Source: an optimization exercise on an open RTL-to-GDS flow (aim: small area). Production flows keep margins and buffers that such runs may drop. Where RTL was checked, it was by simulation tests only, not by an equivalence proof against the original. The series may have gaps, and a smaller design here may also do less where the tests do not look. Only the layout flow was run in runs 7 and 8; the RTL was not checked for function there. No activity file was given, so power comes from the tool's default toggle rates.

Fig. 1: run 1, cell classes on the final placement
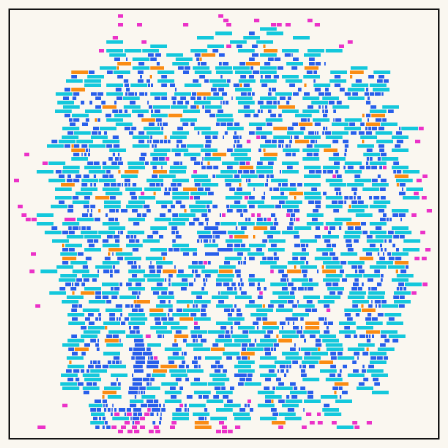
Fig. 2: run 1, the routed nets
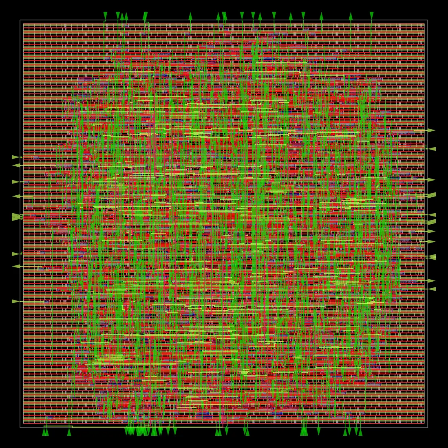
Fig. 3: run 1, IR drop over the die
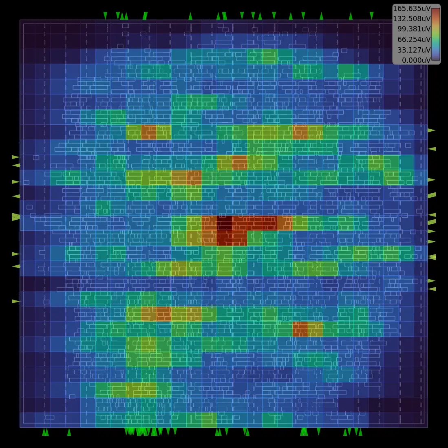
Fig. 4: run 1, signal wires by layer
Only two layers are drawn.
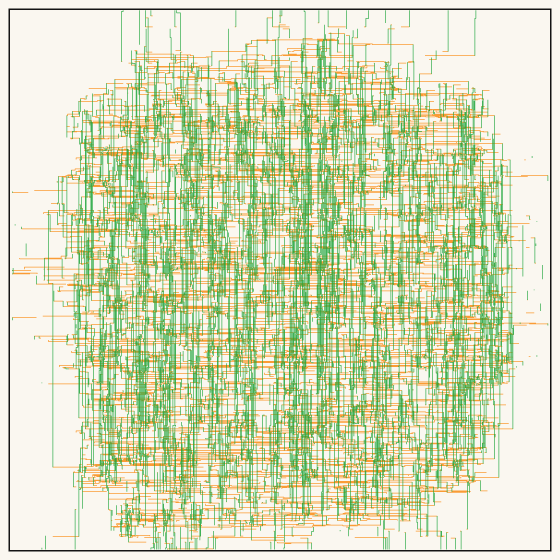
<file path="flow/run.sh">
#!/bin/bash
# synth_recipe.tcl (not shown) runs the flow's synth.tcl, then flattens the netlist and writes it again
# the make line also repeats each setting of config.mk as NAME=value (left out here)
make -C /OpenROAD-flow-scripts/flow DESIGN_CONFIG=/design/flow/config.mk WORK_HOME=/design/flow/orfs CLKGATE_MAP_FILE= SYNTH_SCRIPT=/design/flow/synth_recipe.tcl finish
</file>
<file path="flow/config.mk">
export PLATFORM = sky130hd
export DESIGN_NAME = synch_fifo
export DESIGN_NICKNAME = synch_fifo
export VERILOG_FILES = /design/flow/design.v
export SDC_FILE = /design/flow/constraint.sdc
export NUM_CORES = 4
export LEC_CHECK = 0
export CAP_MARGIN = 20
export CORE_MARGIN = 2
export CORE_UTILIZATION = 40
export SLEW_MARGIN = 20
</file>
<file path="flow/constraint.sdc">
create_clock -name core_clock -period 10.0 [get_ports {clk}]
set_input_delay 2.0000 -clock core_clock [delete_from_list [all_inputs] [get_ports {clk}]]
set_output_delay 2.0000 -clock core_clock [all_outputs]
set_load 0.01 [all_outputs]
</file>
<file path="flow/design.v">
`timescale 1ns / 1ps
module synch_fifo #(
    parameter   FIFO_WIDTH = 32,                       
    parameter   FIFO_DEPTH = 16,                       
    parameter   FIFO_PTR = 4                           
) (
    input       clk,                                   
    input       rst_n,                                 
    input       fifo_wren,                             
    input       fifo_rden,                             
    input       [FIFO_WIDTH-1:0] fifo_wrdata,          
    output reg  [FIFO_WIDTH-1:0] fifo_rddata,          
    output      fifo_full,                             
    output      fifo_empty,                            
    output      [FIFO_PTR:0] fifo_room_avail,          
    output      [FIFO_PTR:0] fifo_data_avail           
);
reg [FIFO_WIDTH-1:0] mem [0:FIFO_DEPTH-1];       
reg [FIFO_PTR-1:0] wr_ptr, rd_ptr;               
reg [FIFO_PTR:0] count;                          
assign fifo_data_avail = count;
assign fifo_full = (count == FIFO_DEPTH - 1);        
assign fifo_empty = (count == 0);                
assign fifo_room_avail = FIFO_DEPTH - count;
always @(posedge clk or negedge rst_n) begin
    if (!rst_n) begin
        wr_ptr <= 0;
        rd_ptr <= 0;
        count <= 0;
    end else begin
        if (fifo_wren && !fifo_full && !fifo_rden) begin
            mem[wr_ptr] <= fifo_wrdata;
            wr_ptr <= (wr_ptr + 1) % FIFO_DEPTH;
            count <= count + 1;
        end
        if (fifo_rden && !fifo_wren && !fifo_empty) begin
            fifo_rddata <= mem[rd_ptr];
            rd_ptr <= (rd_ptr + 1) % FIFO_DEPTH;
            count <= count - 1;
        end
        if (fifo_wren && fifo_rden && !fifo_full) begin
            if (fifo_empty)
                fifo_rddata <= fifo_wrdata;
            else begin
                mem[wr_ptr] <= fifo_wrdata;
                fifo_rddata <= mem[rd_ptr];
                wr_ptr <= wr_ptr + 1;
                rd_ptr <= rd_ptr + 1;
            end
        end
    end
end
endmodule
</file>
==> metrics.yaml, run 1 <==
outcome:
  status: "complete, no violations"
critical_path:
  slowest_delay_ps: 1000
  worst_path_max_delay_cell: "nand4_4"
  endpoint_kind: "flip-flop"
  path_class: "in -> reg"
cells_and_area:
  multi_input_gates: 1150
  area_delta_synth_final_pct: 11.3
  buf_share_pct: 3.28
  n_all_inverters: 14
  nClkBuffers: 82
  mostFrequentLayoutCell: "edfxtp_1"
pwr:
  netSwitchingFraction_pct: 36.3
synthesis:
  synth_edf_count: 544
  yosys-top-cells-area: "edfxtp_1 (58%), mux2_2 (20%), mux2i_1 (1.7%), a22oi_1 (1.5%), buf_2 (1.4%)"
  avgSynthCellArea_um2: 14.8
  synth_compound_area_share_pct: 9.14
  synth_top_family_by_area: "multiplexers"
timing:
  period_needed_ps: 4860
  hold_viol: 0
  hold_slack_ps: 567
clocking:
  cts_max_level: 2
  cts_setup_buffers: 0
flow_run:
  cap_violations: 0
global_routing:
  use_met3_pct: 3.91
worst_hold_path:
  hold_path_end: "mem[0][21]$_DFFE_PP_"
placed_design:
  place.gp.congestion: 0.755
About Fig. 1:
Blue shows all other logic, cells 1,164. Cyan shows flip-flops, cells 557. Orange shows clock drivers and dummy loads, cells 110. Magenta shows other buffers and delay cells, cells 108.
register share of the cell area: 53.3%
Final Instance Area: 31,300 µm²
total core area: 69,800 µm²
Layout Utilization: 44.8%
row count: 97

About Fig. 2:
Vias: 17,400
WL met3: 5.26 mm
detailed-route wire length: 79.8 mm
Top Layer Used: met4
WL/cell: 27.7 µm

About Fig. 3:
P per Cell Area: 277 nW/µm²
Tot Pwr: 8.64 mW

About Fig. 4:
Orange shows met1, wire length 34.1 mm. Green shows met2, wire length 38.4 mm.

==> run 2, diff against run 1 <==
==> flow/design.v (replaced) <==
`timescale 1ns / 1ps
module synch_fifo #(
    parameter   FIFO_WIDTH = 32,                       
    parameter   FIFO_DEPTH = 16,                       
    parameter   FIFO_PTR = 4                           
) (
    input       clk,                                   
    input       rst_n,                                 
    input       fifo_wren,                             
    input       fifo_rden,                             
    input       [FIFO_WIDTH-1:0] fifo_wrdata,          
    output      [FIFO_WIDTH-1:0] fifo_rddata,          
    output      fifo_full,                             
    output      fifo_empty,                            
    output      [FIFO_PTR:0] fifo_room_avail,          
    output      [FIFO_PTR:0] fifo_data_avail           
);
reg [FIFO_WIDTH-1:0] mem [0:FIFO_DEPTH-1];       
reg [FIFO_PTR-1:0] count;                        
assign fifo_full = (count == FIFO_DEPTH - 1);
assign fifo_empty = (count == 0);
assign fifo_data_avail = {1'b0, count};
assign fifo_room_avail = FIFO_DEPTH - {1'b0, count};
assign fifo_rddata = mem[count];
wire shift = fifo_wren && !fifo_full;
integer i;
always @(posedge clk) begin
    if (shift) begin
        mem[0] <= fifo_wrdata;
        for (i = 1; i < FIFO_DEPTH; i = i + 1)
            mem[i] <= mem[i-1];
    end
end
always @(posedge clk or negedge rst_n) begin
    if (!rst_n)
        count <= 0;
    else if (fifo_wren && !fifo_rden && !fifo_full)
        count <= count + 1'b1;
    else if (fifo_rden && !fifo_wren && !fifo_empty)
        count <= count - 1'b1;
end
endmodule
Fig. 5: run 2, the routed nets
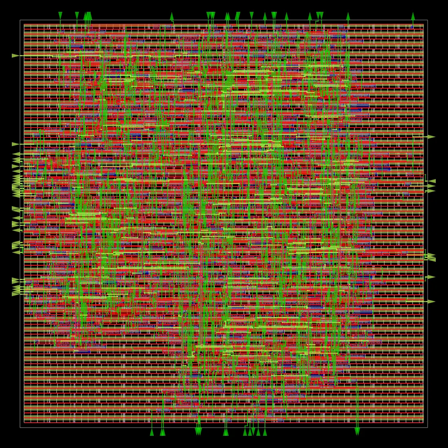
GRT Util Overall: 17.8%
detailed-route wire length: 44.9 mm

==> metrics.yaml, run 2 <==
critical_path:
  worst_path_max_delay_cell: "dfrtp_4"
  slowest_delay_ps: 910  # -90 ps
  path_class: "reg -> out"
  endpoint_kind: "output port"
synthesis:
  synth_top_family_by_area: "compound AO/OA/AOI/OAI gates"
  avgSynthCellArea_um2: 17.8  # +20%
  synth_compound_area_share_pct: 13.6  # +4.5 points
  yosysMostFrequentCell: "edfxtp_1"
  synth_edf_count: 512  # -5.9%
  yosys-top-cells-area: "edfxtp_1 (78%), a22oi_1 (3.2%), a221oi_1 (2.5%), a22o_1 (1.8%), mux2i_1 (1.8%)"
global_routing:
  use_met3_pct: 3.00  # -0.91 points
  first_global_vias: 11200
cells_and_area:
  final_core_util_pct: 46.7  # +1.9 points
  multi_input_gates: 498  # -57%
  reg_top3: "mem: 512 flops, count: 4 flops"
  area_delta_synth_final_pct: 15.9
  mostFrequentLayoutCell: "edfxtp_1"
  nClkBuffers: 62  # -24%
  final_area_um2: 22700  # -27%
  n_all_inverters: 4  # -10
  sh_seq_area_pct: 68.1  # +15 points
  drive_above_1_share_pct: 9.98
timing:
  hold_slack_ps: 443  # -124 ps
  hold_viol: 0  # unchanged
  period_needed_ps: 6430  # +1570 ps
  rsz0062_at_grt: "false"
clocking:
  cts-root-buf: "clkbuf_16"
  cts_setup_buffers: 0  # unchanged
  cts_max_level: 2  # unchanged
floorplan:
  die_w_um: 225
  core-area_um2: 48600  # -30%
  std_cell_rows: 81  # -16%
drt:
  vias: 11000  # -37%
  routedWlPerCell_um: 24.5  # -11%
  routed.top_layer: "met4"
  dr_wl_met3_mm: 3.42  # -35%
placed_design:
  postPlaceCellArea_um2: 20900
  place.gp.congestion: 0.784  # +3.8%
  hpwlAfterDp_mm: 23.6
pwr:
  netSwitchingFraction_pct: 33.5  # -2.7 points
  p_seq_mw: 3.10
  fin_total_pwr_mw: 7.69  # -11%
outcome:
  status: "complete, no violations"
worst_hold_path:
  hold_path_end: "mem[4][8]$_DFFE_PP_"
flow_run:
  cap_violations: 0  # unchanged
Fig. 6: run 2, floorplan with the power grid
Pins as bars on the die edge.
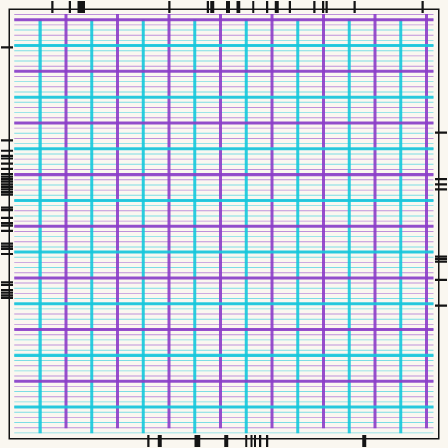
Cyan shows VSS. Purple shows VDD.
80 signal pins sit on the boundary. 16 straps on met4. The core has 81 rows. 82 met1 rails follow the rows. 16 straps on met5.

==> run 3, diff against run 2 <==
--- a/flow/design.v
+++ b/flow/design.v
@@ -22,5 +22,4 @@
 assign fifo_data_avail = {1'b0, count};
 assign fifo_room_avail = FIFO_DEPTH - {1'b0, count};
-assign fifo_rddata = mem[count];
 wire shift = fifo_wren && !fifo_full;
 integer i;
@@ -40,3 +39,46 @@
         count <= count - 1'b1;
 end
+wire [FIFO_DEPTH-1:0] sel;
+fifo_dec u_dec (.a(count), .y(sel));
+genvar b, w;
+generate
+    for (b = 0; b < FIFO_WIDTH; b = b + 1) begin : g_bit
+        wire [FIFO_DEPTH-1:0] col;
+        for (w = 0; w < FIFO_DEPTH; w = w + 1) begin : g_word
+            assign col[w] = mem[w][b];
+        end
+        wire [5:0] y;
+        for (w = 0; w < 5; w = w + 1) begin : g_grp
+            fifo_aoi222 u_aoi (.a(col[3*w+2:3*w]), .s(sel[3*w+2:3*w]), .y(y[w]));
+        end
+        fifo_nand2 u_last (.a(col[15]), .b(sel[15]), .y(y[5]));
+        fifo_nand6 u_out (.a(y), .y(fifo_rddata[b]));
+    end
+endgenerate
 endmodule
+module fifo_dec (
+    input  [3:0] a,
+    output [15:0] y
+);
+assign y = 16'd1 << a;
+endmodule
+module fifo_aoi222 (
+    input  [2:0] a,
+    input  [2:0] s,
+    output y
+);
+assign y = ~|(a & s);
+endmodule
+module fifo_nand2 (
+    input  a,
+    input  b,
+    output y
+);
+assign y = ~(a & b);
+endmodule
+module fifo_nand6 (
+    input  [5:0] a,
+    output y
+);
+assign y = ~&a;
+endmodule
--- a/flow/config.mk
+++ b/flow/config.mk
@@ -9,3 +9,5 @@
 export CORE_MARGIN = 2
 export CORE_UTILIZATION = 40
+export CTS_BUF_LIST = sky130_fd_sc_hd__clkbuf_4
 export SLEW_MARGIN = 20
+export SYNTH_HIERARCHICAL = 1
Fig. 7: run 3, floorplan with the power grid
Pins as bars on the die edge.
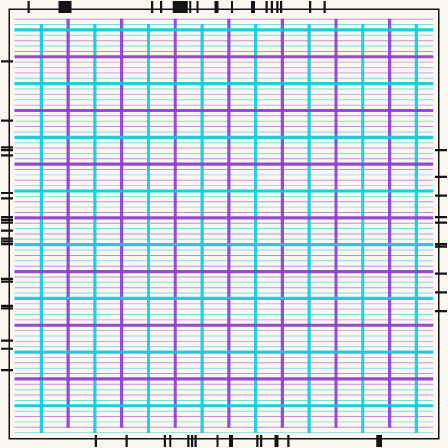
Purple shows VDD. Cyan shows VSS.
The core has 77 rows. 80 signal pins sit on the boundary. 15 straps on met4.

==> metrics.yaml, run 3 <==
timing:
  hold_viol: 0  # unchanged
  hold_slack_ps: 412  # -31.2 ps
  period_needed_ps: 6100  # -332 ps
cells_and_area:
  area_delta_synth_final_pct: 18.6
  mostFrequentLayoutCell: "edfxtp_1"
  multi_input_gates: 295  # -41%
  reg_top3: "mem: 512 flops, count: 4 flops"
  drive_above_1_share_pct: 20.9  # +11 points
synthesis:
  yosys-top-cells-area: "edfxtp_1 (85%), a222oi_1 (8.8%), and4_1 (1.6%), nand3_1 (0.91%), nand2_1 (0.66%)"
  synth_top_family_by_area: "compound AO/OA/AOI/OAI gates"
  synth_edf_count: 512  # unchanged
  avgSynthCellArea_um2: 22.1  # +24%
pwr:
  p_seq_mw: 3.13  # about the same
  netSwitchingFraction_pct: 29.5  # -4.0 points
placed_design:
  hpwlAfterDp_mm: 18.8  # -20%
  postPlaceCellArea_um2: 19800  # -5.5%
  place.gp.congestion: 0.712  # -9.2%
global_routing:
  track_usage_pct: 16.3  # -1.5 points
critical_path:
  worst_path_max_delay_cell: "and4bb_2"
  slowest_delay_ps: 1130  # +220 ps
  endpoint_kind: "output port"
floorplan:
  die_w_um: 217  # -3.8%
drt:
  wl_mm: 38.6  # -14%
  routed.top_layer: "met4"
  routedWlPerCell_um: 22.3  # -9.1%
clocking:
  cts-root-buf: "clkbuf_4"
outcome:
  status: "complete, no violations"
Fig. 8: run 3, cell classes on the final placement
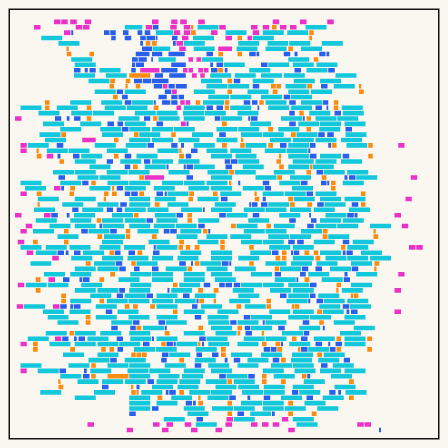
Cyan shows flip-flops, cells 516. Magenta shows other buffers and delay cells, cells 97. Orange shows clock drivers and dummy loads, cells 227. Blue shows all other logic, cells 298.
total core area: 44,400 µm²
row count: 77
Layout Utilization: 48.4%
register share of the cell area: 72.0%
Final Instance Area: 21,500 µm²

==> run 4, diff against run 3 <==
--- a/flow/config.mk
+++ b/flow/config.mk
@@ -9,5 +9,4 @@
 export CORE_MARGIN = 2
 export CORE_UTILIZATION = 40
-export CTS_BUF_LIST = sky130_fd_sc_hd__clkbuf_4
 export SLEW_MARGIN = 20
 export SYNTH_HIERARCHICAL = 1
Fig. 9: run 4, IR drop over the die
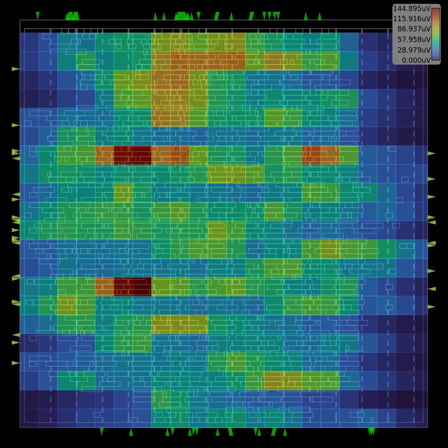
P per Cell Area: 304 nW/µm²
Int Pwr: 4.67 mW
Tot Pwr: 6.53 mW
P_sw: 1.87 mW

==> metrics.yaml, run 4 <==
synthesis:
  yosys-top-cells-area: "edfxtp_1 (85%), a222oi_1 (8.8%), and4_1 (1.6%), nand3_1 (0.91%), nand2_1 (0.66%)"
  synth_edf_count: 512  # unchanged
  synthFlopType: "edfxtp_1"
cells_and_area:
  sh_seq_area_pct: 72.1  # about the same
  multi_input_gates: 295  # unchanged
  area_delta_synth_final_pct: 18.5  # about the same
  final_core_util_pct: 48.3  # about the same
  largest_register: "mem"
  reg_top3: "mem: 512 flops, count: 4 flops"
  drive_above_1_share_pct: 10.2  # -11 points
critical_path:
  slowest_delay_ps: 1090  # -40 ps
  worst_path_max_delay_cell: "and4bb_2"
  endpoint_kind: "output port"
placed_design:
  postPlaceCellArea_um2: 19800  # unchanged
  hpwlAfterDp_mm: 18.8  # unchanged
floorplan:
  core-area_um2: 44400  # unchanged
  std_cell_rows: 77  # unchanged
  io_pins: 80
  die_w_um: 217  # unchanged
pwr:
  netSwitchingFraction_pct: 28.6  # -0.91 points
  p_seq_mw: 3.13  # about the same
  comb_power_mw: 1.55
timing:
  hold_slack_ps: 445  # +33.5 ps
  hold_viol: 0  # unchanged
drt:
  routedWlPerCell_um: 23.3  # +4.8%
  wl_mm: 37.4  # -3.0%
  routed.top_layer: "met4"
outcome:
  status: "complete, no violations"
Fig. 10: run 4, the routed nets
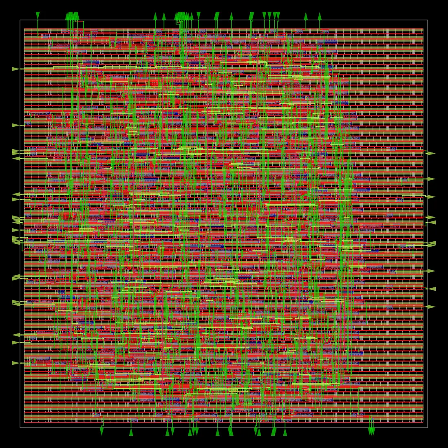
GRT Util Overall: 15.7%
met1 WL: 16.3 mm
WL met3: 3.27 mm

==> run 5, diff against run 4 <==
--- a/flow/design.v
+++ b/flow/design.v
@@ -61,5 +61,26 @@
     output [15:0] y
 );
-assign y = 16'd1 << a;
+wire [3:0] lo_n, hi_n;
+fifo_dec2n u_lo (.a(a[1:0]), .y_n(lo_n));
+fifo_dec2n u_hi (.a(a[3:2]), .y_n(hi_n));
+genvar k;
+generate
+    for (k = 0; k < 16; k = k + 1) begin : g_sel
+        fifo_nor2 u_nor (.a(lo_n[k%4]), .b(hi_n[k/4]), .y(y[k]));
+    end
+endgenerate
+endmodule
+module fifo_dec2n (
+    input  [1:0] a,
+    output [3:0] y_n
+);
+assign y_n = ~(4'd1 << a);
+endmodule
+module fifo_nor2 (
+    input  a,
+    input  b,
+    output y
+);
+assign y = ~(a | b);
 endmodule
 module fifo_aoi222 (
==> flow/flow/run.sh (new file) <==
#!/bin/bash
# The standard layout, with smaller port buffers and no CTS dummy loads.
set -euo pipefail
export BUFFER_PORTS_ARGS="-buffer_cell sky130_fd_sc_hd__buf_1"
export CTS_ARGS="-sink_clustering_enable -repair_clock_nets -dont_use_dummy_load -buf_list sky130_fd_sc_hd__clkbuf_16 -sink_clustering_size 26 -sink_clustering_max_diameter 100"
bash standard.sh finish > standard.log 2>&1
==> flow/standard.sh (new file) <==
#!/bin/bash
# synth_recipe.tcl (not shown) runs the flow's synth.tcl, then flattens the netlist and writes it again
# the make line also repeats each setting of config.mk as NAME=value (left out here)
make -C /OpenROAD-flow-scripts/flow DESIGN_CONFIG=/design/flow/config.mk WORK_HOME=/design/flow/orfs CLKGATE_MAP_FILE= SYNTH_SCRIPT=/design/flow/synth_recipe.tcl "${@:-finish}"
removed: flow/run.sh
Fig. 11: run 5, signal wires by layer
Only two layers are drawn.
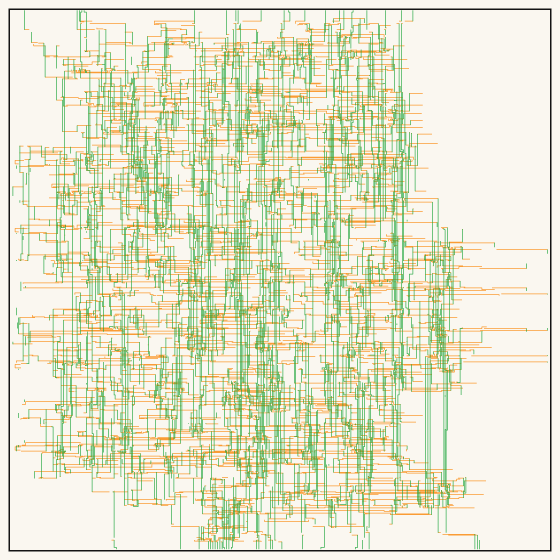
Green shows met2, wire length 17,600 µm. Orange shows met1, wire length 16,800 µm.

==> metrics.yaml, run 5 <==
pwr:
  comb_power_mw: 1.32  # -15%
  netSwitchingFraction_pct: 31.1  # +2.5 points
  p_switching_mw: 1.69  # -9.6%
  power_density_nw_per_um2: 274  # -10%
  p_seq_mw: 3.09  # -1%
  p_int_mw: 3.74  # -20%
cells_and_area:
  layout_common_cells: "edfxtp_1 (512), a222oi_1 (160), buf_1 (78), nand2_1 (34), nand3_1 (33)"
  drive_above_1_share_pct: 6.58  # -3.6 points
  final_core_util_pct: 44.7  # -3.6 points
  multi_input_gates: 303  # +2.7%
  area_delta_synth_final_pct: 10.2
  largest_register: "mem"
  sh_seq_area_pct: 78.1  # +6.0 points
timing:
  hold_slack_ps: 440  # -5.12 ps
  rsz0062_at_grt: "false"
  hold_viol: 0  # unchanged
placed_design:
  postPlaceCellArea_um2: 19200  # -2.7%
  hpwlAfterDp_mm: 19.3  # +2.5%
outcome:
  status: "complete, no violations"
drt:
  dr_wl_met3_mm: 3.13  # -4.2%
  routed.top_layer: "met4"
  routedWlPerCell_um: 24.7  # +5.6%
  wl_mm: 37.8  # +1.1%
  met1_length_mm: 16.8  # +3.0%
  via_per_inst: 6.04
critical_path:
  worst_path_max_delay_cell: "nor2_2"
  critPathLaunch: "count[2]$_DFFE_PN0P_"
  slowest_delay_ps: 820  # -270 ps
synthesis:
  synth_edf_count: 512  # unchanged
  yosys.area_share.adder_pct: 0.389
  yosys-top-cells-area: "edfxtp_1 (85%), a222oi_1 (8.9%), and4_1 (1.6%), nand3_1 (0.92%), nand2_1 (0.71%)"
  seq_area_frac_synth_pct: 86.0
  synth_cells: 825
  synthFlopType: "edfxtp_1"
  async_reset_ff_share_pct: 0.775
global_routing:
  track_usage_pct: 15.7  # +0.017 points
  met2_usage_pct: 24.4
clocking:
  cts.repair.resized: 0
  cts-root-buf: "clkbuf_16"
floorplan:
  std_cell_rows: 77  # unchanged
Fig. 12: run 5, floorplan with the power grid
Pins as bars on the die edge.
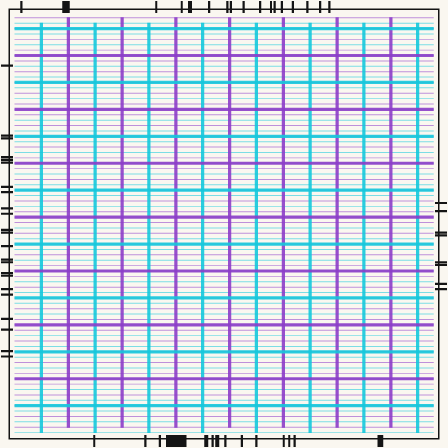
Purple shows VDD. Cyan shows VSS.
The core has 77 rows. 15 straps on met4. 80 signal pins sit on the boundary.
Die H: 216 µm
worst vdd ir: 0.171 mV
Die X-Extent: 216 µm
total core area: 44,300 µm²

==> run 6, diff against run 5 <==
==> flow/flow/run.sh (replaced) <==
#!/bin/bash
# The standard layout, with smaller port buffers and no CTS dummy loads.
set -euo pipefail
export BUFFER_PORTS_ARGS="-buffer_cell sky130_fd_sc_hd__buf_1"
export CTS_ARGS="-sink_clustering_enable -repair_clock_nets -dont_use_dummy_load -buf_list sky130_fd_sc_hd__clkbuf_8 -sink_clustering_size 16 -sink_clustering_max_diameter 80"
bash standard.sh finish > standard.log 2>&1
Fig. 13: run 6, clock wires, drivers and flops
The bar under the picture is 50 µm long.
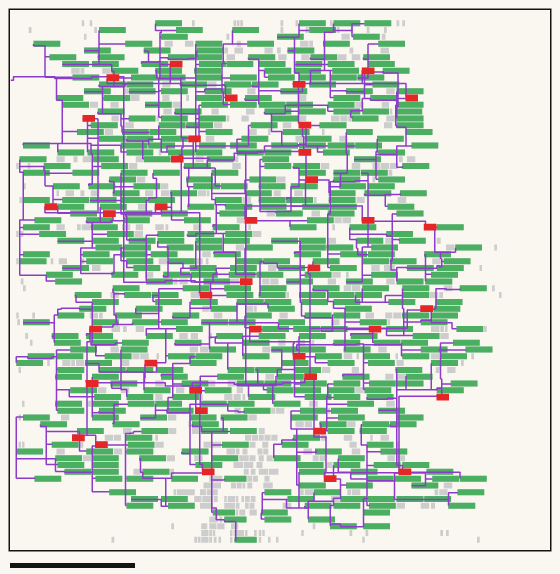
Purple shows clock wires, length 5,660 µm. Red shows cells driving clock nets, count 38. Green shows flip-flops, count 516.
There are 39 routed clock nets.

==> metrics.yaml, run 6 <==
outcome:
  status: "complete, no violations"
timing:
  hold_slack_ps: 409  # -30.7 ps
  hold_viol: 0  # unchanged
  rsz0062_at_grt: "false"
critical_path:
  critPathLaunch: "count[2]$_DFFE_PN0P_"
  worst_path_max_delay_cell: "nor2_2"
  slowest_delay_ps: 830  # about the same
pwr:
  comb_power_mw: 1.33  # about the same
  netSwitchingFraction_pct: 31.7  # +0.61 points
  p_int_mw: 3.67  # -1.9%
  ir_drop_mv: 0.169  # -1.2%
  p_switching_mw: 1.70  # +0.91%
  p_seq_mw: 3.09  # about the same
cells_and_area:
  area_delta_synth_final_pct: 9.86
  sh_seq_area_pct: 78.3  # +0.21 points
  layout_common_cells: "edfxtp_1 (512), a222oi_1 (160), buf_1 (78), clkbuf_8 (38), nand2_1 (34)"
  final_core_util_pct: 44.6  # -0.12 points
  drive_above_1_share_pct: 8.05  # +1.5 points
  largest_register: "mem"
synthesis:
  synthFlopType: "edfxtp_1"
  yosys-top-cells-area: "edfxtp_1 (85%), a222oi_1 (8.9%), and4_1 (1.6%), nand3_1 (0.92%), nand2_1 (0.71%)"
  synth_cells: 825  # unchanged
  synth_edf_count: 512  # unchanged
  yosys.area_share.adder_pct: 0.389  # unchanged
  async_reset_ff_share_pct: 0.775  # unchanged
  seq_area_frac_synth_pct: 86.0  # unchanged
clocking:
  cts.repair.resized: 0  # unchanged
  cts-root-buf: "clkbuf_8"
floorplan:
  core-area_um2: 44300  # unchanged
  die_w_um: 216  # unchanged
  die-height_um: 216  # unchanged
  std_cell_rows: 77  # unchanged
drt:
  dr_wl_met3_mm: 3.07  # -2.0%
  routedWlPerCell_um: 24.6  # about the same
  routed.top_layer: "met4"
  wl_mm: 38.2  # +0.89%
  met1_length_mm: 16.8  # +0.26%
  via_per_inst: 6.04  # -0.15%
placed_design:
  postPlaceCellArea_um2: 19200  # unchanged
global_routing:
  track_usage_pct: 15.9  # +0.21 points
  use_met1_pct: 24.1
  met2_usage_pct: 24.4  # -0.032 points
Fig. 14: run 6, cell classes on the final placement
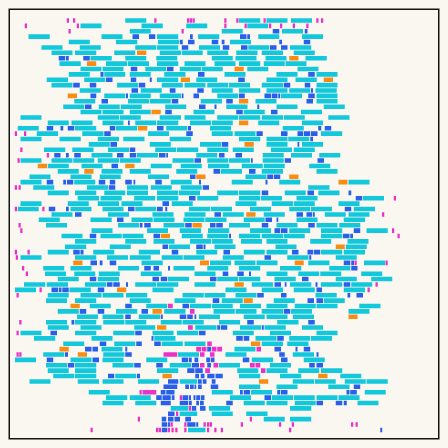
Cyan shows flip-flops, cells 516. Magenta shows other buffers and delay cells, cells 97. Blue shows all other logic, cells 306. Orange shows cells driving clock nets, cells 38.

==> run 7, diff against run 6 <==
--- a/flow/design.v
+++ b/flow/design.v
@@ -39,33 +39,26 @@
         count <= count - 1'b1;
 end
-wire [FIFO_DEPTH-1:0] sel;
-fifo_dec u_dec (.a(count), .y(sel));
-genvar b, w;
+wire [3:0] lo_n, hi_n;
+fifo_dec2n u_lo (.a(count[1:0]), .y_n(lo_n));
+fifo_dec2n u_hi (.a(count[3:2]), .y_n(hi_n));
+genvar b, w, h;
 generate
-    for (b = 0; b < FIFO_WIDTH; b = b + 1) begin : g_bit
-        wire [FIFO_DEPTH-1:0] col;
-        for (w = 0; w < FIFO_DEPTH; w = w + 1) begin : g_word
-            assign col[w] = mem[w][b];
+    for (h = 0; h < 2; h = h + 1) begin : g_half
+        wire [FIFO_DEPTH-1:0] sel;
+        for (w = 0; w < FIFO_DEPTH; w = w + 1) begin : g_sel
+            fifo_nor2 u_nor (.a(lo_n[w%4]), .b(hi_n[w/4]), .y(sel[w]));
         end
-        wire [5:0] y;
-        for (w = 0; w < 5; w = w + 1) begin : g_grp
-            fifo_aoi222 u_aoi (.a(col[3*w+2:3*w]), .s(sel[3*w+2:3*w]), .y(y[w]));
+        for (b = h * FIFO_WIDTH / 2; b < (h + 1) * FIFO_WIDTH / 2; b = b + 1) begin : g_bit
+            wire [FIFO_DEPTH-1:0] col;
+            for (w = 0; w < FIFO_DEPTH; w = w + 1) begin : g_word
+                assign col[w] = mem[w][b];
+            end
+            wire [5:0] y;
+            for (w = 0; w < 5; w = w + 1) begin : g_grp
+                fifo_aoi222 u_aoi (.a(col[3*w+2:3*w]), .s(sel[3*w+2:3*w]), .y(y[w]));
+            end
+            fifo_nand2 u_last (.a(col[15]), .b(sel[15]), .y(y[5]));
+            fifo_nand6 u_out (.a(y), .y(fifo_rddata[b]));
         end
-        fifo_nand2 u_last (.a(col[15]), .b(sel[15]), .y(y[5]));
-        fifo_nand6 u_out (.a(y), .y(fifo_rddata[b]));
-    end
-endgenerate
-endmodule
-module fifo_dec (
-    input  [3:0] a,
-    output [15:0] y
-);
-wire [3:0] lo_n, hi_n;
-fifo_dec2n u_lo (.a(a[1:0]), .y_n(lo_n));
-fifo_dec2n u_hi (.a(a[3:2]), .y_n(hi_n));
-genvar k;
-generate
-    for (k = 0; k < 16; k = k + 1) begin : g_sel
-        fifo_nor2 u_nor (.a(lo_n[k%4]), .b(hi_n[k/4]), .y(y[k]));
     end
 endgenerate
==> flow/flow/run.sh (replaced) <==
#!/bin/bash
# The standard layout, with smaller port buffers and no CTS dummy loads.
set -euo pipefail
export BUFFER_PORTS_ARGS="-buffer_cell sky130_fd_sc_hd__buf_1"
export CTS_ARGS="-sink_clustering_enable -repair_clock_nets -dont_use_dummy_load -buf_list sky130_fd_sc_hd__clkbuf_16 -sink_clustering_size 30 -sink_clustering_max_diameter 100"
bash standard.sh finish > standard.log 2>&1
--- a/flow/config.mk
+++ b/flow/config.mk
@@ -6,7 +6,7 @@
 export NUM_CORES = 4
 export LEC_CHECK = 0
-export CAP_MARGIN = 20
+export CAP_MARGIN = 5
 export CORE_MARGIN = 2
 export CORE_UTILIZATION = 40
-export SLEW_MARGIN = 20
+export SLEW_MARGIN = 5
 export SYNTH_HIERARCHICAL = 1
Fig. 15: run 7, signal wires by layer
Only two layers are drawn.
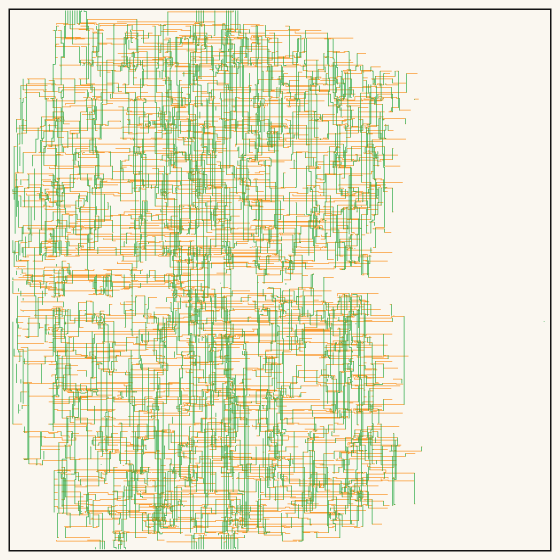
Orange shows met1, wire length 16,400 µm. Green shows met2, wire length 16,100 µm.

==> metrics.yaml, run 7 <==
synthesis:
  yosys.area_share.adder_pct: 0.388  # -0.0013 points
  synthFlopType: "edfxtp_1"
  synth_top_family_by_area: "compound AO/OA/AOI/OAI gates"
  yosys-top-cells-area: "edfxtp_1 (85%), a222oi_1 (8.9%), and4_1 (1.6%), nand3_1 (0.91%), nand2_1 (0.71%)"
  synth_cells: 841  # +1.9%
  syn_nets: 882
  seq_area_frac_synth_pct: 85.7  # -0.29 points
  async_reset_ff_share_pct: 0.775  # unchanged
  synth_edf_count: 512  # unchanged
timing:
  slew_headroom_pct: 25.3
  post-route-period-util_pct: 52.5
  rsz0062_at_grt: "false"
  fin_setup_tns_ps: 0
  hold_slack_ps: 386  # -23.2 ps
  hold_viol: 0  # unchanged
cells_and_area:
  layout_common_cells: "edfxtp_1 (512), a222oi_1 (160), buf_1 (78), nand2_1 (34), nand3_1 (33)"
  multi_input_area_um2: 2590
  final-clk-cell-share_pct: 2.65
  largest_register: "mem"
  drive_above_1_share_pct: 6.48  # -1.6 points
  area_delta_synth_final_pct: 9.66
  final_core_util_pct: 44.6  # about the same
outcome:
  status: "complete, no violations"
placed_design:
  postPlaceCellArea_um2: 19300  # +0.14%
  post-place-cells: 1528
  hpwlAfterDp_mm: 21.6
floorplan:
  std_cell_rows: 77  # unchanged
  core-area_um2: 44400  # +0.22%
  die-height_um: 216  # +0.16%
  die_w_um: 216  # +0.16%
pwr:
  p_int_mw: 3.71  # +1.0%
  p_seq_share_pct: 56.8
  ir_drop_mv: 0.259  # +53%
  p_switching_mw: 1.73  # +1.7%
  p_seq_mw: 3.09  # about the same
  comb_power_mw: 1.38  # +4%
  netSwitchingFraction_pct: 31.8  # +0.14 points
global_routing:
  met2_usage_pct: 21.8  # -2.6 points
  overflow: 0
  use_met1_pct: 23.6  # -0.52 points
drt:
  met1_length_mm: 16.4  # -2.4%
  routed.top_layer: "met4"
  via_per_inst: 6.08  # +0.71%
  routedWlPerCell_um: 23.5  # -4.7%
  dr_wl_met3_mm: 3.36  # +9.6%
  wl_mm: 36.4  # -4.7%
clocking:
  cts-root-buf: "clkbuf_16"
  cts_tree: "done"
  cts.repair.resized: 0  # unchanged
critical_path:
  slowest_delay_ps: 850  # +20 ps
  critPathLaunch: "count[0]$_DFFE_PN0P_"
  cp.depth: 6
  worst_path_max_delay_cell: "nor2_2"
  reg2regPathDepth: 4
  cp_max_fo: 16
Fig. 16: run 7, cell classes on the final placement
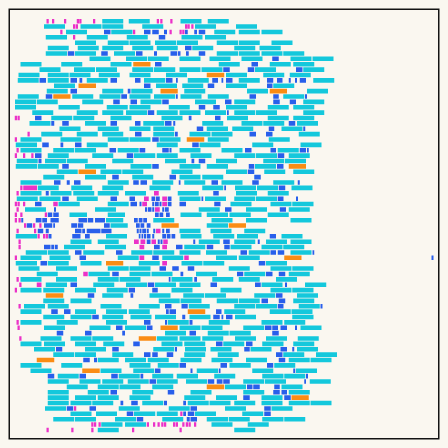
Magenta shows other buffers and delay cells, cells 98. Blue shows all other logic, cells 322. Orange shows cells driving clock nets, cells 21. Cyan shows flip-flops, cells 516.
register share of the cell area: 78.2%
Final Instance Area: 19,800 µm²

==> run 8, diff against run 7 <==
--- a/flow/config.mk
+++ b/flow/config.mk
@@ -8,5 +8,5 @@
 export CAP_MARGIN = 5
 export CORE_MARGIN = 2
-export CORE_UTILIZATION = 40
+export CORE_UTILIZATION = 65
 export SLEW_MARGIN = 5
 export SYNTH_HIERARCHICAL = 1
Fig. 17: run 8, cell classes on the final placement
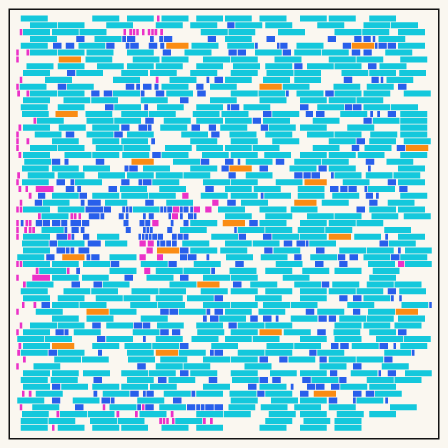
Orange shows cells driving clock nets, cells 21. Magenta shows other buffers and delay cells, cells 94. Cyan shows flip-flops, cells 516. Blue shows all other logic, cells 322.

==> metrics.yaml, run 8 <==
synthesis:
  syn_nets: 882  # unchanged
  yosys-top-cells-area: "edfxtp_1 (85%), a222oi_1 (8.9%), and4_1 (1.6%), nand3_1 (0.91%), nand2_1 (0.71%)"
  synth_top_family_by_area: "compound AO/OA/AOI/OAI gates"
  yosys.area_share.adder_pct: 0.388  # unchanged
  synthFlopType: "edfxtp_1"
  seq_area_frac_synth_pct: 85.7  # unchanged
pwr:
  p_switching_mw: 1.75  # +1.2%
  comb_power_mw: 1.40  # about the same
  p_seq_mw: 3.11  # about the same
  p_seq_share_pct: 56.9  # about the same
  netSwitchingFraction_pct: 32.1  # +0.26 points
  ir_drop_mv: 0.303  # +17%
  p_int_mw: 3.71  # about the same
timing:
  hold_slack_ps: 392  # +6.17 ps
  fin_setup_tns_ps: 0  # unchanged
  hold_viol: 0  # unchanged
  post-route-period-util_pct: 52.2  # -0.24 points
  slew_headroom_pct: 20.9  # -4.3 points
cells_and_area:
  drive_above_1_share_pct: 5.67  # -0.81 points
  final-clk-cell-share_pct: 2.69  # +0.040 points
  sh_seq_area_pct: 79.3  # +1.2 points
  multi_input_area_um2: 2580  # -0.39%
  layout_common_cells: "edfxtp_1 (512), a222oi_1 (160), buf_1 (78), nand2_1 (34), nand3_1 (33)"
clocking:
  cts.repair.resized: 0  # unchanged
  cts-root-buf: "clkbuf_16"
placed_design:
  post-place-cells: 1310  # -14%
  postPlaceCellArea_um2: 19000  # -1.5%
outcome:
  status: "complete, no violations"
drt:
  routed.top_layer: "met5"
  via_per_inst: 7.21  # +19%
  routedWlPerCell_um: 27.2  # +16%
  dr_wl_met3_mm: 4.45  # +33%
  met1_length_mm: 15.8  # -3.6%
global_routing:
  overflow: 0  # unchanged
  use_met1_pct: 42.4  # +19 points
  met2_usage_pct: 33.4  # +12 points
critical_path:
  critPathLaunch: "count[0]$_DFFE_PN0P_"
  cp.depth: 6  # unchanged
  reg2regPathDepth: 4  # unchanged
  cp_max_fo: 16  # unchanged
floorplan:
  core-area_um2: 27600  # -38%
  die-height_um: 171  # -21%
Fig. 18: run 8, signal wires by layer
Only two layers are drawn.
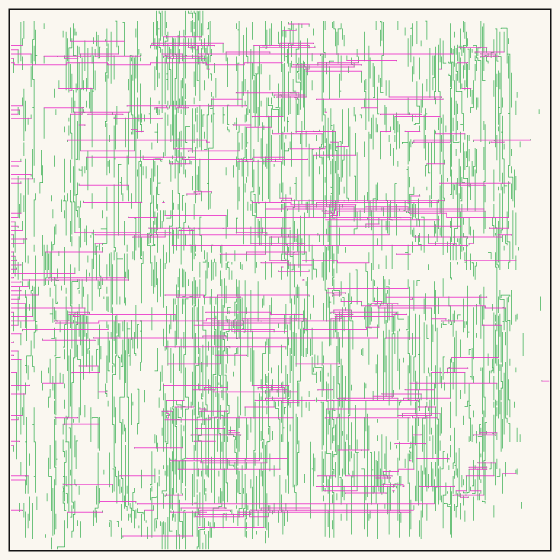
Magenta shows met3, wire length 4,450 µm. Green shows met2, wire length 15,400 µm.

==> run 9, diff against run 8 <==
==> flow/design.v (replaced) <==
`timescale 1ns / 1ps
module synch_fifo #(
    parameter   FIFO_WIDTH = 32,                       
    parameter   FIFO_DEPTH = 16,                       
    parameter   FIFO_PTR = 4                           
) (
    input       clk,                                   
    input       rst_n,                                 
    input       fifo_wren,                             
    input       fifo_rden,                             
    input       [FIFO_WIDTH-1:0] fifo_wrdata,          
    output      [FIFO_WIDTH-1:0] fifo_rddata,          
    output      fifo_full,                             
    output      fifo_empty,                            
    output      [FIFO_PTR:0] fifo_room_avail,          
    output      [FIFO_PTR:0] fifo_data_avail           
);
reg [FIFO_WIDTH-1:0] mem [0:FIFO_DEPTH-1];       
reg [FIFO_PTR-1:0] count;                        
wire shift, shift_n;                             
wire [FIFO_PTR-1:0] count_nxt;
fifo_ctl u_ctl (
    .wren(fifo_wren), .rden(fifo_rden), .count(count), .count_nxt(count_nxt),
    .full(fifo_full), .empty(fifo_empty), .room(fifo_room_avail), .shift(shift),
    .shift_n(shift_n)
);
assign fifo_data_avail = {1'b0, count};
wire [FIFO_WIDTH-1:0] mem_d [0:FIFO_DEPTH-1];
genvar p;
generate
    for (p = 0; p < FIFO_DEPTH; p = p + 1) begin : g_place
        fifo_hold #(.W(FIFO_WIDTH)) u_hold (
            .a(p == 0 ? fifo_wrdata : mem[p == 0 ? 0 : p-1]), .q(mem[p]),
            .s(shift), .sn(shift_n), .y(mem_d[p])
        );
    end
endgenerate
integer i;
always @(posedge clk) begin
    for (i = 0; i < FIFO_DEPTH; i = i + 1)
        mem[i] <= mem_d[i];
end
always @(posedge clk or negedge rst_n) begin
    if (!rst_n)
        count <= 0;
    else
        count <= count_nxt;
end
wire [FIFO_DEPTH-1:0] sel;
fifo_dec u_dec (.a(count), .y(sel));
genvar b, w;
generate
    for (b = 0; b < FIFO_WIDTH; b = b + 1) begin : g_bit
        wire [FIFO_DEPTH-1:0] col;
        for (w = 0; w < FIFO_DEPTH; w = w + 1) begin : g_word
            assign col[w] = mem[w][b];
        end
        wire [5:0] y;
        for (w = 0; w < 5; w = w + 1) begin : g_grp
            fifo_aoi222 u_aoi (.a(col[3*w+2:3*w]), .s(sel[3*w+2:3*w]), .y(y[w]));
        end
        fifo_nand2 u_last (.a(col[15]), .b(sel[15]), .y(y[5]));
        fifo_nand6 u_out (.a(y), .y(fifo_rddata[b]));
    end
endgenerate
endmodule
module fifo_ctl (
    input        wren,
    input        rden,
    input  [3:0] count,
    output [3:0] count_nxt,
    output       full,
    output       empty,
    output [4:0] room,
    output       shift,
    output       shift_n
);
wire o1 = count[0] | count[1];
wire o2 = o1 | count[2];
wire a1 = count[0] & count[1];
wire a2 = a1 & count[2];
assign full = a2 & count[3];
assign empty = ~(o2 | count[3]);
assign room = {empty, count[3] ^ o2, count[2] ^ o1, count[1] ^ count[0], count[0]};
assign shift = wren & ~full;
assign shift_n = ~(wren & ~full);
wire en = (wren ^ rden) & (wren ? ~full : ~empty);
wire [3:0] tog = {en & (wren ? a2 : ~o2), en & (wren ? a1 : ~o1), en & ~(wren ^ count[0]), en};
assign count_nxt = count ^ tog;
endmodule
module fifo_hold #(parameter W = 32) (
    input  [W-1:0] a,
    input  [W-1:0] q,
    input          s,
    input          sn,
    output [W-1:0] y
);
assign y = (a & {W{s}}) | (q & {W{sn}});
endmodule
module fifo_dec (
    input  [3:0] a,
    output [15:0] y
);
wire [3:0] lo_n, hi_n;
fifo_dec2n u_lo (.a(a[1:0]), .y_n(lo_n));
fifo_dec2n u_hi (.a(a[3:2]), .y_n(hi_n));
genvar k;
generate
    for (k = 0; k < 16; k = k + 1) begin : g_sel
        fifo_nor2 u_nor (.a(lo_n[k%4]), .b(hi_n[k/4]), .y(y[k]));
    end
endgenerate
endmodule
module fifo_dec2n (
    input  [1:0] a,
    output [3:0] y_n
);
assign y_n = ~(4'd1 << a);
endmodule
module fifo_nor2 (
    input  a,
    input  b,
    output y
);
assign y = ~(a | b);
endmodule
module fifo_aoi222 (
    input  [2:0] a,
    input  [2:0] s,
    output y
);
assign y = ~|(a & s);
endmodule
module fifo_nand2 (
    input  a,
    input  b,
    output y
);
assign y = ~(a & b);
endmodule
module fifo_nand6 (
    input  [5:0] a,
    output y
);
assign y = ~&a;
endmodule
--- a/flow/config.mk
+++ b/flow/config.mk
@@ -6,7 +6,7 @@
 export NUM_CORES = 4
 export LEC_CHECK = 0
-export CAP_MARGIN = 5
+export CAP_MARGIN = 0
 export CORE_MARGIN = 2
-export CORE_UTILIZATION = 65
-export SLEW_MARGIN = 5
+export CORE_UTILIZATION = 60
+export SLEW_MARGIN = 0
 export SYNTH_HIERARCHICAL = 1
Fig. 19: run 9, the routed nets
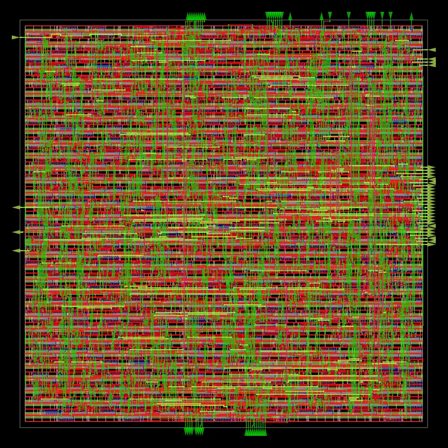
WL met3: 2.99 mm
WL/cell: 24.0 µm
GRT Util Overall: 26.8%
Vias: 13,000

==> metrics.yaml, run 9 <==
outcome:
  status: "complete, no violations"
timing:
  slew_headroom_pct: 24.5  # +3.6 points
  fin_setup_tns_ps: 0  # unchanged
  post-route-period-util_pct: 54.1  # +1.9 points
  rsz0062_at_grt: "false"
  hold_slack_ps: 449  # +56.3 ps
  hold_viol: 0  # unchanged
  period_needed_ps: 5410
pwr:
  comb_power_mw: 1.97  # +41%
  power-top-group: "registers"
  p_int_mw: 4.28  # +15%
  power_density_nw_per_um2: 351
  p_switching_mw: 2.36  # +35%
  p_seq_share_pct: 55.5  # -1.4 points
  netSwitchingFraction_pct: 35.6  # +3.5 points
  p_seq_mw: 3.68  # +18%
placed_design:
  postPlaceCellArea_um2: 18400  # -3.1%
  io_buffers: 78
critical_path:
  crit_end: "fifo_rddata[24]"
  rr_startpoint: "count[0]$_DFF_PN0_"
  critPathRequiredTime_ps: 8000
  critPathLaunch: "count[1]$_DFF_PN0_"
  cp.depth: 7  # +1
  cp_cell_sequence: "nand2b_1, nor2_2, buf_4, a222oi_1, and4_1, nand3_1, buf_1"
clocking:
  cts.repair.resized: 0  # unchanged
  cts-root-buf: "clkbuf_16"
global_routing:
  overflow: 0  # unchanged
  use_met1_pct: 41.2  # -1.3 points
  met2_usage_pct: 39.9  # +6.6 points
cells_and_area:
  final_core_util_pct: 62.2
  multi_input_area_um2: 7030  # +170%
  layout_common_cells: "dfxtp_1 (512), a22o_1 (480), a222oi_1 (160), buf_1 (78), nand2_1 (36)"
  mostFrequentLayoutCell: "dfxtp_1"
  drive_above_1_share_pct: 6.52  # +0.85 points
  sh_seq_area_pct: 54.7  # -25 points
  seq_cell_count: 516
  final-clk-cell-share_pct: 2.78  # +0.084 points
synthesis:
  synthFlopType: "dfxtp_1"
  yosys_warnings: 9
  synth_top_area_share_pct: 55.5
  syn_nets: 1476  # +67%
  seq_area_frac_synth_pct: 56.1  # -30 points
  yosys.area_share.adder_pct: 0.271  # -0.12 points
  synth_cell_types: 25
  synth_top_family_by_area: "compound AO/OA/AOI/OAI gates"
  yosys-top-cells-area: "dfxtp_1 (56%), a22o_1 (23%), a222oi_1 (8.7%), buf_6 (5.9%), a22o_2 (1.7%)"
flow_run:
  cap_violations: 0
drt:
  ant_nets: 0
  via_per_inst: 7.02  # -2.7%
  met1_length_mm: 20.8  # +31%
  routed.top_layer: "met4"
worst_hold_path:
  holdPathStages: 1
floorplan:
  die-height_um: 179  # +5.1%
  core-area_um2: 30400  # +10%
Fig. 20: run 9, signal wires by layer
Only two layers are drawn.
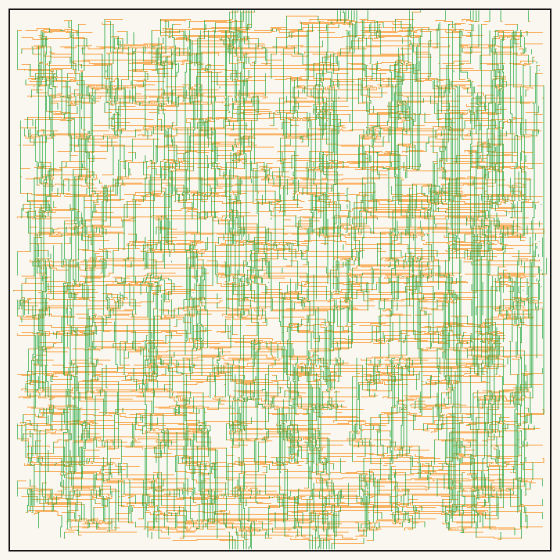
Green shows met2, wire length 19,800 µm. Orange shows met1, wire length 20.8 mm.

==> run 10, diff against run 9 <==
==> flow/flow/run.sh (replaced) <==
#!/bin/bash
# The standard layout, with smaller port buffers and no CTS dummy loads.
set -euo pipefail
export BUFFER_PORTS_ARGS="-buffer_cell sky130_fd_sc_hd__buf_1"
export CTS_ARGS="-sink_clustering_enable -repair_clock_nets -dont_use_dummy_load -buf_list sky130_fd_sc_hd__clkbuf_8 -sink_clustering_size 16 -sink_clustering_max_diameter 80"
bash standard.sh finish > standard.log 2>&1
--- a/flow/config.mk
+++ b/flow/config.mk
@@ -6,7 +6,7 @@
 export NUM_CORES = 4
 export LEC_CHECK = 0
-export CAP_MARGIN = 0
+export CAP_MARGIN = 20
 export CORE_MARGIN = 2
-export CORE_UTILIZATION = 60
-export SLEW_MARGIN = 0
+export CORE_UTILIZATION = 40
+export SLEW_MARGIN = 20
 export SYNTH_HIERARCHICAL = 1
Fig. 21: run 10, signal wires by layer
Only two layers are drawn.
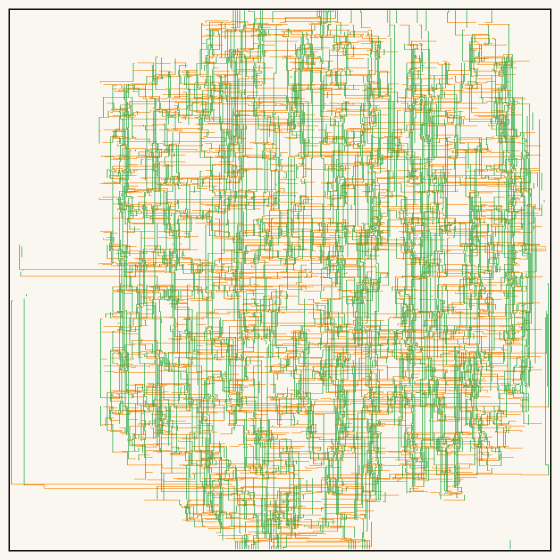
Green shows met2, wire length 22.6 mm. Orange shows met1, wire length 21.6 mm.

==> metrics.yaml, run 10 <==
drt:
  ant_nets: 0  # unchanged
  via_per_inst: 6.43  # -8.3%
  dr_wl_met3_mm: 3.03  # +1.0%
  met1_length_mm: 21.6  # +3.9%
  routed.top_layer: "met4"
  routedWlPerCell_um: 23.4  # -2.6%
global_routing:
  overflow: 0  # unchanged
  met2_usage_pct: 31.4  # -8.5 points
  track_usage_pct: 19.7  # -7.1 points
timing:
  hold_viol: 0  # unchanged
  fin_setup_tns_ps: 0  # unchanged
  hold_slack_ps: 470  # +21.4 ps
  period_needed_ps: 5310  # -104 ps
  slew_headroom_pct: 27.4  # +2.9 points
clocking:
  cts.repair.resized: 0  # unchanged
pwr:
  power_density_nw_per_um2: 347  # -1.0%
  comb_power_mw: 2.00  # about the same
  power-top-group: "registers"
  p_seq_mw: 3.70  # about the same
  p_switching_mw: 2.42  # +2.6%
synthesis:
  yosys-top-cells-area: "dfxtp_1 (56%), a22o_1 (23%), a222oi_1 (8.7%), buf_6 (5.9%), a22o_2 (1.7%)"
  synth_cell_types: 25  # unchanged
  syn_nets: 1476  # unchanged
  seq_area_frac_synth_pct: 56.1  # unchanged
  synthFlopType: "dfxtp_1"
cells_and_area:
  seq_cell_count: 516  # unchanged
  mostFrequentLayoutCell: "dfxtp_1"
  final_core_util_pct: 42.2  # -20 points
  multi_input_area_um2: 7040  # +0.14%
  drive_above_1_share_pct: 7.66  # +1.1 points
critical_path:
  critPathRequiredTime_ps: 8000  # about the same
  critPathLaunch: "count[0]$_DFF_PN0_"
  cp.depth: 6  # -1
placed_design:
  postPlaceCellArea_um2: 18700  # +1.4%
  io_buffers: 78  # unchanged
worst_hold_path:
  holdPathStages: 1  # unchanged
outcome:
  status: "complete, no violations"
flow_run:
  cap_violations: 0  # unchanged
Fig. 22: run 10, floorplan with the power grid
Pins as bars on the die edge.
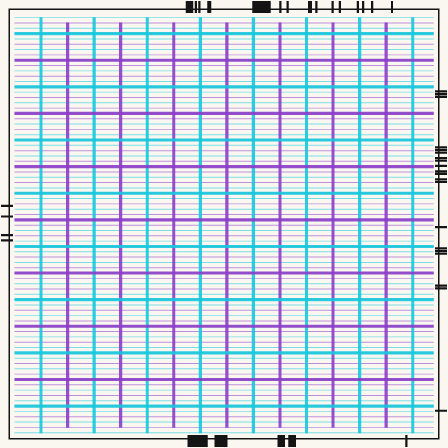
Cyan shows VSS. Purple shows VDD.
15 straps on met4. 80 signal pins sit on the boundary. 15 straps on met5.

==> run 11, diff against run 10 <==
--- a/flow/design.v
+++ b/flow/design.v
@@ -27,11 +27,11 @@
 assign fifo_data_avail = {1'b0, count};
 wire [FIFO_WIDTH-1:0] mem_d [0:FIFO_DEPTH-1];
-genvar p;
+genvar p, q;
 generate
     for (p = 0; p < FIFO_DEPTH; p = p + 1) begin : g_place
-        fifo_hold #(.W(FIFO_WIDTH)) u_hold (
-            .a(p == 0 ? fifo_wrdata : mem[p == 0 ? 0 : p-1]), .q(mem[p]),
-            .s(shift), .sn(shift_n), .y(mem_d[p])
-        );
+        wire [FIFO_WIDTH-1:0] a = (p == 0) ? fifo_wrdata : mem[p == 0 ? 0 : p-1];
+        for (q = 0; q < FIFO_WIDTH; q = q + 1) begin : g_bit
+            fifo_hold u_hold (.a(a[q]), .q(mem[p][q]), .s(shift), .sn(shift_n), .y(mem_d[p][q]));
+        end
     end
 endgenerate
@@ -89,12 +89,12 @@
 assign count_nxt = count ^ tog;
 endmodule
-module fifo_hold #(parameter W = 32) (
-    input  [W-1:0] a,
-    input  [W-1:0] q,
-    input          s,
-    input          sn,
-    output [W-1:0] y
+module fifo_hold (
+    input  a,
+    input  q,
+    input  s,
+    input  sn,
+    output y
 );
-assign y = (a & {W{s}}) | (q & {W{sn}});
+assign y = (a & s) | (q & sn);
 endmodule
 module fifo_dec (
--- a/flow/config.mk
+++ b/flow/config.mk
@@ -6,7 +6,7 @@
 export NUM_CORES = 4
 export LEC_CHECK = 0
-export CAP_MARGIN = 20
+export CAP_MARGIN = 0
 export CORE_MARGIN = 2
-export CORE_UTILIZATION = 40
-export SLEW_MARGIN = 20
+export CORE_UTILIZATION = 60
+export SLEW_MARGIN = 0
 export SYNTH_HIERARCHICAL = 1
Fig. 23: run 11, floorplan with the power grid
Pins as bars on the die edge.
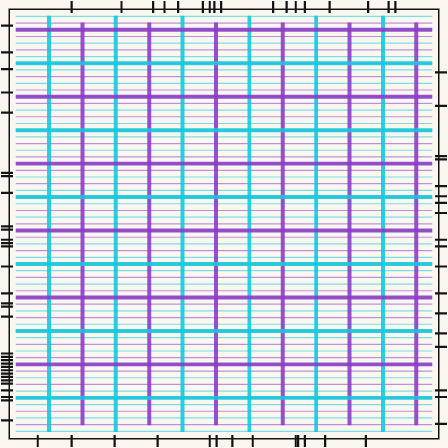
Cyan shows VSS. Purple shows VDD.
12 straps on met4. The core has 62 rows. 12 straps on met5. 63 met1 rails follow the rows. 80 signal pins sit on the boundary.

==> metrics.yaml, run 11 <==
drt:
  via_per_inst: 7.12  # +11%
  ant_nets: 0  # unchanged
  dr_wl_met3_mm: 2.99  # -1.0%
  routed.top_layer: "met4"
  met1_length_mm: 19.7  # -9.0%
  routedWlPerCell_um: 22.4  # -4.5%
critical_path:
  critPathLaunch: "count[1]$_DFF_PN0_"
  cp.depth: 6  # unchanged
  rr_startpoint: "count[0]$_DFF_PN0_"
pwr:
  comb_power_mw: 1.91  # -5%
  power-top-group: "registers"
  p_switching_mw: 2.29  # -5.4%
  power_density_nw_per_um2: 347  # -0.13%
  p_seq_mw: 3.67  # about the same
synthesis:
  synth-xor-area-share_pct: 0.101
  synth_cell_types: 23  # -8.0%
  seq_area_frac_synth_pct: 59.7  # +3.6 points
  yosys.area_share.adder_pct: 0.289
  ys_ff_latch: 516
  synthFlopType: "dfxtp_1"
  yosys_warnings: 9
  yosys-top-cells-area: "dfxtp_1 (59%), a22o_1 (26%), a222oi_1 (9.2%), and4_1 (1.7%), nand3_1 (0.95%)"
  syn_nets: 1380  # -6.5%
cells_and_area:
  drive_above_1_share_pct: 5.55  # -2.1 points
  final_core_util_pct: 66.1  # +24 points
  seq_cell_count: 516  # unchanged
  final_area_um2: 18900
clocking:
  cts.repair.resized: 0  # unchanged
  cts_tree: "done"
  cts_setup_buffers: 0
timing:
  fin_setup_tns_ps: 0  # unchanged
  hold_slack_ps: 464  # -5.45 ps
  slew_headroom_pct: 16.6  # -11 points
  period_needed_ps: 5230  # -77.0 ps
  post-route-period-util_pct: 52.3
  hold_viol: 0  # unchanged
placed_design:
  postPlaceCellArea_um2: 18300  # -1.7%
  io_buffers: 78  # unchanged
global_routing:
  grt_max_degree: 239
  overflow: 0  # unchanged
  busiest_layer: "met1"
worst_hold_path:
  hold_path_end: "mem[2][9]$_DFF_P_"
  holdPathStages: 1  # unchanged
outcome:
  status: "complete, no violations"
floorplan:
  die_w_um: 174
Fig. 24: run 11, the routed nets
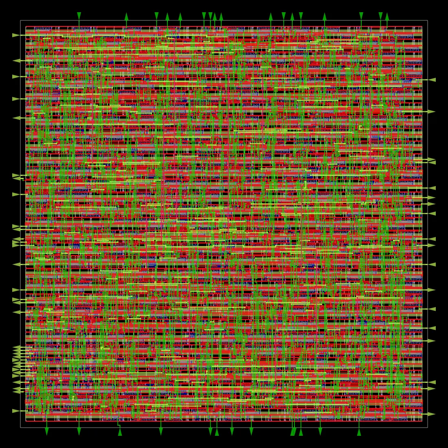
metal2 WL: 18.3 mm
GRT Util Overall: 26.5%

==> run 12, diff against run 11 <==
==> flow/flow/run.sh (replaced) <==
#!/bin/bash
# The standard layout, with smaller port buffers and no CTS dummy loads.
set -euo pipefail
export BUFFER_PORTS_ARGS="-buffer_cell sky130_fd_sc_hd__buf_1"
export CTS_ARGS="-sink_clustering_enable -repair_clock_nets -dont_use_dummy_load -buf_list sky130_fd_sc_hd__clkbuf_16 -sink_clustering_size 30 -sink_clustering_max_diameter 100"
bash standard.sh finish > standard.log 2>&1
Fig. 25: run 12, cell classes on the final placement
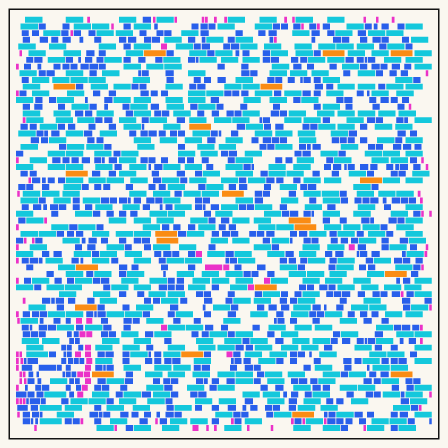
Cyan shows flip-flops, cells 516. Blue shows all other logic, cells 821. Magenta shows other buffers and delay cells, cells 102. Orange shows cells driving clock nets, cells 21.
register share of the cell area: 54.9%
Layout Utilization: 66.1%
row count: 62
Final Instance Area: 18,900 µm²
total core area: 28,500 µm²

==> metrics.yaml, run 12 <==
drt:
  dr_wl_met2_mm: 18.6  # +1.7%
  routedWlPerCell_um: 22.6  # +0.95%
  met1_length_mm: 19.7  # about the same
  routed.top_layer: "met4"
  dr_wl_met3_mm: 2.58  # -14%
  via_per_inst: 7.13  # +0.21%
worst_hold_path:
  hold_path_end: "mem[15][9]$_DFF_P_"
  holdPathStages: 1  # unchanged
timing:
  hold_slack_ps: 460  # -4.02 ps
  period_needed_ps: 5330  # +93.2 ps
  fin_setup_tns_ps: 0  # unchanged
  slew_headroom_pct: 15.5  # -1.1 points
critical_path:
  cp.depth: 6  # unchanged
  worst_path_max_delay_cell: "nor2_2"
  cp_cell_sequence: "or2_1, nor2_2, buf_4, a222oi_1, nand3_1, buf_1"
  rr_startpoint: "count[0]$_DFF_PN0_"
  critPathLaunch: "count[0]$_DFF_PN0_"
global_routing:
  track_usage_pct: 26.4  # -0.17 points
  grt_max_degree: 239  # unchanged
  overflow: 0  # unchanged
  busiest_layer: "met1"
synthesis:
  yosys-top-cells-area: "dfxtp_1 (59%), a22o_1 (26%), a222oi_1 (9.2%), and4_1 (1.7%), nand3_1 (0.95%)"
  yosys_warnings: 9  # unchanged
  yosys.area_share.adder_pct: 0.289  # unchanged
  syn_nets: 1380  # unchanged
  synth_cell_types: 23  # unchanged
  synthFlopType: "dfxtp_1"
  synth-xor-area-share_pct: 0.101  # unchanged
  ys_ff_latch: 516  # unchanged
placed_design:
  io_buffers: 78  # unchanged
pwr:
  p_seq_mw: 3.67  # about the same
  p_switching_mw: 2.28  # -0.55%
  power-top-group: "registers"
  comb_power_mw: 1.92  # about the same
clocking:
  cts_setup_buffers: 0  # unchanged
  cts.repair.resized: 0  # unchanged
outcome:
  status: "complete, no violations"
cells_and_area:
  largest_cell_class: "sequential cells"
  seq_cell_count: 516  # unchanged
  drive_above_1_share_pct: 4.45  # -1.1 points
floorplan:
  die_w_um: 174  # unchanged
Fig. 26: run 12, clock wires, drivers and flops
The bar under the picture is 50 µm long.
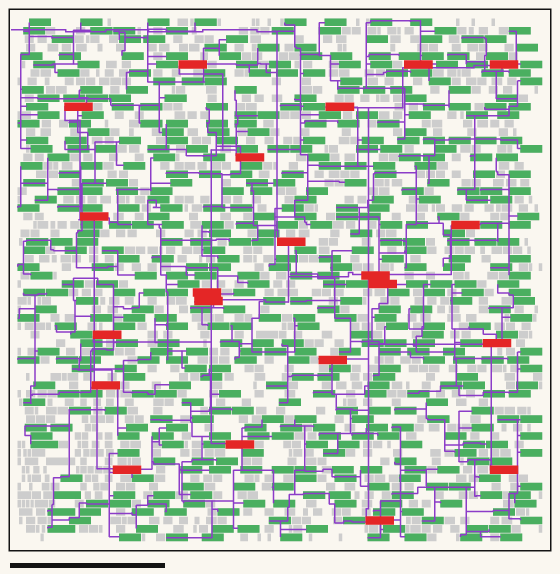
Purple shows clock wires, length 4,790 µm. Red shows cells driving clock nets, count 21. Green shows flip-flops, count 516.
Position of the flops: widely spread.
clk_skew: 59.7 ps
Clk Latency, worst-skew pair: 550 ps
Clock net power: 0.974 mW

==> run 13, diff against run 12 <==
==> flow/flow/run.sh (replaced) <==
#!/bin/bash
# The standard layout, with smaller port buffers and no CTS dummy loads.
set -euo pipefail
export BUFFER_PORTS_ARGS="-buffer_cell sky130_fd_sc_hd__buf_1"
export CTS_ARGS="-sink_clustering_enable -repair_clock_nets -dont_use_dummy_load -buf_list {sky130_fd_sc_hd__clkbuf_4 sky130_fd_sc_hd__clkbuf_8 sky130_fd_sc_hd__clkbuf_16} -sink_clustering_size 24 -sink_clustering_max_diameter 80"
bash standard.sh finish > standard.log 2>&1
Fig. 27: run 13, the routed nets
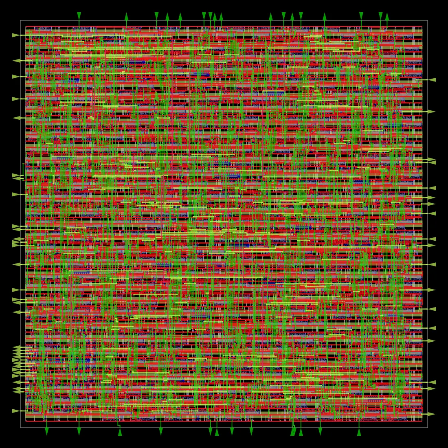
Vias: 13,200
GRT Util Overall: 26.3%
detailed-route wire length: 41.4 mm

==> metrics.yaml, run 13 <==
outcome:
  status: "complete, no violations"
drt:
  routed.top_layer: "met4"
  routedWlPerCell_um: 22.4  # -0.63%
  dr_wl_met2_mm: 18.5  # -0.58%
  dr_wl_met3_mm: 2.79  # +8.0%
  via_per_inst: 7.12  # -0.25%
  met1_length_mm: 19.7  # about the same
cells_and_area:
  nFillCells: 2304
  seq_cell_count: 516  # unchanged
  seqCellArea_um2: 10300
  final_core_util_pct: 66.4  # +0.35 points
  drive_above_1_share_pct: 4.71  # +0.26 points
  largest_cell_class: "sequential cells"
pwr:
  p_seq_mw: 3.67  # about the same
  power-top-group: "registers"
  comb_power_mw: 1.92  # about the same
  p_clk_mw: 1.06  # +9%
clocking:
  cts.repair.resized: 0  # unchanged
  insertion_delay_ps: 550  # about the same
  cts_setup_buffers: 0  # unchanged
  cts-root-buf: "clkbuf_16"
placed_design:
  io_buffers: 78  # unchanged
critical_path:
  worst_path_max_delay_cell: "nor2_2"
  critPathLaunch: "count[2]$_DFF_PN0_"
  cp_cell_sequence: "or2_1, nor2_2, buf_4, a222oi_1, nand3_1, buf_1"
  cp.depth: 6  # unchanged
  rr_startpoint: "count[0]$_DFF_PN0_"
floorplan:
  std_cell_rows: 62  # unchanged
  well_tap_count: 384
  die_w_um: 174  # unchanged
timing:
  slew_headroom_pct: 17.2  # +1.7 points
  post-route-period-util_pct: 52.9
  hold_viol: 0
  fin_setup_tns_ps: 0  # unchanged
  period_needed_ps: 5290  # -37.0 ps
  hold_slack_ps: 478  # +17.5 ps
synthesis:
  synth_cell_types: 23  # unchanged
  synth-xor-area-share_pct: 0.101  # unchanged
  yosys_warnings: 9  # unchanged
  yosys.area_share.adder_pct: 0.289  # unchanged
  synth_compound_area_share_pct: 35.4
  syn_nets: 1380  # unchanged
  synthFlopType: "dfxtp_1"
global_routing:
  overflow: 0  # unchanged
  busiest_layer: "met1"
  grt_max_degree: 239  # unchanged
worst_hold_path:
  holdPathStages: 1  # unchanged
  hold_path_end: "mem[15][25]$_DFF_P_"
Fig. 28: run 13, IR drop over the die
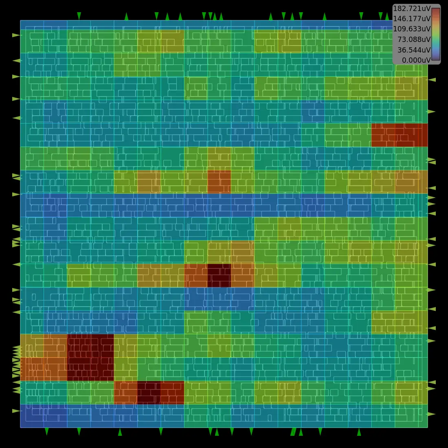
P_sw: 2.29 mW
Int Pwr: 4.35 mW
P per Cell Area: 351 nW/µm²

==> run 14, diff against run 13 <==
==> flow/flow/run.sh (replaced) <==
#!/bin/bash
# The standard layout, with smaller port buffers and no CTS dummy loads.
set -euo pipefail
export BUFFER_PORTS_ARGS="-buffer_cell sky130_fd_sc_hd__buf_1"
export CTS_ARGS="-sink_clustering_enable -repair_clock_nets -dont_use_dummy_load -buf_list sky130_fd_sc_hd__clkbuf_2 -sink_clustering_size 6 -sink_clustering_max_diameter 40"
bash standard.sh finish > standard.log 2>&1
Fig. 29: run 14, IR drop over the die
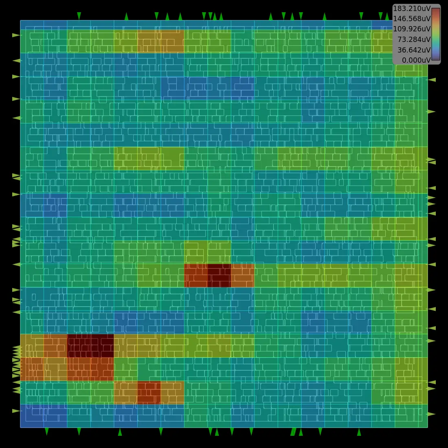
P_sw: 2.36 mW
P per Cell Area: 346 nW/µm²

==> metrics.yaml, run 14 <==
outcome:
  status: "complete, no violations"
synthesis:
  synth-xor-area-share_pct: 0.101  # unchanged
  syn_nets: 1380  # unchanged
  yosys_warnings: 9  # unchanged
  synth_cell_types: 23  # unchanged
  synthFlopType: "dfxtp_1"
global_routing:
  track_usage_pct: 27.3  # +0.95 points
  overflow: 0  # unchanged
  grt_max_degree: 239  # unchanged
  busiest_layer: "met1"
pwr:
  p_clk_mw: 0.923  # -13%
  p_seq_mw: 3.67  # about the same
  comb_power_mw: 1.92  # about the same
  power-top-group: "registers"
clocking:
  cts.repair.resized: 0  # unchanged
  cts_setup_buffers: 0  # unchanged
cells_and_area:
  seqCellArea_um2: 10300  # unchanged
  largest_cell_class: "sequential cells"
  seq_cell_count: 516  # unchanged
worst_hold_path:
  holdPathStages: 1  # unchanged
  hold_path_end: "mem[14][21]$_DFF_P_"
drt:
  met1_length_mm: 19.9  # +1.0%
  dr_wl_met3_mm: 3.26  # +17%
  dr_wl_met2_mm: 18.7  # +1.1%
  routedWlPerCell_um: 22.2  # -1.1%
timing:
  hold_slack_ps: 388  # -89.9 ps
  hold_viol: 0  # unchanged
  period_needed_ps: 5670  # +385 ps
placed_design:
  io_buffers: 78  # unchanged
critical_path:
  rr_startpoint: "count[0]$_DFF_PN0_"
  worst_path_max_delay_cell: "nor2_2"
  critPathLaunch: "count[2]$_DFF_PN0_"
floorplan:
  std_cell_rows: 62  # unchanged
  die_w_um: 174  # unchanged
  well_tap_count: 384  # unchanged
Fig. 30: run 14, cell classes on the final placement
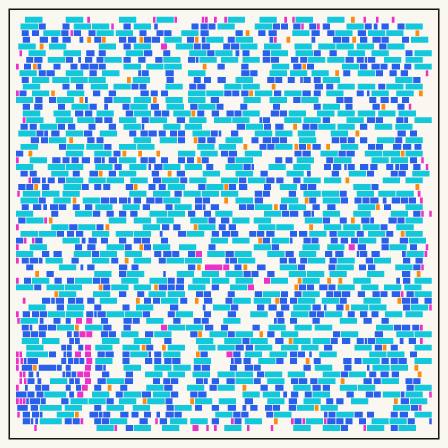
Blue shows all other logic, cells 821. Cyan shows flip-flops, cells 516. Magenta shows other buffers and delay cells, cells 102. Orange shows cells driving clock nets, cells 95.
register share of the cell area: 55.0%
Layout Utilization: 65.9%

==> run 15, diff against run 14 <==
==> flow/flow/run.sh (replaced) <==
#!/bin/bash
# The standard layout, with smaller port buffers and no CTS dummy loads.
set -euo pipefail
export BUFFER_PORTS_ARGS="-buffer_cell sky130_fd_sc_hd__buf_1"
export CTS_ARGS="-sink_clustering_enable -repair_clock_nets -dont_use_dummy_load -buf_list sky130_fd_sc_hd__clkbuf_4 -sink_clustering_size 10 -sink_clustering_max_diameter 50"
bash standard.sh finish > standard.log 2>&1
--- a/flow/config.mk
+++ b/flow/config.mk
@@ -8,5 +8,5 @@
 export CAP_MARGIN = 0
 export CORE_MARGIN = 2
-export CORE_UTILIZATION = 60
+export CORE_UTILIZATION = 75
 export SLEW_MARGIN = 0
 export SYNTH_HIERARCHICAL = 1
Fig. 31: run 15, clock wires, drivers and flops
The bar under the picture is 50 µm long.
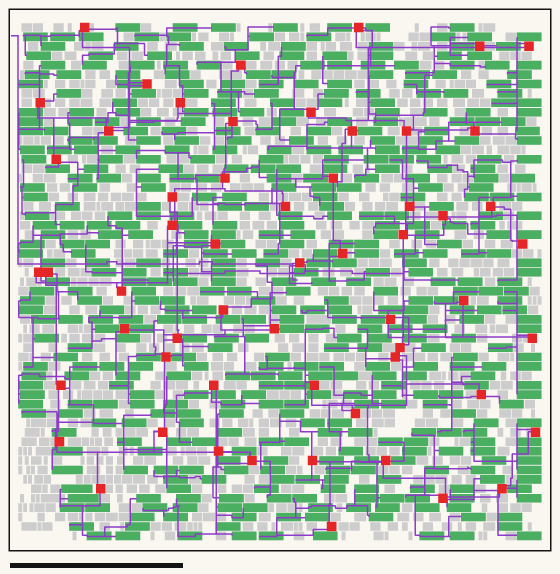
Purple shows clock wires, length 4,820 µm. Green shows flip-flops, count 516. Red shows cells driving clock nets, count 57.
Position of the flops: widely spread.
Clk Latency, worst-skew pair: 730 ps
Clock net power: 0.865 mW
clk_skew: 76.1 ps

==> metrics.yaml, run 15 <==
worst_hold_path:
  hold_path_end: "mem[15][18]$_DFF_P_"
  holdPathStages: 1  # unchanged
  min_path_type: "reg -> reg"
pwr:
  p_clk_share_pct: 13.3
  comb_power_mw: 1.91  # about the same
  p_switching_mw: 2.32  # -2.1%
  power-top-group: "registers"
  p_seq_mw: 3.70  # about the same
  power_density_nw_per_um2: 348  # +0.48%
cells_and_area:
  seqCellArea_um2: 10300  # unchanged
  multi_input_area_um2: 7010
  largest_cell_class: "sequential cells"
  seq_cell_count: 516  # unchanged
  final_core_util_pct: 82.3  # +16 points
  sh_seq_area_pct: 55.6  # +0.57 points
global_routing:
  grt_max_degree: 223  # -6.7%
  overflow: 0  # unchanged
  track_usage_pct: 33.1  # +5.8 points
  busiest_layer: "met2"
drt:
  met1_length_mm: 17.6  # -11%
  dr_wl_met2_mm: 19.0  # +1.6%
  dr_wl_met3_mm: 3.80  # +17%
  wl_mm: 41.2
  routedWlPerCell_um: 23.2  # +4.5%
  vias: 13600
synthesis:
  synth-xor-area-share_pct: 0.101  # unchanged
  syn_nets: 1380  # unchanged
  synth_cell_types: 23  # unchanged
  synthFlopType: "dfxtp_1"
  synthSimpleGateAreaFrac_pct: 4.21
  yosys_warnings: 9  # unchanged
timing:
  hold_viol: 0  # unchanged
  hold_slack_ps: 483  # +94.6 ps
  period_needed_ps: 5400  # -276 ps
  max_freq_mhz: 185
critical_path:
  critPathLaunch: "count[0]$_DFF_PN0_"
  path_class: "reg -> out"
  worst_path_max_delay_cell: "nor2_2"
  cp_max_fo: 22
  rr_startpoint: "count[0]$_DFF_PN0_"
outcome:
  status: "complete, no violations"
floorplan:
  io_pins: 80
  std_cell_rows: 55  # -11%
  die_w_um: 156  # -10%
  well_tap_count: 285  # -26%
placed_design:
  post-place-cells: 1718
  io_buffers: 78  # unchanged
clocking:
  cts_setup_buffers: 0  # unchanged
Fig. 32: run 15, cell classes on the final placement
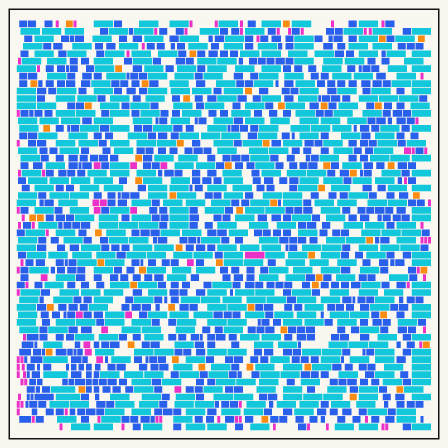
Magenta shows other buffers and delay cells, cells 96. Blue shows all other logic, cells 821. Cyan shows flip-flops, cells 516. Orange shows cells driving clock nets, cells 57.

==> run 16, diff against run 15 <==
--- a/flow/config.mk
+++ b/flow/config.mk
@@ -8,5 +8,5 @@
 export CAP_MARGIN = 0
 export CORE_MARGIN = 2
-export CORE_UTILIZATION = 75
+export CORE_UTILIZATION = 60
 export SLEW_MARGIN = 0
 export SYNTH_HIERARCHICAL = 1
Fig. 33: run 16, signal wires by layer
Only two layers are drawn.
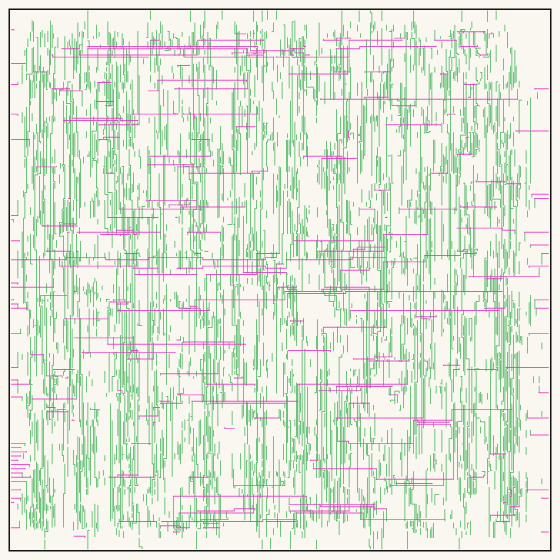
Magenta shows met3, wire length 2,990 µm. Green shows met2, wire length 18,400 µm.

==> metrics.yaml, run 16 <==
worst_hold_path:
  holdPathStages: 1  # unchanged
  hold_path_end: "mem[15][25]$_DFF_P_"
  min_path_type: "reg -> reg"
  hold_start: "mem[15][25]$_DFF_P_"
timing:
  max_freq_mhz: 183  # -1.4%
  hold_viol: 0  # unchanged
  fin_skew_ps: 56.4  # -19.7 ps
  period_needed_ps: 5470  # +75.6 ps
  hold_slack_ps: 483  # -0.0540 ps
critical_path:
  critPathLaunch: "count[2]$_DFF_PN0_"
  path_class: "reg -> out"
  rr_startpoint: "count[0]$_DFF_PN0_"
  worst_path_max_delay_cell: "nor2_2"
  cp_max_fo: 17  # -23%
pwr:
  p_clk_mw: 0.889  # +2.8%
  comb_power_mw: 1.92  # about the same
  power-top-group: "registers"
  p_int_mw: 4.17
  power_density_nw_per_um2: 345  # -0.76%
  p_clk_share_pct: 13.7  # +0.4 points
  p_seq_mw: 3.67  # about the same
cells_and_area:
  sh_seq_area_pct: 55.1  # -0.43 points
  multi_input_area_um2: 6990  # -0.29%
  seq_cell_count: 516  # unchanged
  seqCellArea_um2: 10300  # unchanged
  largest_cell_class: "sequential cells"
synthesis:
  synth_top_area_cell: "dfxtp_1"
  synth_cell_types: 23  # unchanged
  syn_nets: 1380  # unchanged
  synthFlopType: "dfxtp_1"
  synth-xor-area-share_pct: 0.101  # unchanged
  avgSynthCellArea_um2: 12.9
  async_reset_ff_share_pct: 0.775
  yosys_warnings: 9  # unchanged
  synthSimpleGateAreaFrac_pct: 4.21  # unchanged
clocking:
  insertion_delay_ps: 750  # +20 ps
  cts_setup_buffers: 0  # unchanged
outcome:
  status: "complete, no violations"
floorplan:
  well_tap_count: 384  # +35%
  die-height_um: 174
  io_pins: 80  # unchanged
  std_cell_rows: 62  # +13%
  die_w_um: 174  # +12%
global_routing:
  grt_max_degree: 239  # +7.2%
  busiest_layer: "met1"
  overflow: 0  # unchanged
drt:
  met1_length_mm: 19.9  # +13%
  routedWlPerCell_um: 22.3  # -3.7%
  wl_mm: 42.0  # +1.8%
placed_design:
  post-place-cells: 1823  # +6.1%
  io_buffers: 78  # unchanged
Fig. 34: run 16, the routed nets
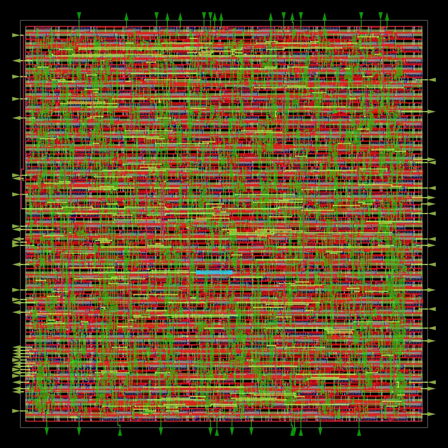
Top Layer Used: met5
GRT Util Overall: 26.7%
Vias: 13,400

==> run 17, diff against run 16 <==
--- a/flow/design.v
+++ b/flow/design.v
@@ -26,9 +26,22 @@
 );
 assign fifo_data_avail = {1'b0, count};
+reg phase;
+always @(posedge clk or negedge rst_n) begin
+    if (!rst_n)
+        phase <= 1'b0;
+    else
+        phase <= !phase;
+end
+wire [FIFO_WIDTH-1:0] wr_enc;                    
+wire [FIFO_WIDTH-1:0] rd_enc;                    
 wire [FIFO_WIDTH-1:0] mem_d [0:FIFO_DEPTH-1];
 genvar p, q;
 generate
+    for (q = 0; q < FIFO_WIDTH; q = q + 1) begin : g_io
+        fifo_xor2 u_wr (.a(fifo_wrdata[q]), .b(phase), .y(wr_enc[q]));
+        fifo_xor2 u_rd (.a(rd_enc[q]), .b(phase), .y(fifo_rddata[q]));
+    end
     for (p = 0; p < FIFO_DEPTH; p = p + 1) begin : g_place
-        wire [FIFO_WIDTH-1:0] a = (p == 0) ? fifo_wrdata : mem[p == 0 ? 0 : p-1];
+        wire [FIFO_WIDTH-1:0] a = (p == 0) ? wr_enc : mem[p == 0 ? 0 : p-1];
         for (q = 0; q < FIFO_WIDTH; q = q + 1) begin : g_bit
             fifo_hold u_hold (.a(a[q]), .q(mem[p][q]), .s(shift), .sn(shift_n), .y(mem_d[p][q]));
@@ -61,5 +74,5 @@
         end
         fifo_nand2 u_last (.a(col[15]), .b(sel[15]), .y(y[5]));
-        fifo_nand6 u_out (.a(y), .y(fifo_rddata[b]));
+        fifo_nand6 u_out (.a(y), .y(rd_enc[b]));
     end
 endgenerate
@@ -96,5 +109,12 @@
     output y
 );
-assign y = (a & s) | (q & sn);
+assign y = ~((a | sn) & (q | s));
+endmodule
+module fifo_xor2 (
+    input  a,
+    input  b,
+    output y
+);
+assign y = a ^ b;
 endmodule
 module fifo_dec (
Fig. 35: run 17, IR drop over the die
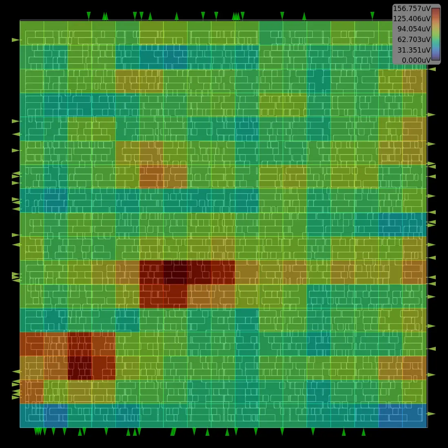
Tot Pwr: 7.20 mW
P per Cell Area: 398 nW/µm²

==> metrics.yaml, run 17 <==
cells_and_area:
  multi_input_area_um2: 6270  # -10%
  largest_cell_class: "sequential cells"
  sh_seq_area_pct: 57.4  # +2.3 points
  seqCellArea_um2: 10400  # +0.28%
  seq_cell_count: 517  # +0.19%
synthesis:
  synth_cell_types: 24  # +4.3%
  avgSynthCellArea_um2: 11.8  # -8.5%
  synth_top_cells_by_count: "dfxtp_1 (512), o22ai_1 (512), a222oi_1 (160)"
  async_reset_ff_share_pct: 0.967  # +0.19 points
  syn_nets: 1446  # +4.8%
  yosys_warnings: 9  # unchanged
  synth-xor-area-share_pct: 3.47  # +3.4 points
  synthFlopType: "dfxtp_1"
  synthSimpleGateAreaFrac_pct: 4.38  # +0.18 points
  synth_top_area_cell: "dfxtp_1"
  seq_area_frac_synth_pct: 62.4
drt:
  routedWlPerCell_um: 21.4  # -4.0%
  dr_wl_met2_mm: 19.5
  routed.top_layer: "met4"
  vias: 13500  # +1.2%
  wl_mm: 41.5  # -1.1%
  met1_length_mm: 18.6  # -6.6%
floorplan:
  die_w_um: 171  # -2.0%
  std_cell_rows: 60  # -3.2%
  well_tap_count: 372  # -3.1%
  io_pins: 80  # unchanged
pwr:
  power-top-group: "registers"
  p_seq_mw: 4.03  # +9.8%
  comb_power_share_pct: 31.8
  p_clk_share_pct: 12.2  # -1.5 points
  p_clk_mw: 0.877  # -1%
  comb_power_mw: 2.29  # +19%
critical_path:
  critPathLaunch: "count[0]$_DFF_PN0_"
  cp_max_fo: 17  # unchanged
  path_class: "reg -> out"
  slowest_delay_ps: 920
  rr_startpoint: "count[0]$_DFF_PN0_"
  worst_path_max_delay_cell: "nor2_2"
timing:
  fin_skew_ps: 54.7  # -1.73 ps
  max_freq_mhz: 177  # -2.9%
  hold_slack_ps: 423  # -59.4 ps
  hold_viol: 0  # unchanged
  period_needed_ps: 5630  # +161 ps
global_routing:
  overflow: 0  # unchanged
  busiest_layer: "met2"
  track_usage_pct: 27.9  # +1.2 points
clocking:
  cts_setup_buffers: 0  # unchanged
  cts_made_buffers: 58
  insertion_delay_ps: 740  # about the same
placed_design:
  post-place-cells: 1876  # +2.9%
  io_buffers: 78  # unchanged
worst_hold_path:
  min_path_type: "reg -> reg"
  hold_start: "mem[4][16]$_DFF_P_"
  hold_path_end: "mem[5][16]$_DFF_P_"
  holdPathStages: 1  # unchanged
outcome:
  status: "complete, no violations"
Fig. 36: run 17, clock wires, drivers and flops
The bar under the picture is 50 µm long.
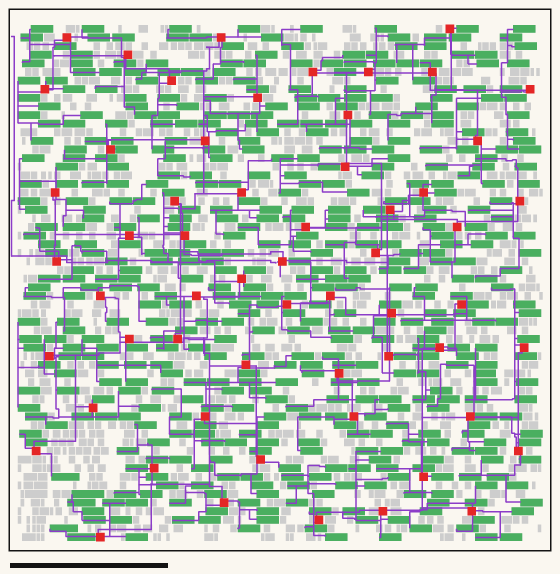
Green shows flip-flops, count 517. Purple shows clock wires, length 5,160 µm. Red shows cells driving clock nets, count 58.
There are 59 routed clock nets. Position of the flops: widely spread.

==> run 18, diff against run 17 <==
--- a/flow/config.mk
+++ b/flow/config.mk
@@ -8,5 +8,5 @@
 export CAP_MARGIN = 0
 export CORE_MARGIN = 2
-export CORE_UTILIZATION = 60
+export CORE_UTILIZATION = 75
 export SLEW_MARGIN = 0
 export SYNTH_HIERARCHICAL = 1
Fig. 37: run 18, the routed nets
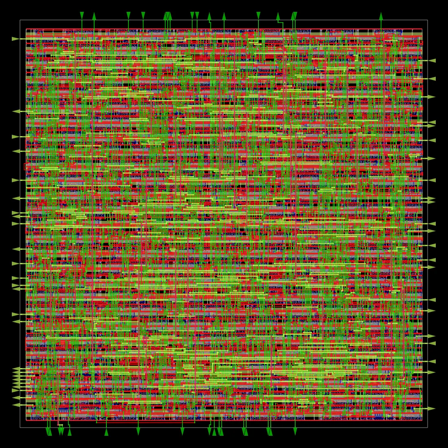
WL/cell: 22.5 µm
Top Layer Used: met4

==> metrics.yaml, run 18 <==
floorplan:
  std_cell_rows: 54  # -10%
  die_w_um: 153  # -10%
  io_pins: 80  # unchanged
drt:
  wl_mm: 41.3  # -0.46%
  met1_length_mm: 16.5  # -12%
  dr_wl_met2_mm: 19.6  # +0.41%
  vias: 13800  # +2.1%
worst_hold_path:
  holdPathStages: 1  # unchanged
  min_path_type: "reg -> reg"
critical_path:
  rr_startpoint: "count[0]$_DFF_PN0_"
  slowest_delay_ps: 850  # -70 ps
  cp_max_fo: 17  # unchanged
cells_and_area:
  largest_cell_class: "sequential cells"
  seqCellArea_um2: 10400  # unchanged
  seq_cell_count: 517  # unchanged
  multi_input_area_um2: 6290  # +0.24%
synthesis:
  avgSynthCellArea_um2: 11.8  # unchanged
  synth_top_area_cell: "dfxtp_1"
  synth_top_cells_by_count: "dfxtp_1 (512), o22ai_1 (512), a222oi_1 (160)"
  async_reset_ff_share_pct: 0.967  # unchanged
  synthFlopType: "dfxtp_1"
  synthSimpleGateAreaFrac_pct: 4.38  # unchanged
  synth-xor-area-share_pct: 3.47  # unchanged
  synth_cell_types: 24  # unchanged
  seq_area_frac_synth_pct: 62.4  # unchanged
pwr:
  power-top-group: "registers"
  p_clk_share_pct: 12.0  # -0.2 points
  power_density_nw_per_um2: 404  # +1.4%
  comb_power_share_pct: 31.8  # about the same
  p_seq_mw: 4.07  # +1%
  comb_power_mw: 2.30  # about the same
placed_design:
  post-place-cells: 1782  # -5.0%
timing:
  hold_viol: 0  # unchanged
  period_needed_ps: 5800  # +167 ps
  max_freq_mhz: 172  # -2.9%
  hold_slack_ps: 453  # +29.5 ps
  fin_skew_ps: 36.6  # -18.1 ps
outcome:
  status: "complete, no violations"
Fig. 38: run 18, signal wires by layer
Only two layers are drawn.
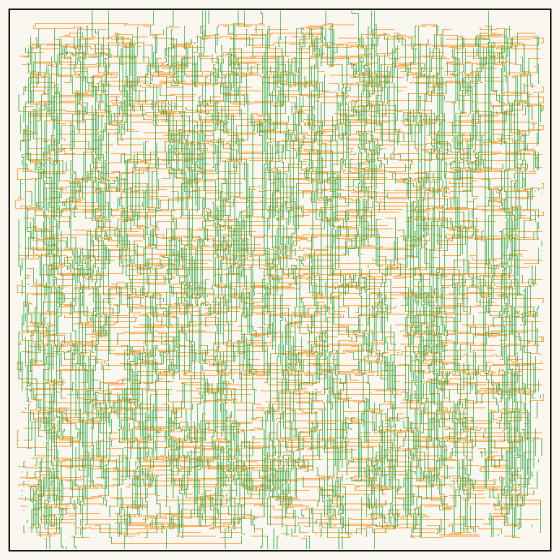
Orange shows met1, wire length 16,500 µm. Green shows met2, wire length 19,600 µm.

==> run 19, diff against run 18 <==
==> flow/flow/run.sh (replaced) <==
#!/bin/bash
# The standard layout, with smaller port buffers and no CTS dummy loads.
set -euo pipefail
export BUFFER_PORTS_ARGS="-buffer_cell sky130_fd_sc_hd__buf_1"
export CTS_ARGS="-sink_clustering_enable -repair_clock_nets -dont_use_dummy_load -buf_list sky130_fd_sc_hd__clkbuf_8 -sink_clustering_size 20 -sink_clustering_max_diameter 60"
bash standard.sh finish > standard.log 2>&1
Fig. 39: run 19, clock wires, drivers and flops
The bar under the picture is 50 µm long.
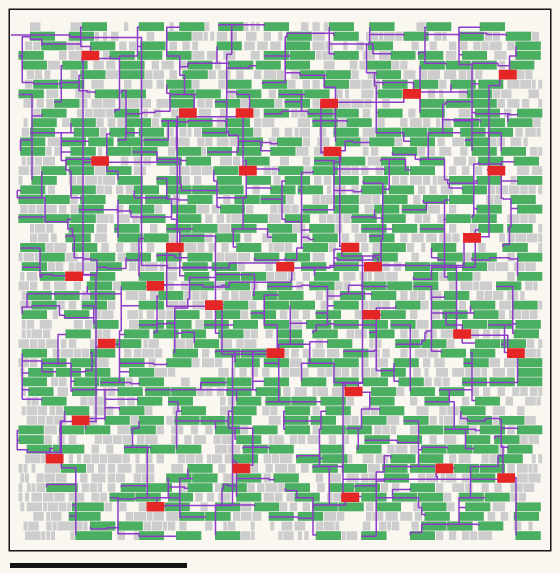
Purple shows clock wires, length 4,430 µm. Green shows flip-flops, count 517. Red shows cells driving clock nets, count 31.
There are 32 routed clock nets. Position of the flops: widely spread.
Clk Latency, worst-skew pair: 620 ps
part of the power in the clock network: 11.9%
Clock net power: 0.858 mW

==> metrics.yaml, run 19 <==
cells_and_area:
  largest_cell_class: "sequential cells"
  multi_input_area_um2: 6290  # unchanged
  seqCellArea_um2: 10400  # unchanged
  seq_cell_count: 517  # unchanged
synthesis:
  synth_cell_types: 24  # unchanged
  avgSynthCellArea_um2: 11.8  # unchanged
  synthFlopType: "dfxtp_1"
  seq_area_frac_synth_pct: 62.4  # unchanged
  synthSimpleGateAreaFrac_pct: 4.38  # unchanged
  async_reset_ff_share_pct: 0.967  # unchanged
  synth_top_area_cell: "dfxtp_1"
  synth_top_cells_by_count: "dfxtp_1 (512), o22ai_1 (512), a222oi_1 (160)"
outcome:
  status: "complete, no violations"
timing:
  hold_viol: 0  # unchanged
  hold_slack_ps: 455  # +1.75 ps
floorplan:
  die_w_um: 153  # unchanged
pwr:
  power-top-group: "registers"
  comb_power_mw: 2.30  # about the same
  p_seq_mw: 4.07  # about the same
drt:
  met1_length_mm: 16.5  # +0.48%
  dr_wl_met2_mm: 19.3  # -1.1%
  routedWlPerCell_um: 22.6  # +0.70%
critical_path:
  slowest_delay_ps: 820  # -30 ps
  cp_max_fo: 17  # unchanged
worst_hold_path:
  holdPathStages: 1  # unchanged
  min_path_type: "reg -> reg"
Fig. 40: run 19, cell classes on the final placement
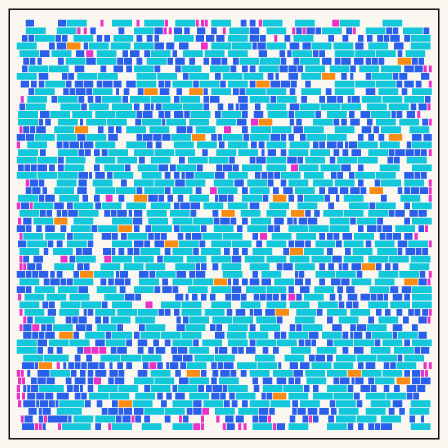
Orange shows cells driving clock nets, cells 31. Cyan shows flip-flops, cells 517. Magenta shows other buffers and delay cells, cells 99. Blue shows all other logic, cells 886.
total core area: 21,800 µm²
Layout Utilization: 82.1%
row count: 54
register share of the cell area: 57.9%
Final Instance Area: 17,900 µm²


## Gallery

Cell classes on the final placement.
shot_01.png
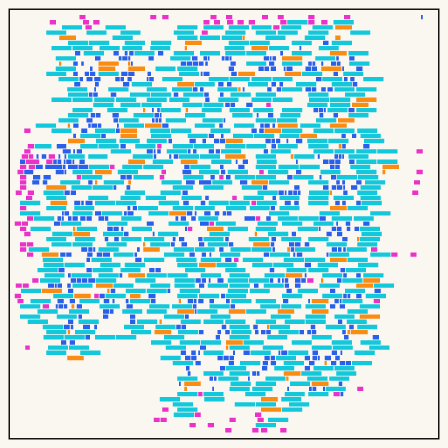
shot_02.png
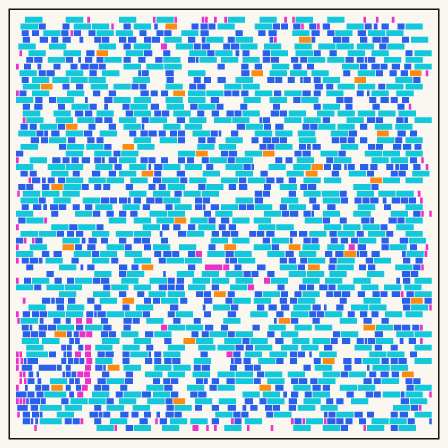
shot_03.png
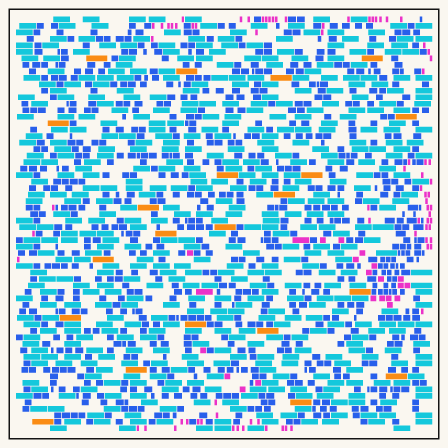
shot_04.png
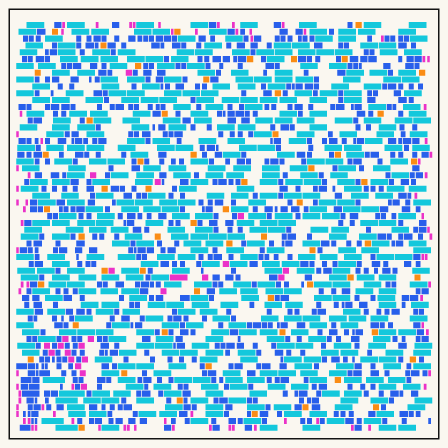
shot_05.png
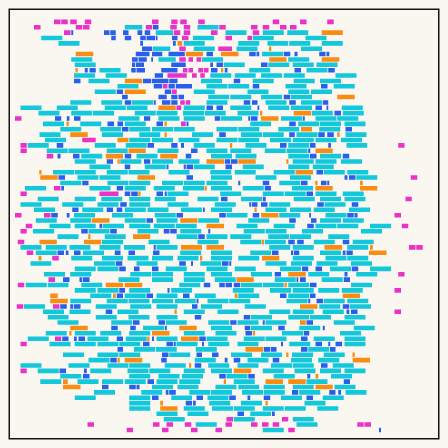
shot_06.png
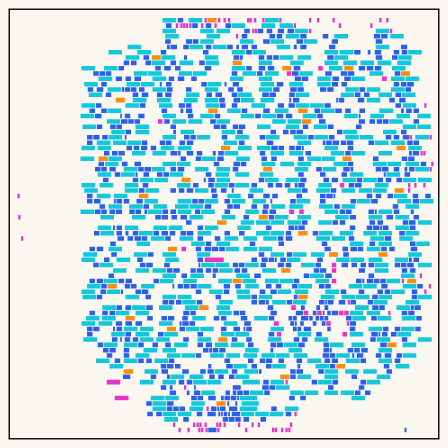
shot_05.png -> run 4
shot_02.png -> run 11
shot_03.png -> run 9
shot_06.png -> run 10
shot_01.png -> run 2
shot_04.png -> run 17


==> layout pictures side by side <==
Signal wires by layer.
Only two layers are drawn.
(a)
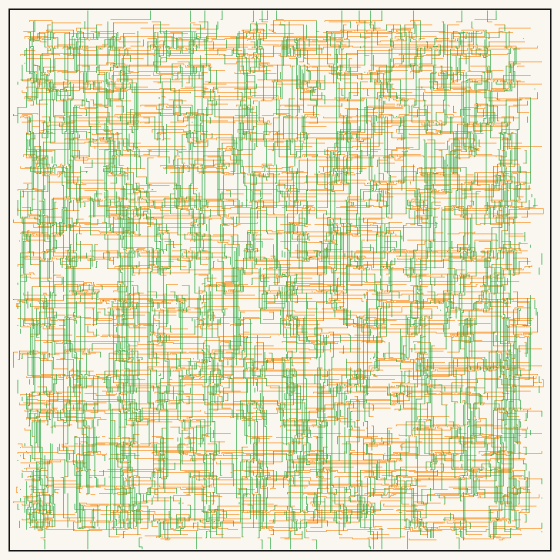
(b)
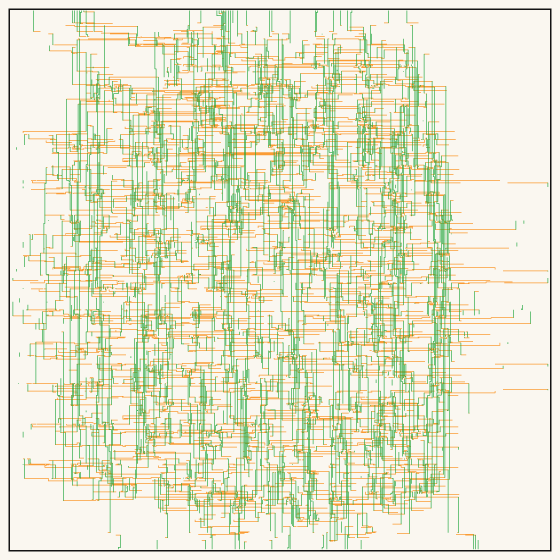
(c)
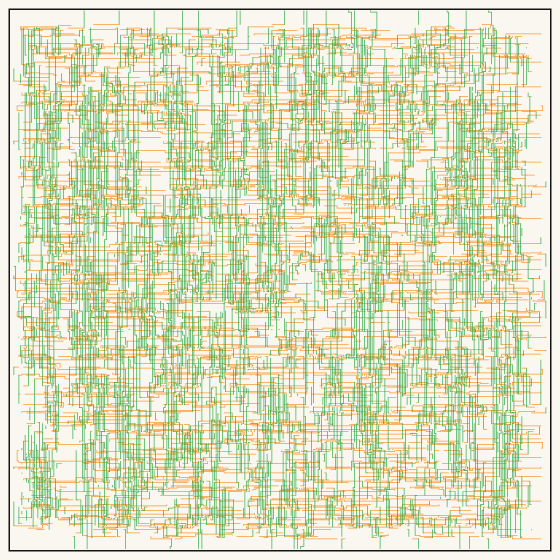
(d)
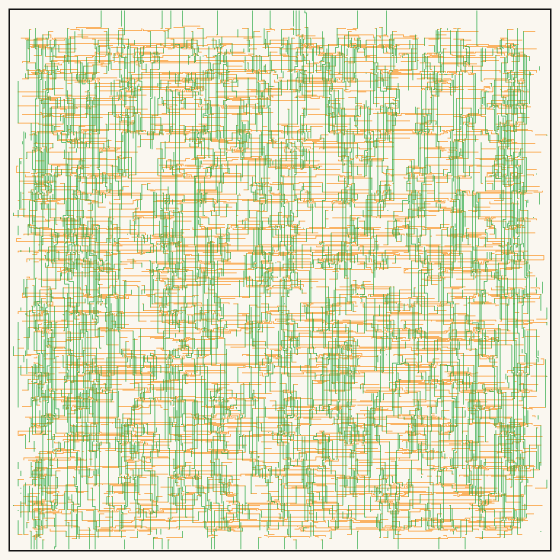
(e)
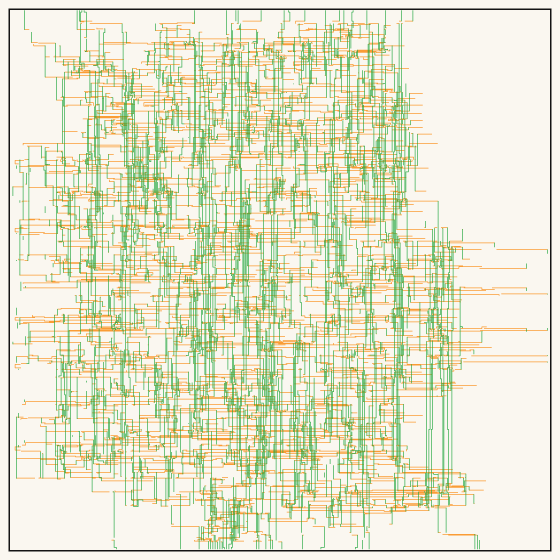
(f)
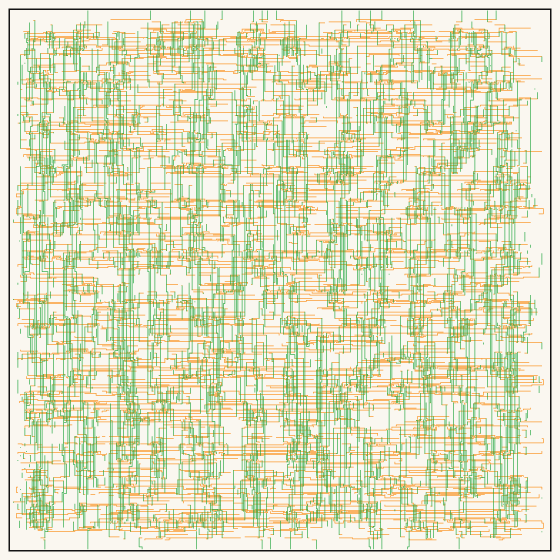
| from | picture |
|---|---|
| run 15 | (c) |
| run 6 | (e) |
| run 17 | (d) |
| run 14 | (a) |
| run 12 | (f) |
| run 4 | (b) |

Key to (d):
Green shows met2, wire length 19,500 µm. Orange shows met1, wire length 18,600 µm.

-- afterwards: timing with drivers on the ports --
The flow's constraints put no driver on any port. The routed layouts listed below were extracted and timed again, unchanged, in two steps. Step 1: set_driving_cell puts a clkbuf_16 on clk and a buf_2 on each other input, an assumption about the parent block. Step 2 adds t to the input delays and takes it off the output delays; t is the mean of the earliest and latest rising clock arrival at the registers after step 1. Input paths then give back, and output paths get back, about the clock's delay inside the block. Three values: ideal ports, drivers, drivers and shift; two values: the first two.
| run | t (ns) | setup WS [ns] | pins driven straight from the clock port |
|---|---|---|---|
| run 1 | 0.676 | 5.140 / 5.177 / 4.501 | 1 |
| run 2 | 0.635 | 3.570 / 3.511 / 4.146 | 1 |
| run 3 | 0.835 | 3.902 / 3.850 / 4.686 | 1 |
| run 4 | 0.629 | 4.159 / 4.106 / 4.736 | 1 |
| run 5 | 0.589 | 4.765 / 4.714 / 5.303 | 1 |
| run 6 | 0.591 | 4.740 / 4.688 / 5.279 | 1 |
| run 7 | 0.586 | 4.753 / 4.704 / 5.290 | 1 |
| run 8 | 0.563 | 4.777 / 4.725 / 5.288 | 1 |
| run 9 | 0.579 | 4.585 / 4.533 / 4.413 | 1 |
| run 10 | 0.623 | 4.690 / 4.638 / 5.148 | 1 |
| run 11 | 0.589 | 4.767 / 4.714 / 4.845 | 1 |
| run 12 | 0.569 | 4.674 / 4.622 / 4.906 | 1 |
| run 13 | 0.587 | 4.711 / 4.661 / 4.836 | 1 |
| run 14 | 0.926 | 4.326 / 4.278 / 4.792 | 1 |
| run 15 | 0.741 | 4.602 / 4.554 / 5.042 | 1 |
| run 16 | 0.762 | 4.526 / 4.483 / 4.769 | 1 |
| run 17 | 0.758 | 4.366 / 4.321 / 4.913 | 1 |
| run 18 | 0.768 | 4.198 / 4.155 / 4.615 | 1 |
| run 19 | 0.647 | 4.358 / 4.314 / 4.648 | 1 |
After both steps setup and hold are still met in every run listed. The setup slack of run 1, which loses most, moves by +0.037 ns with the drivers and by -0.639 ns with both steps.
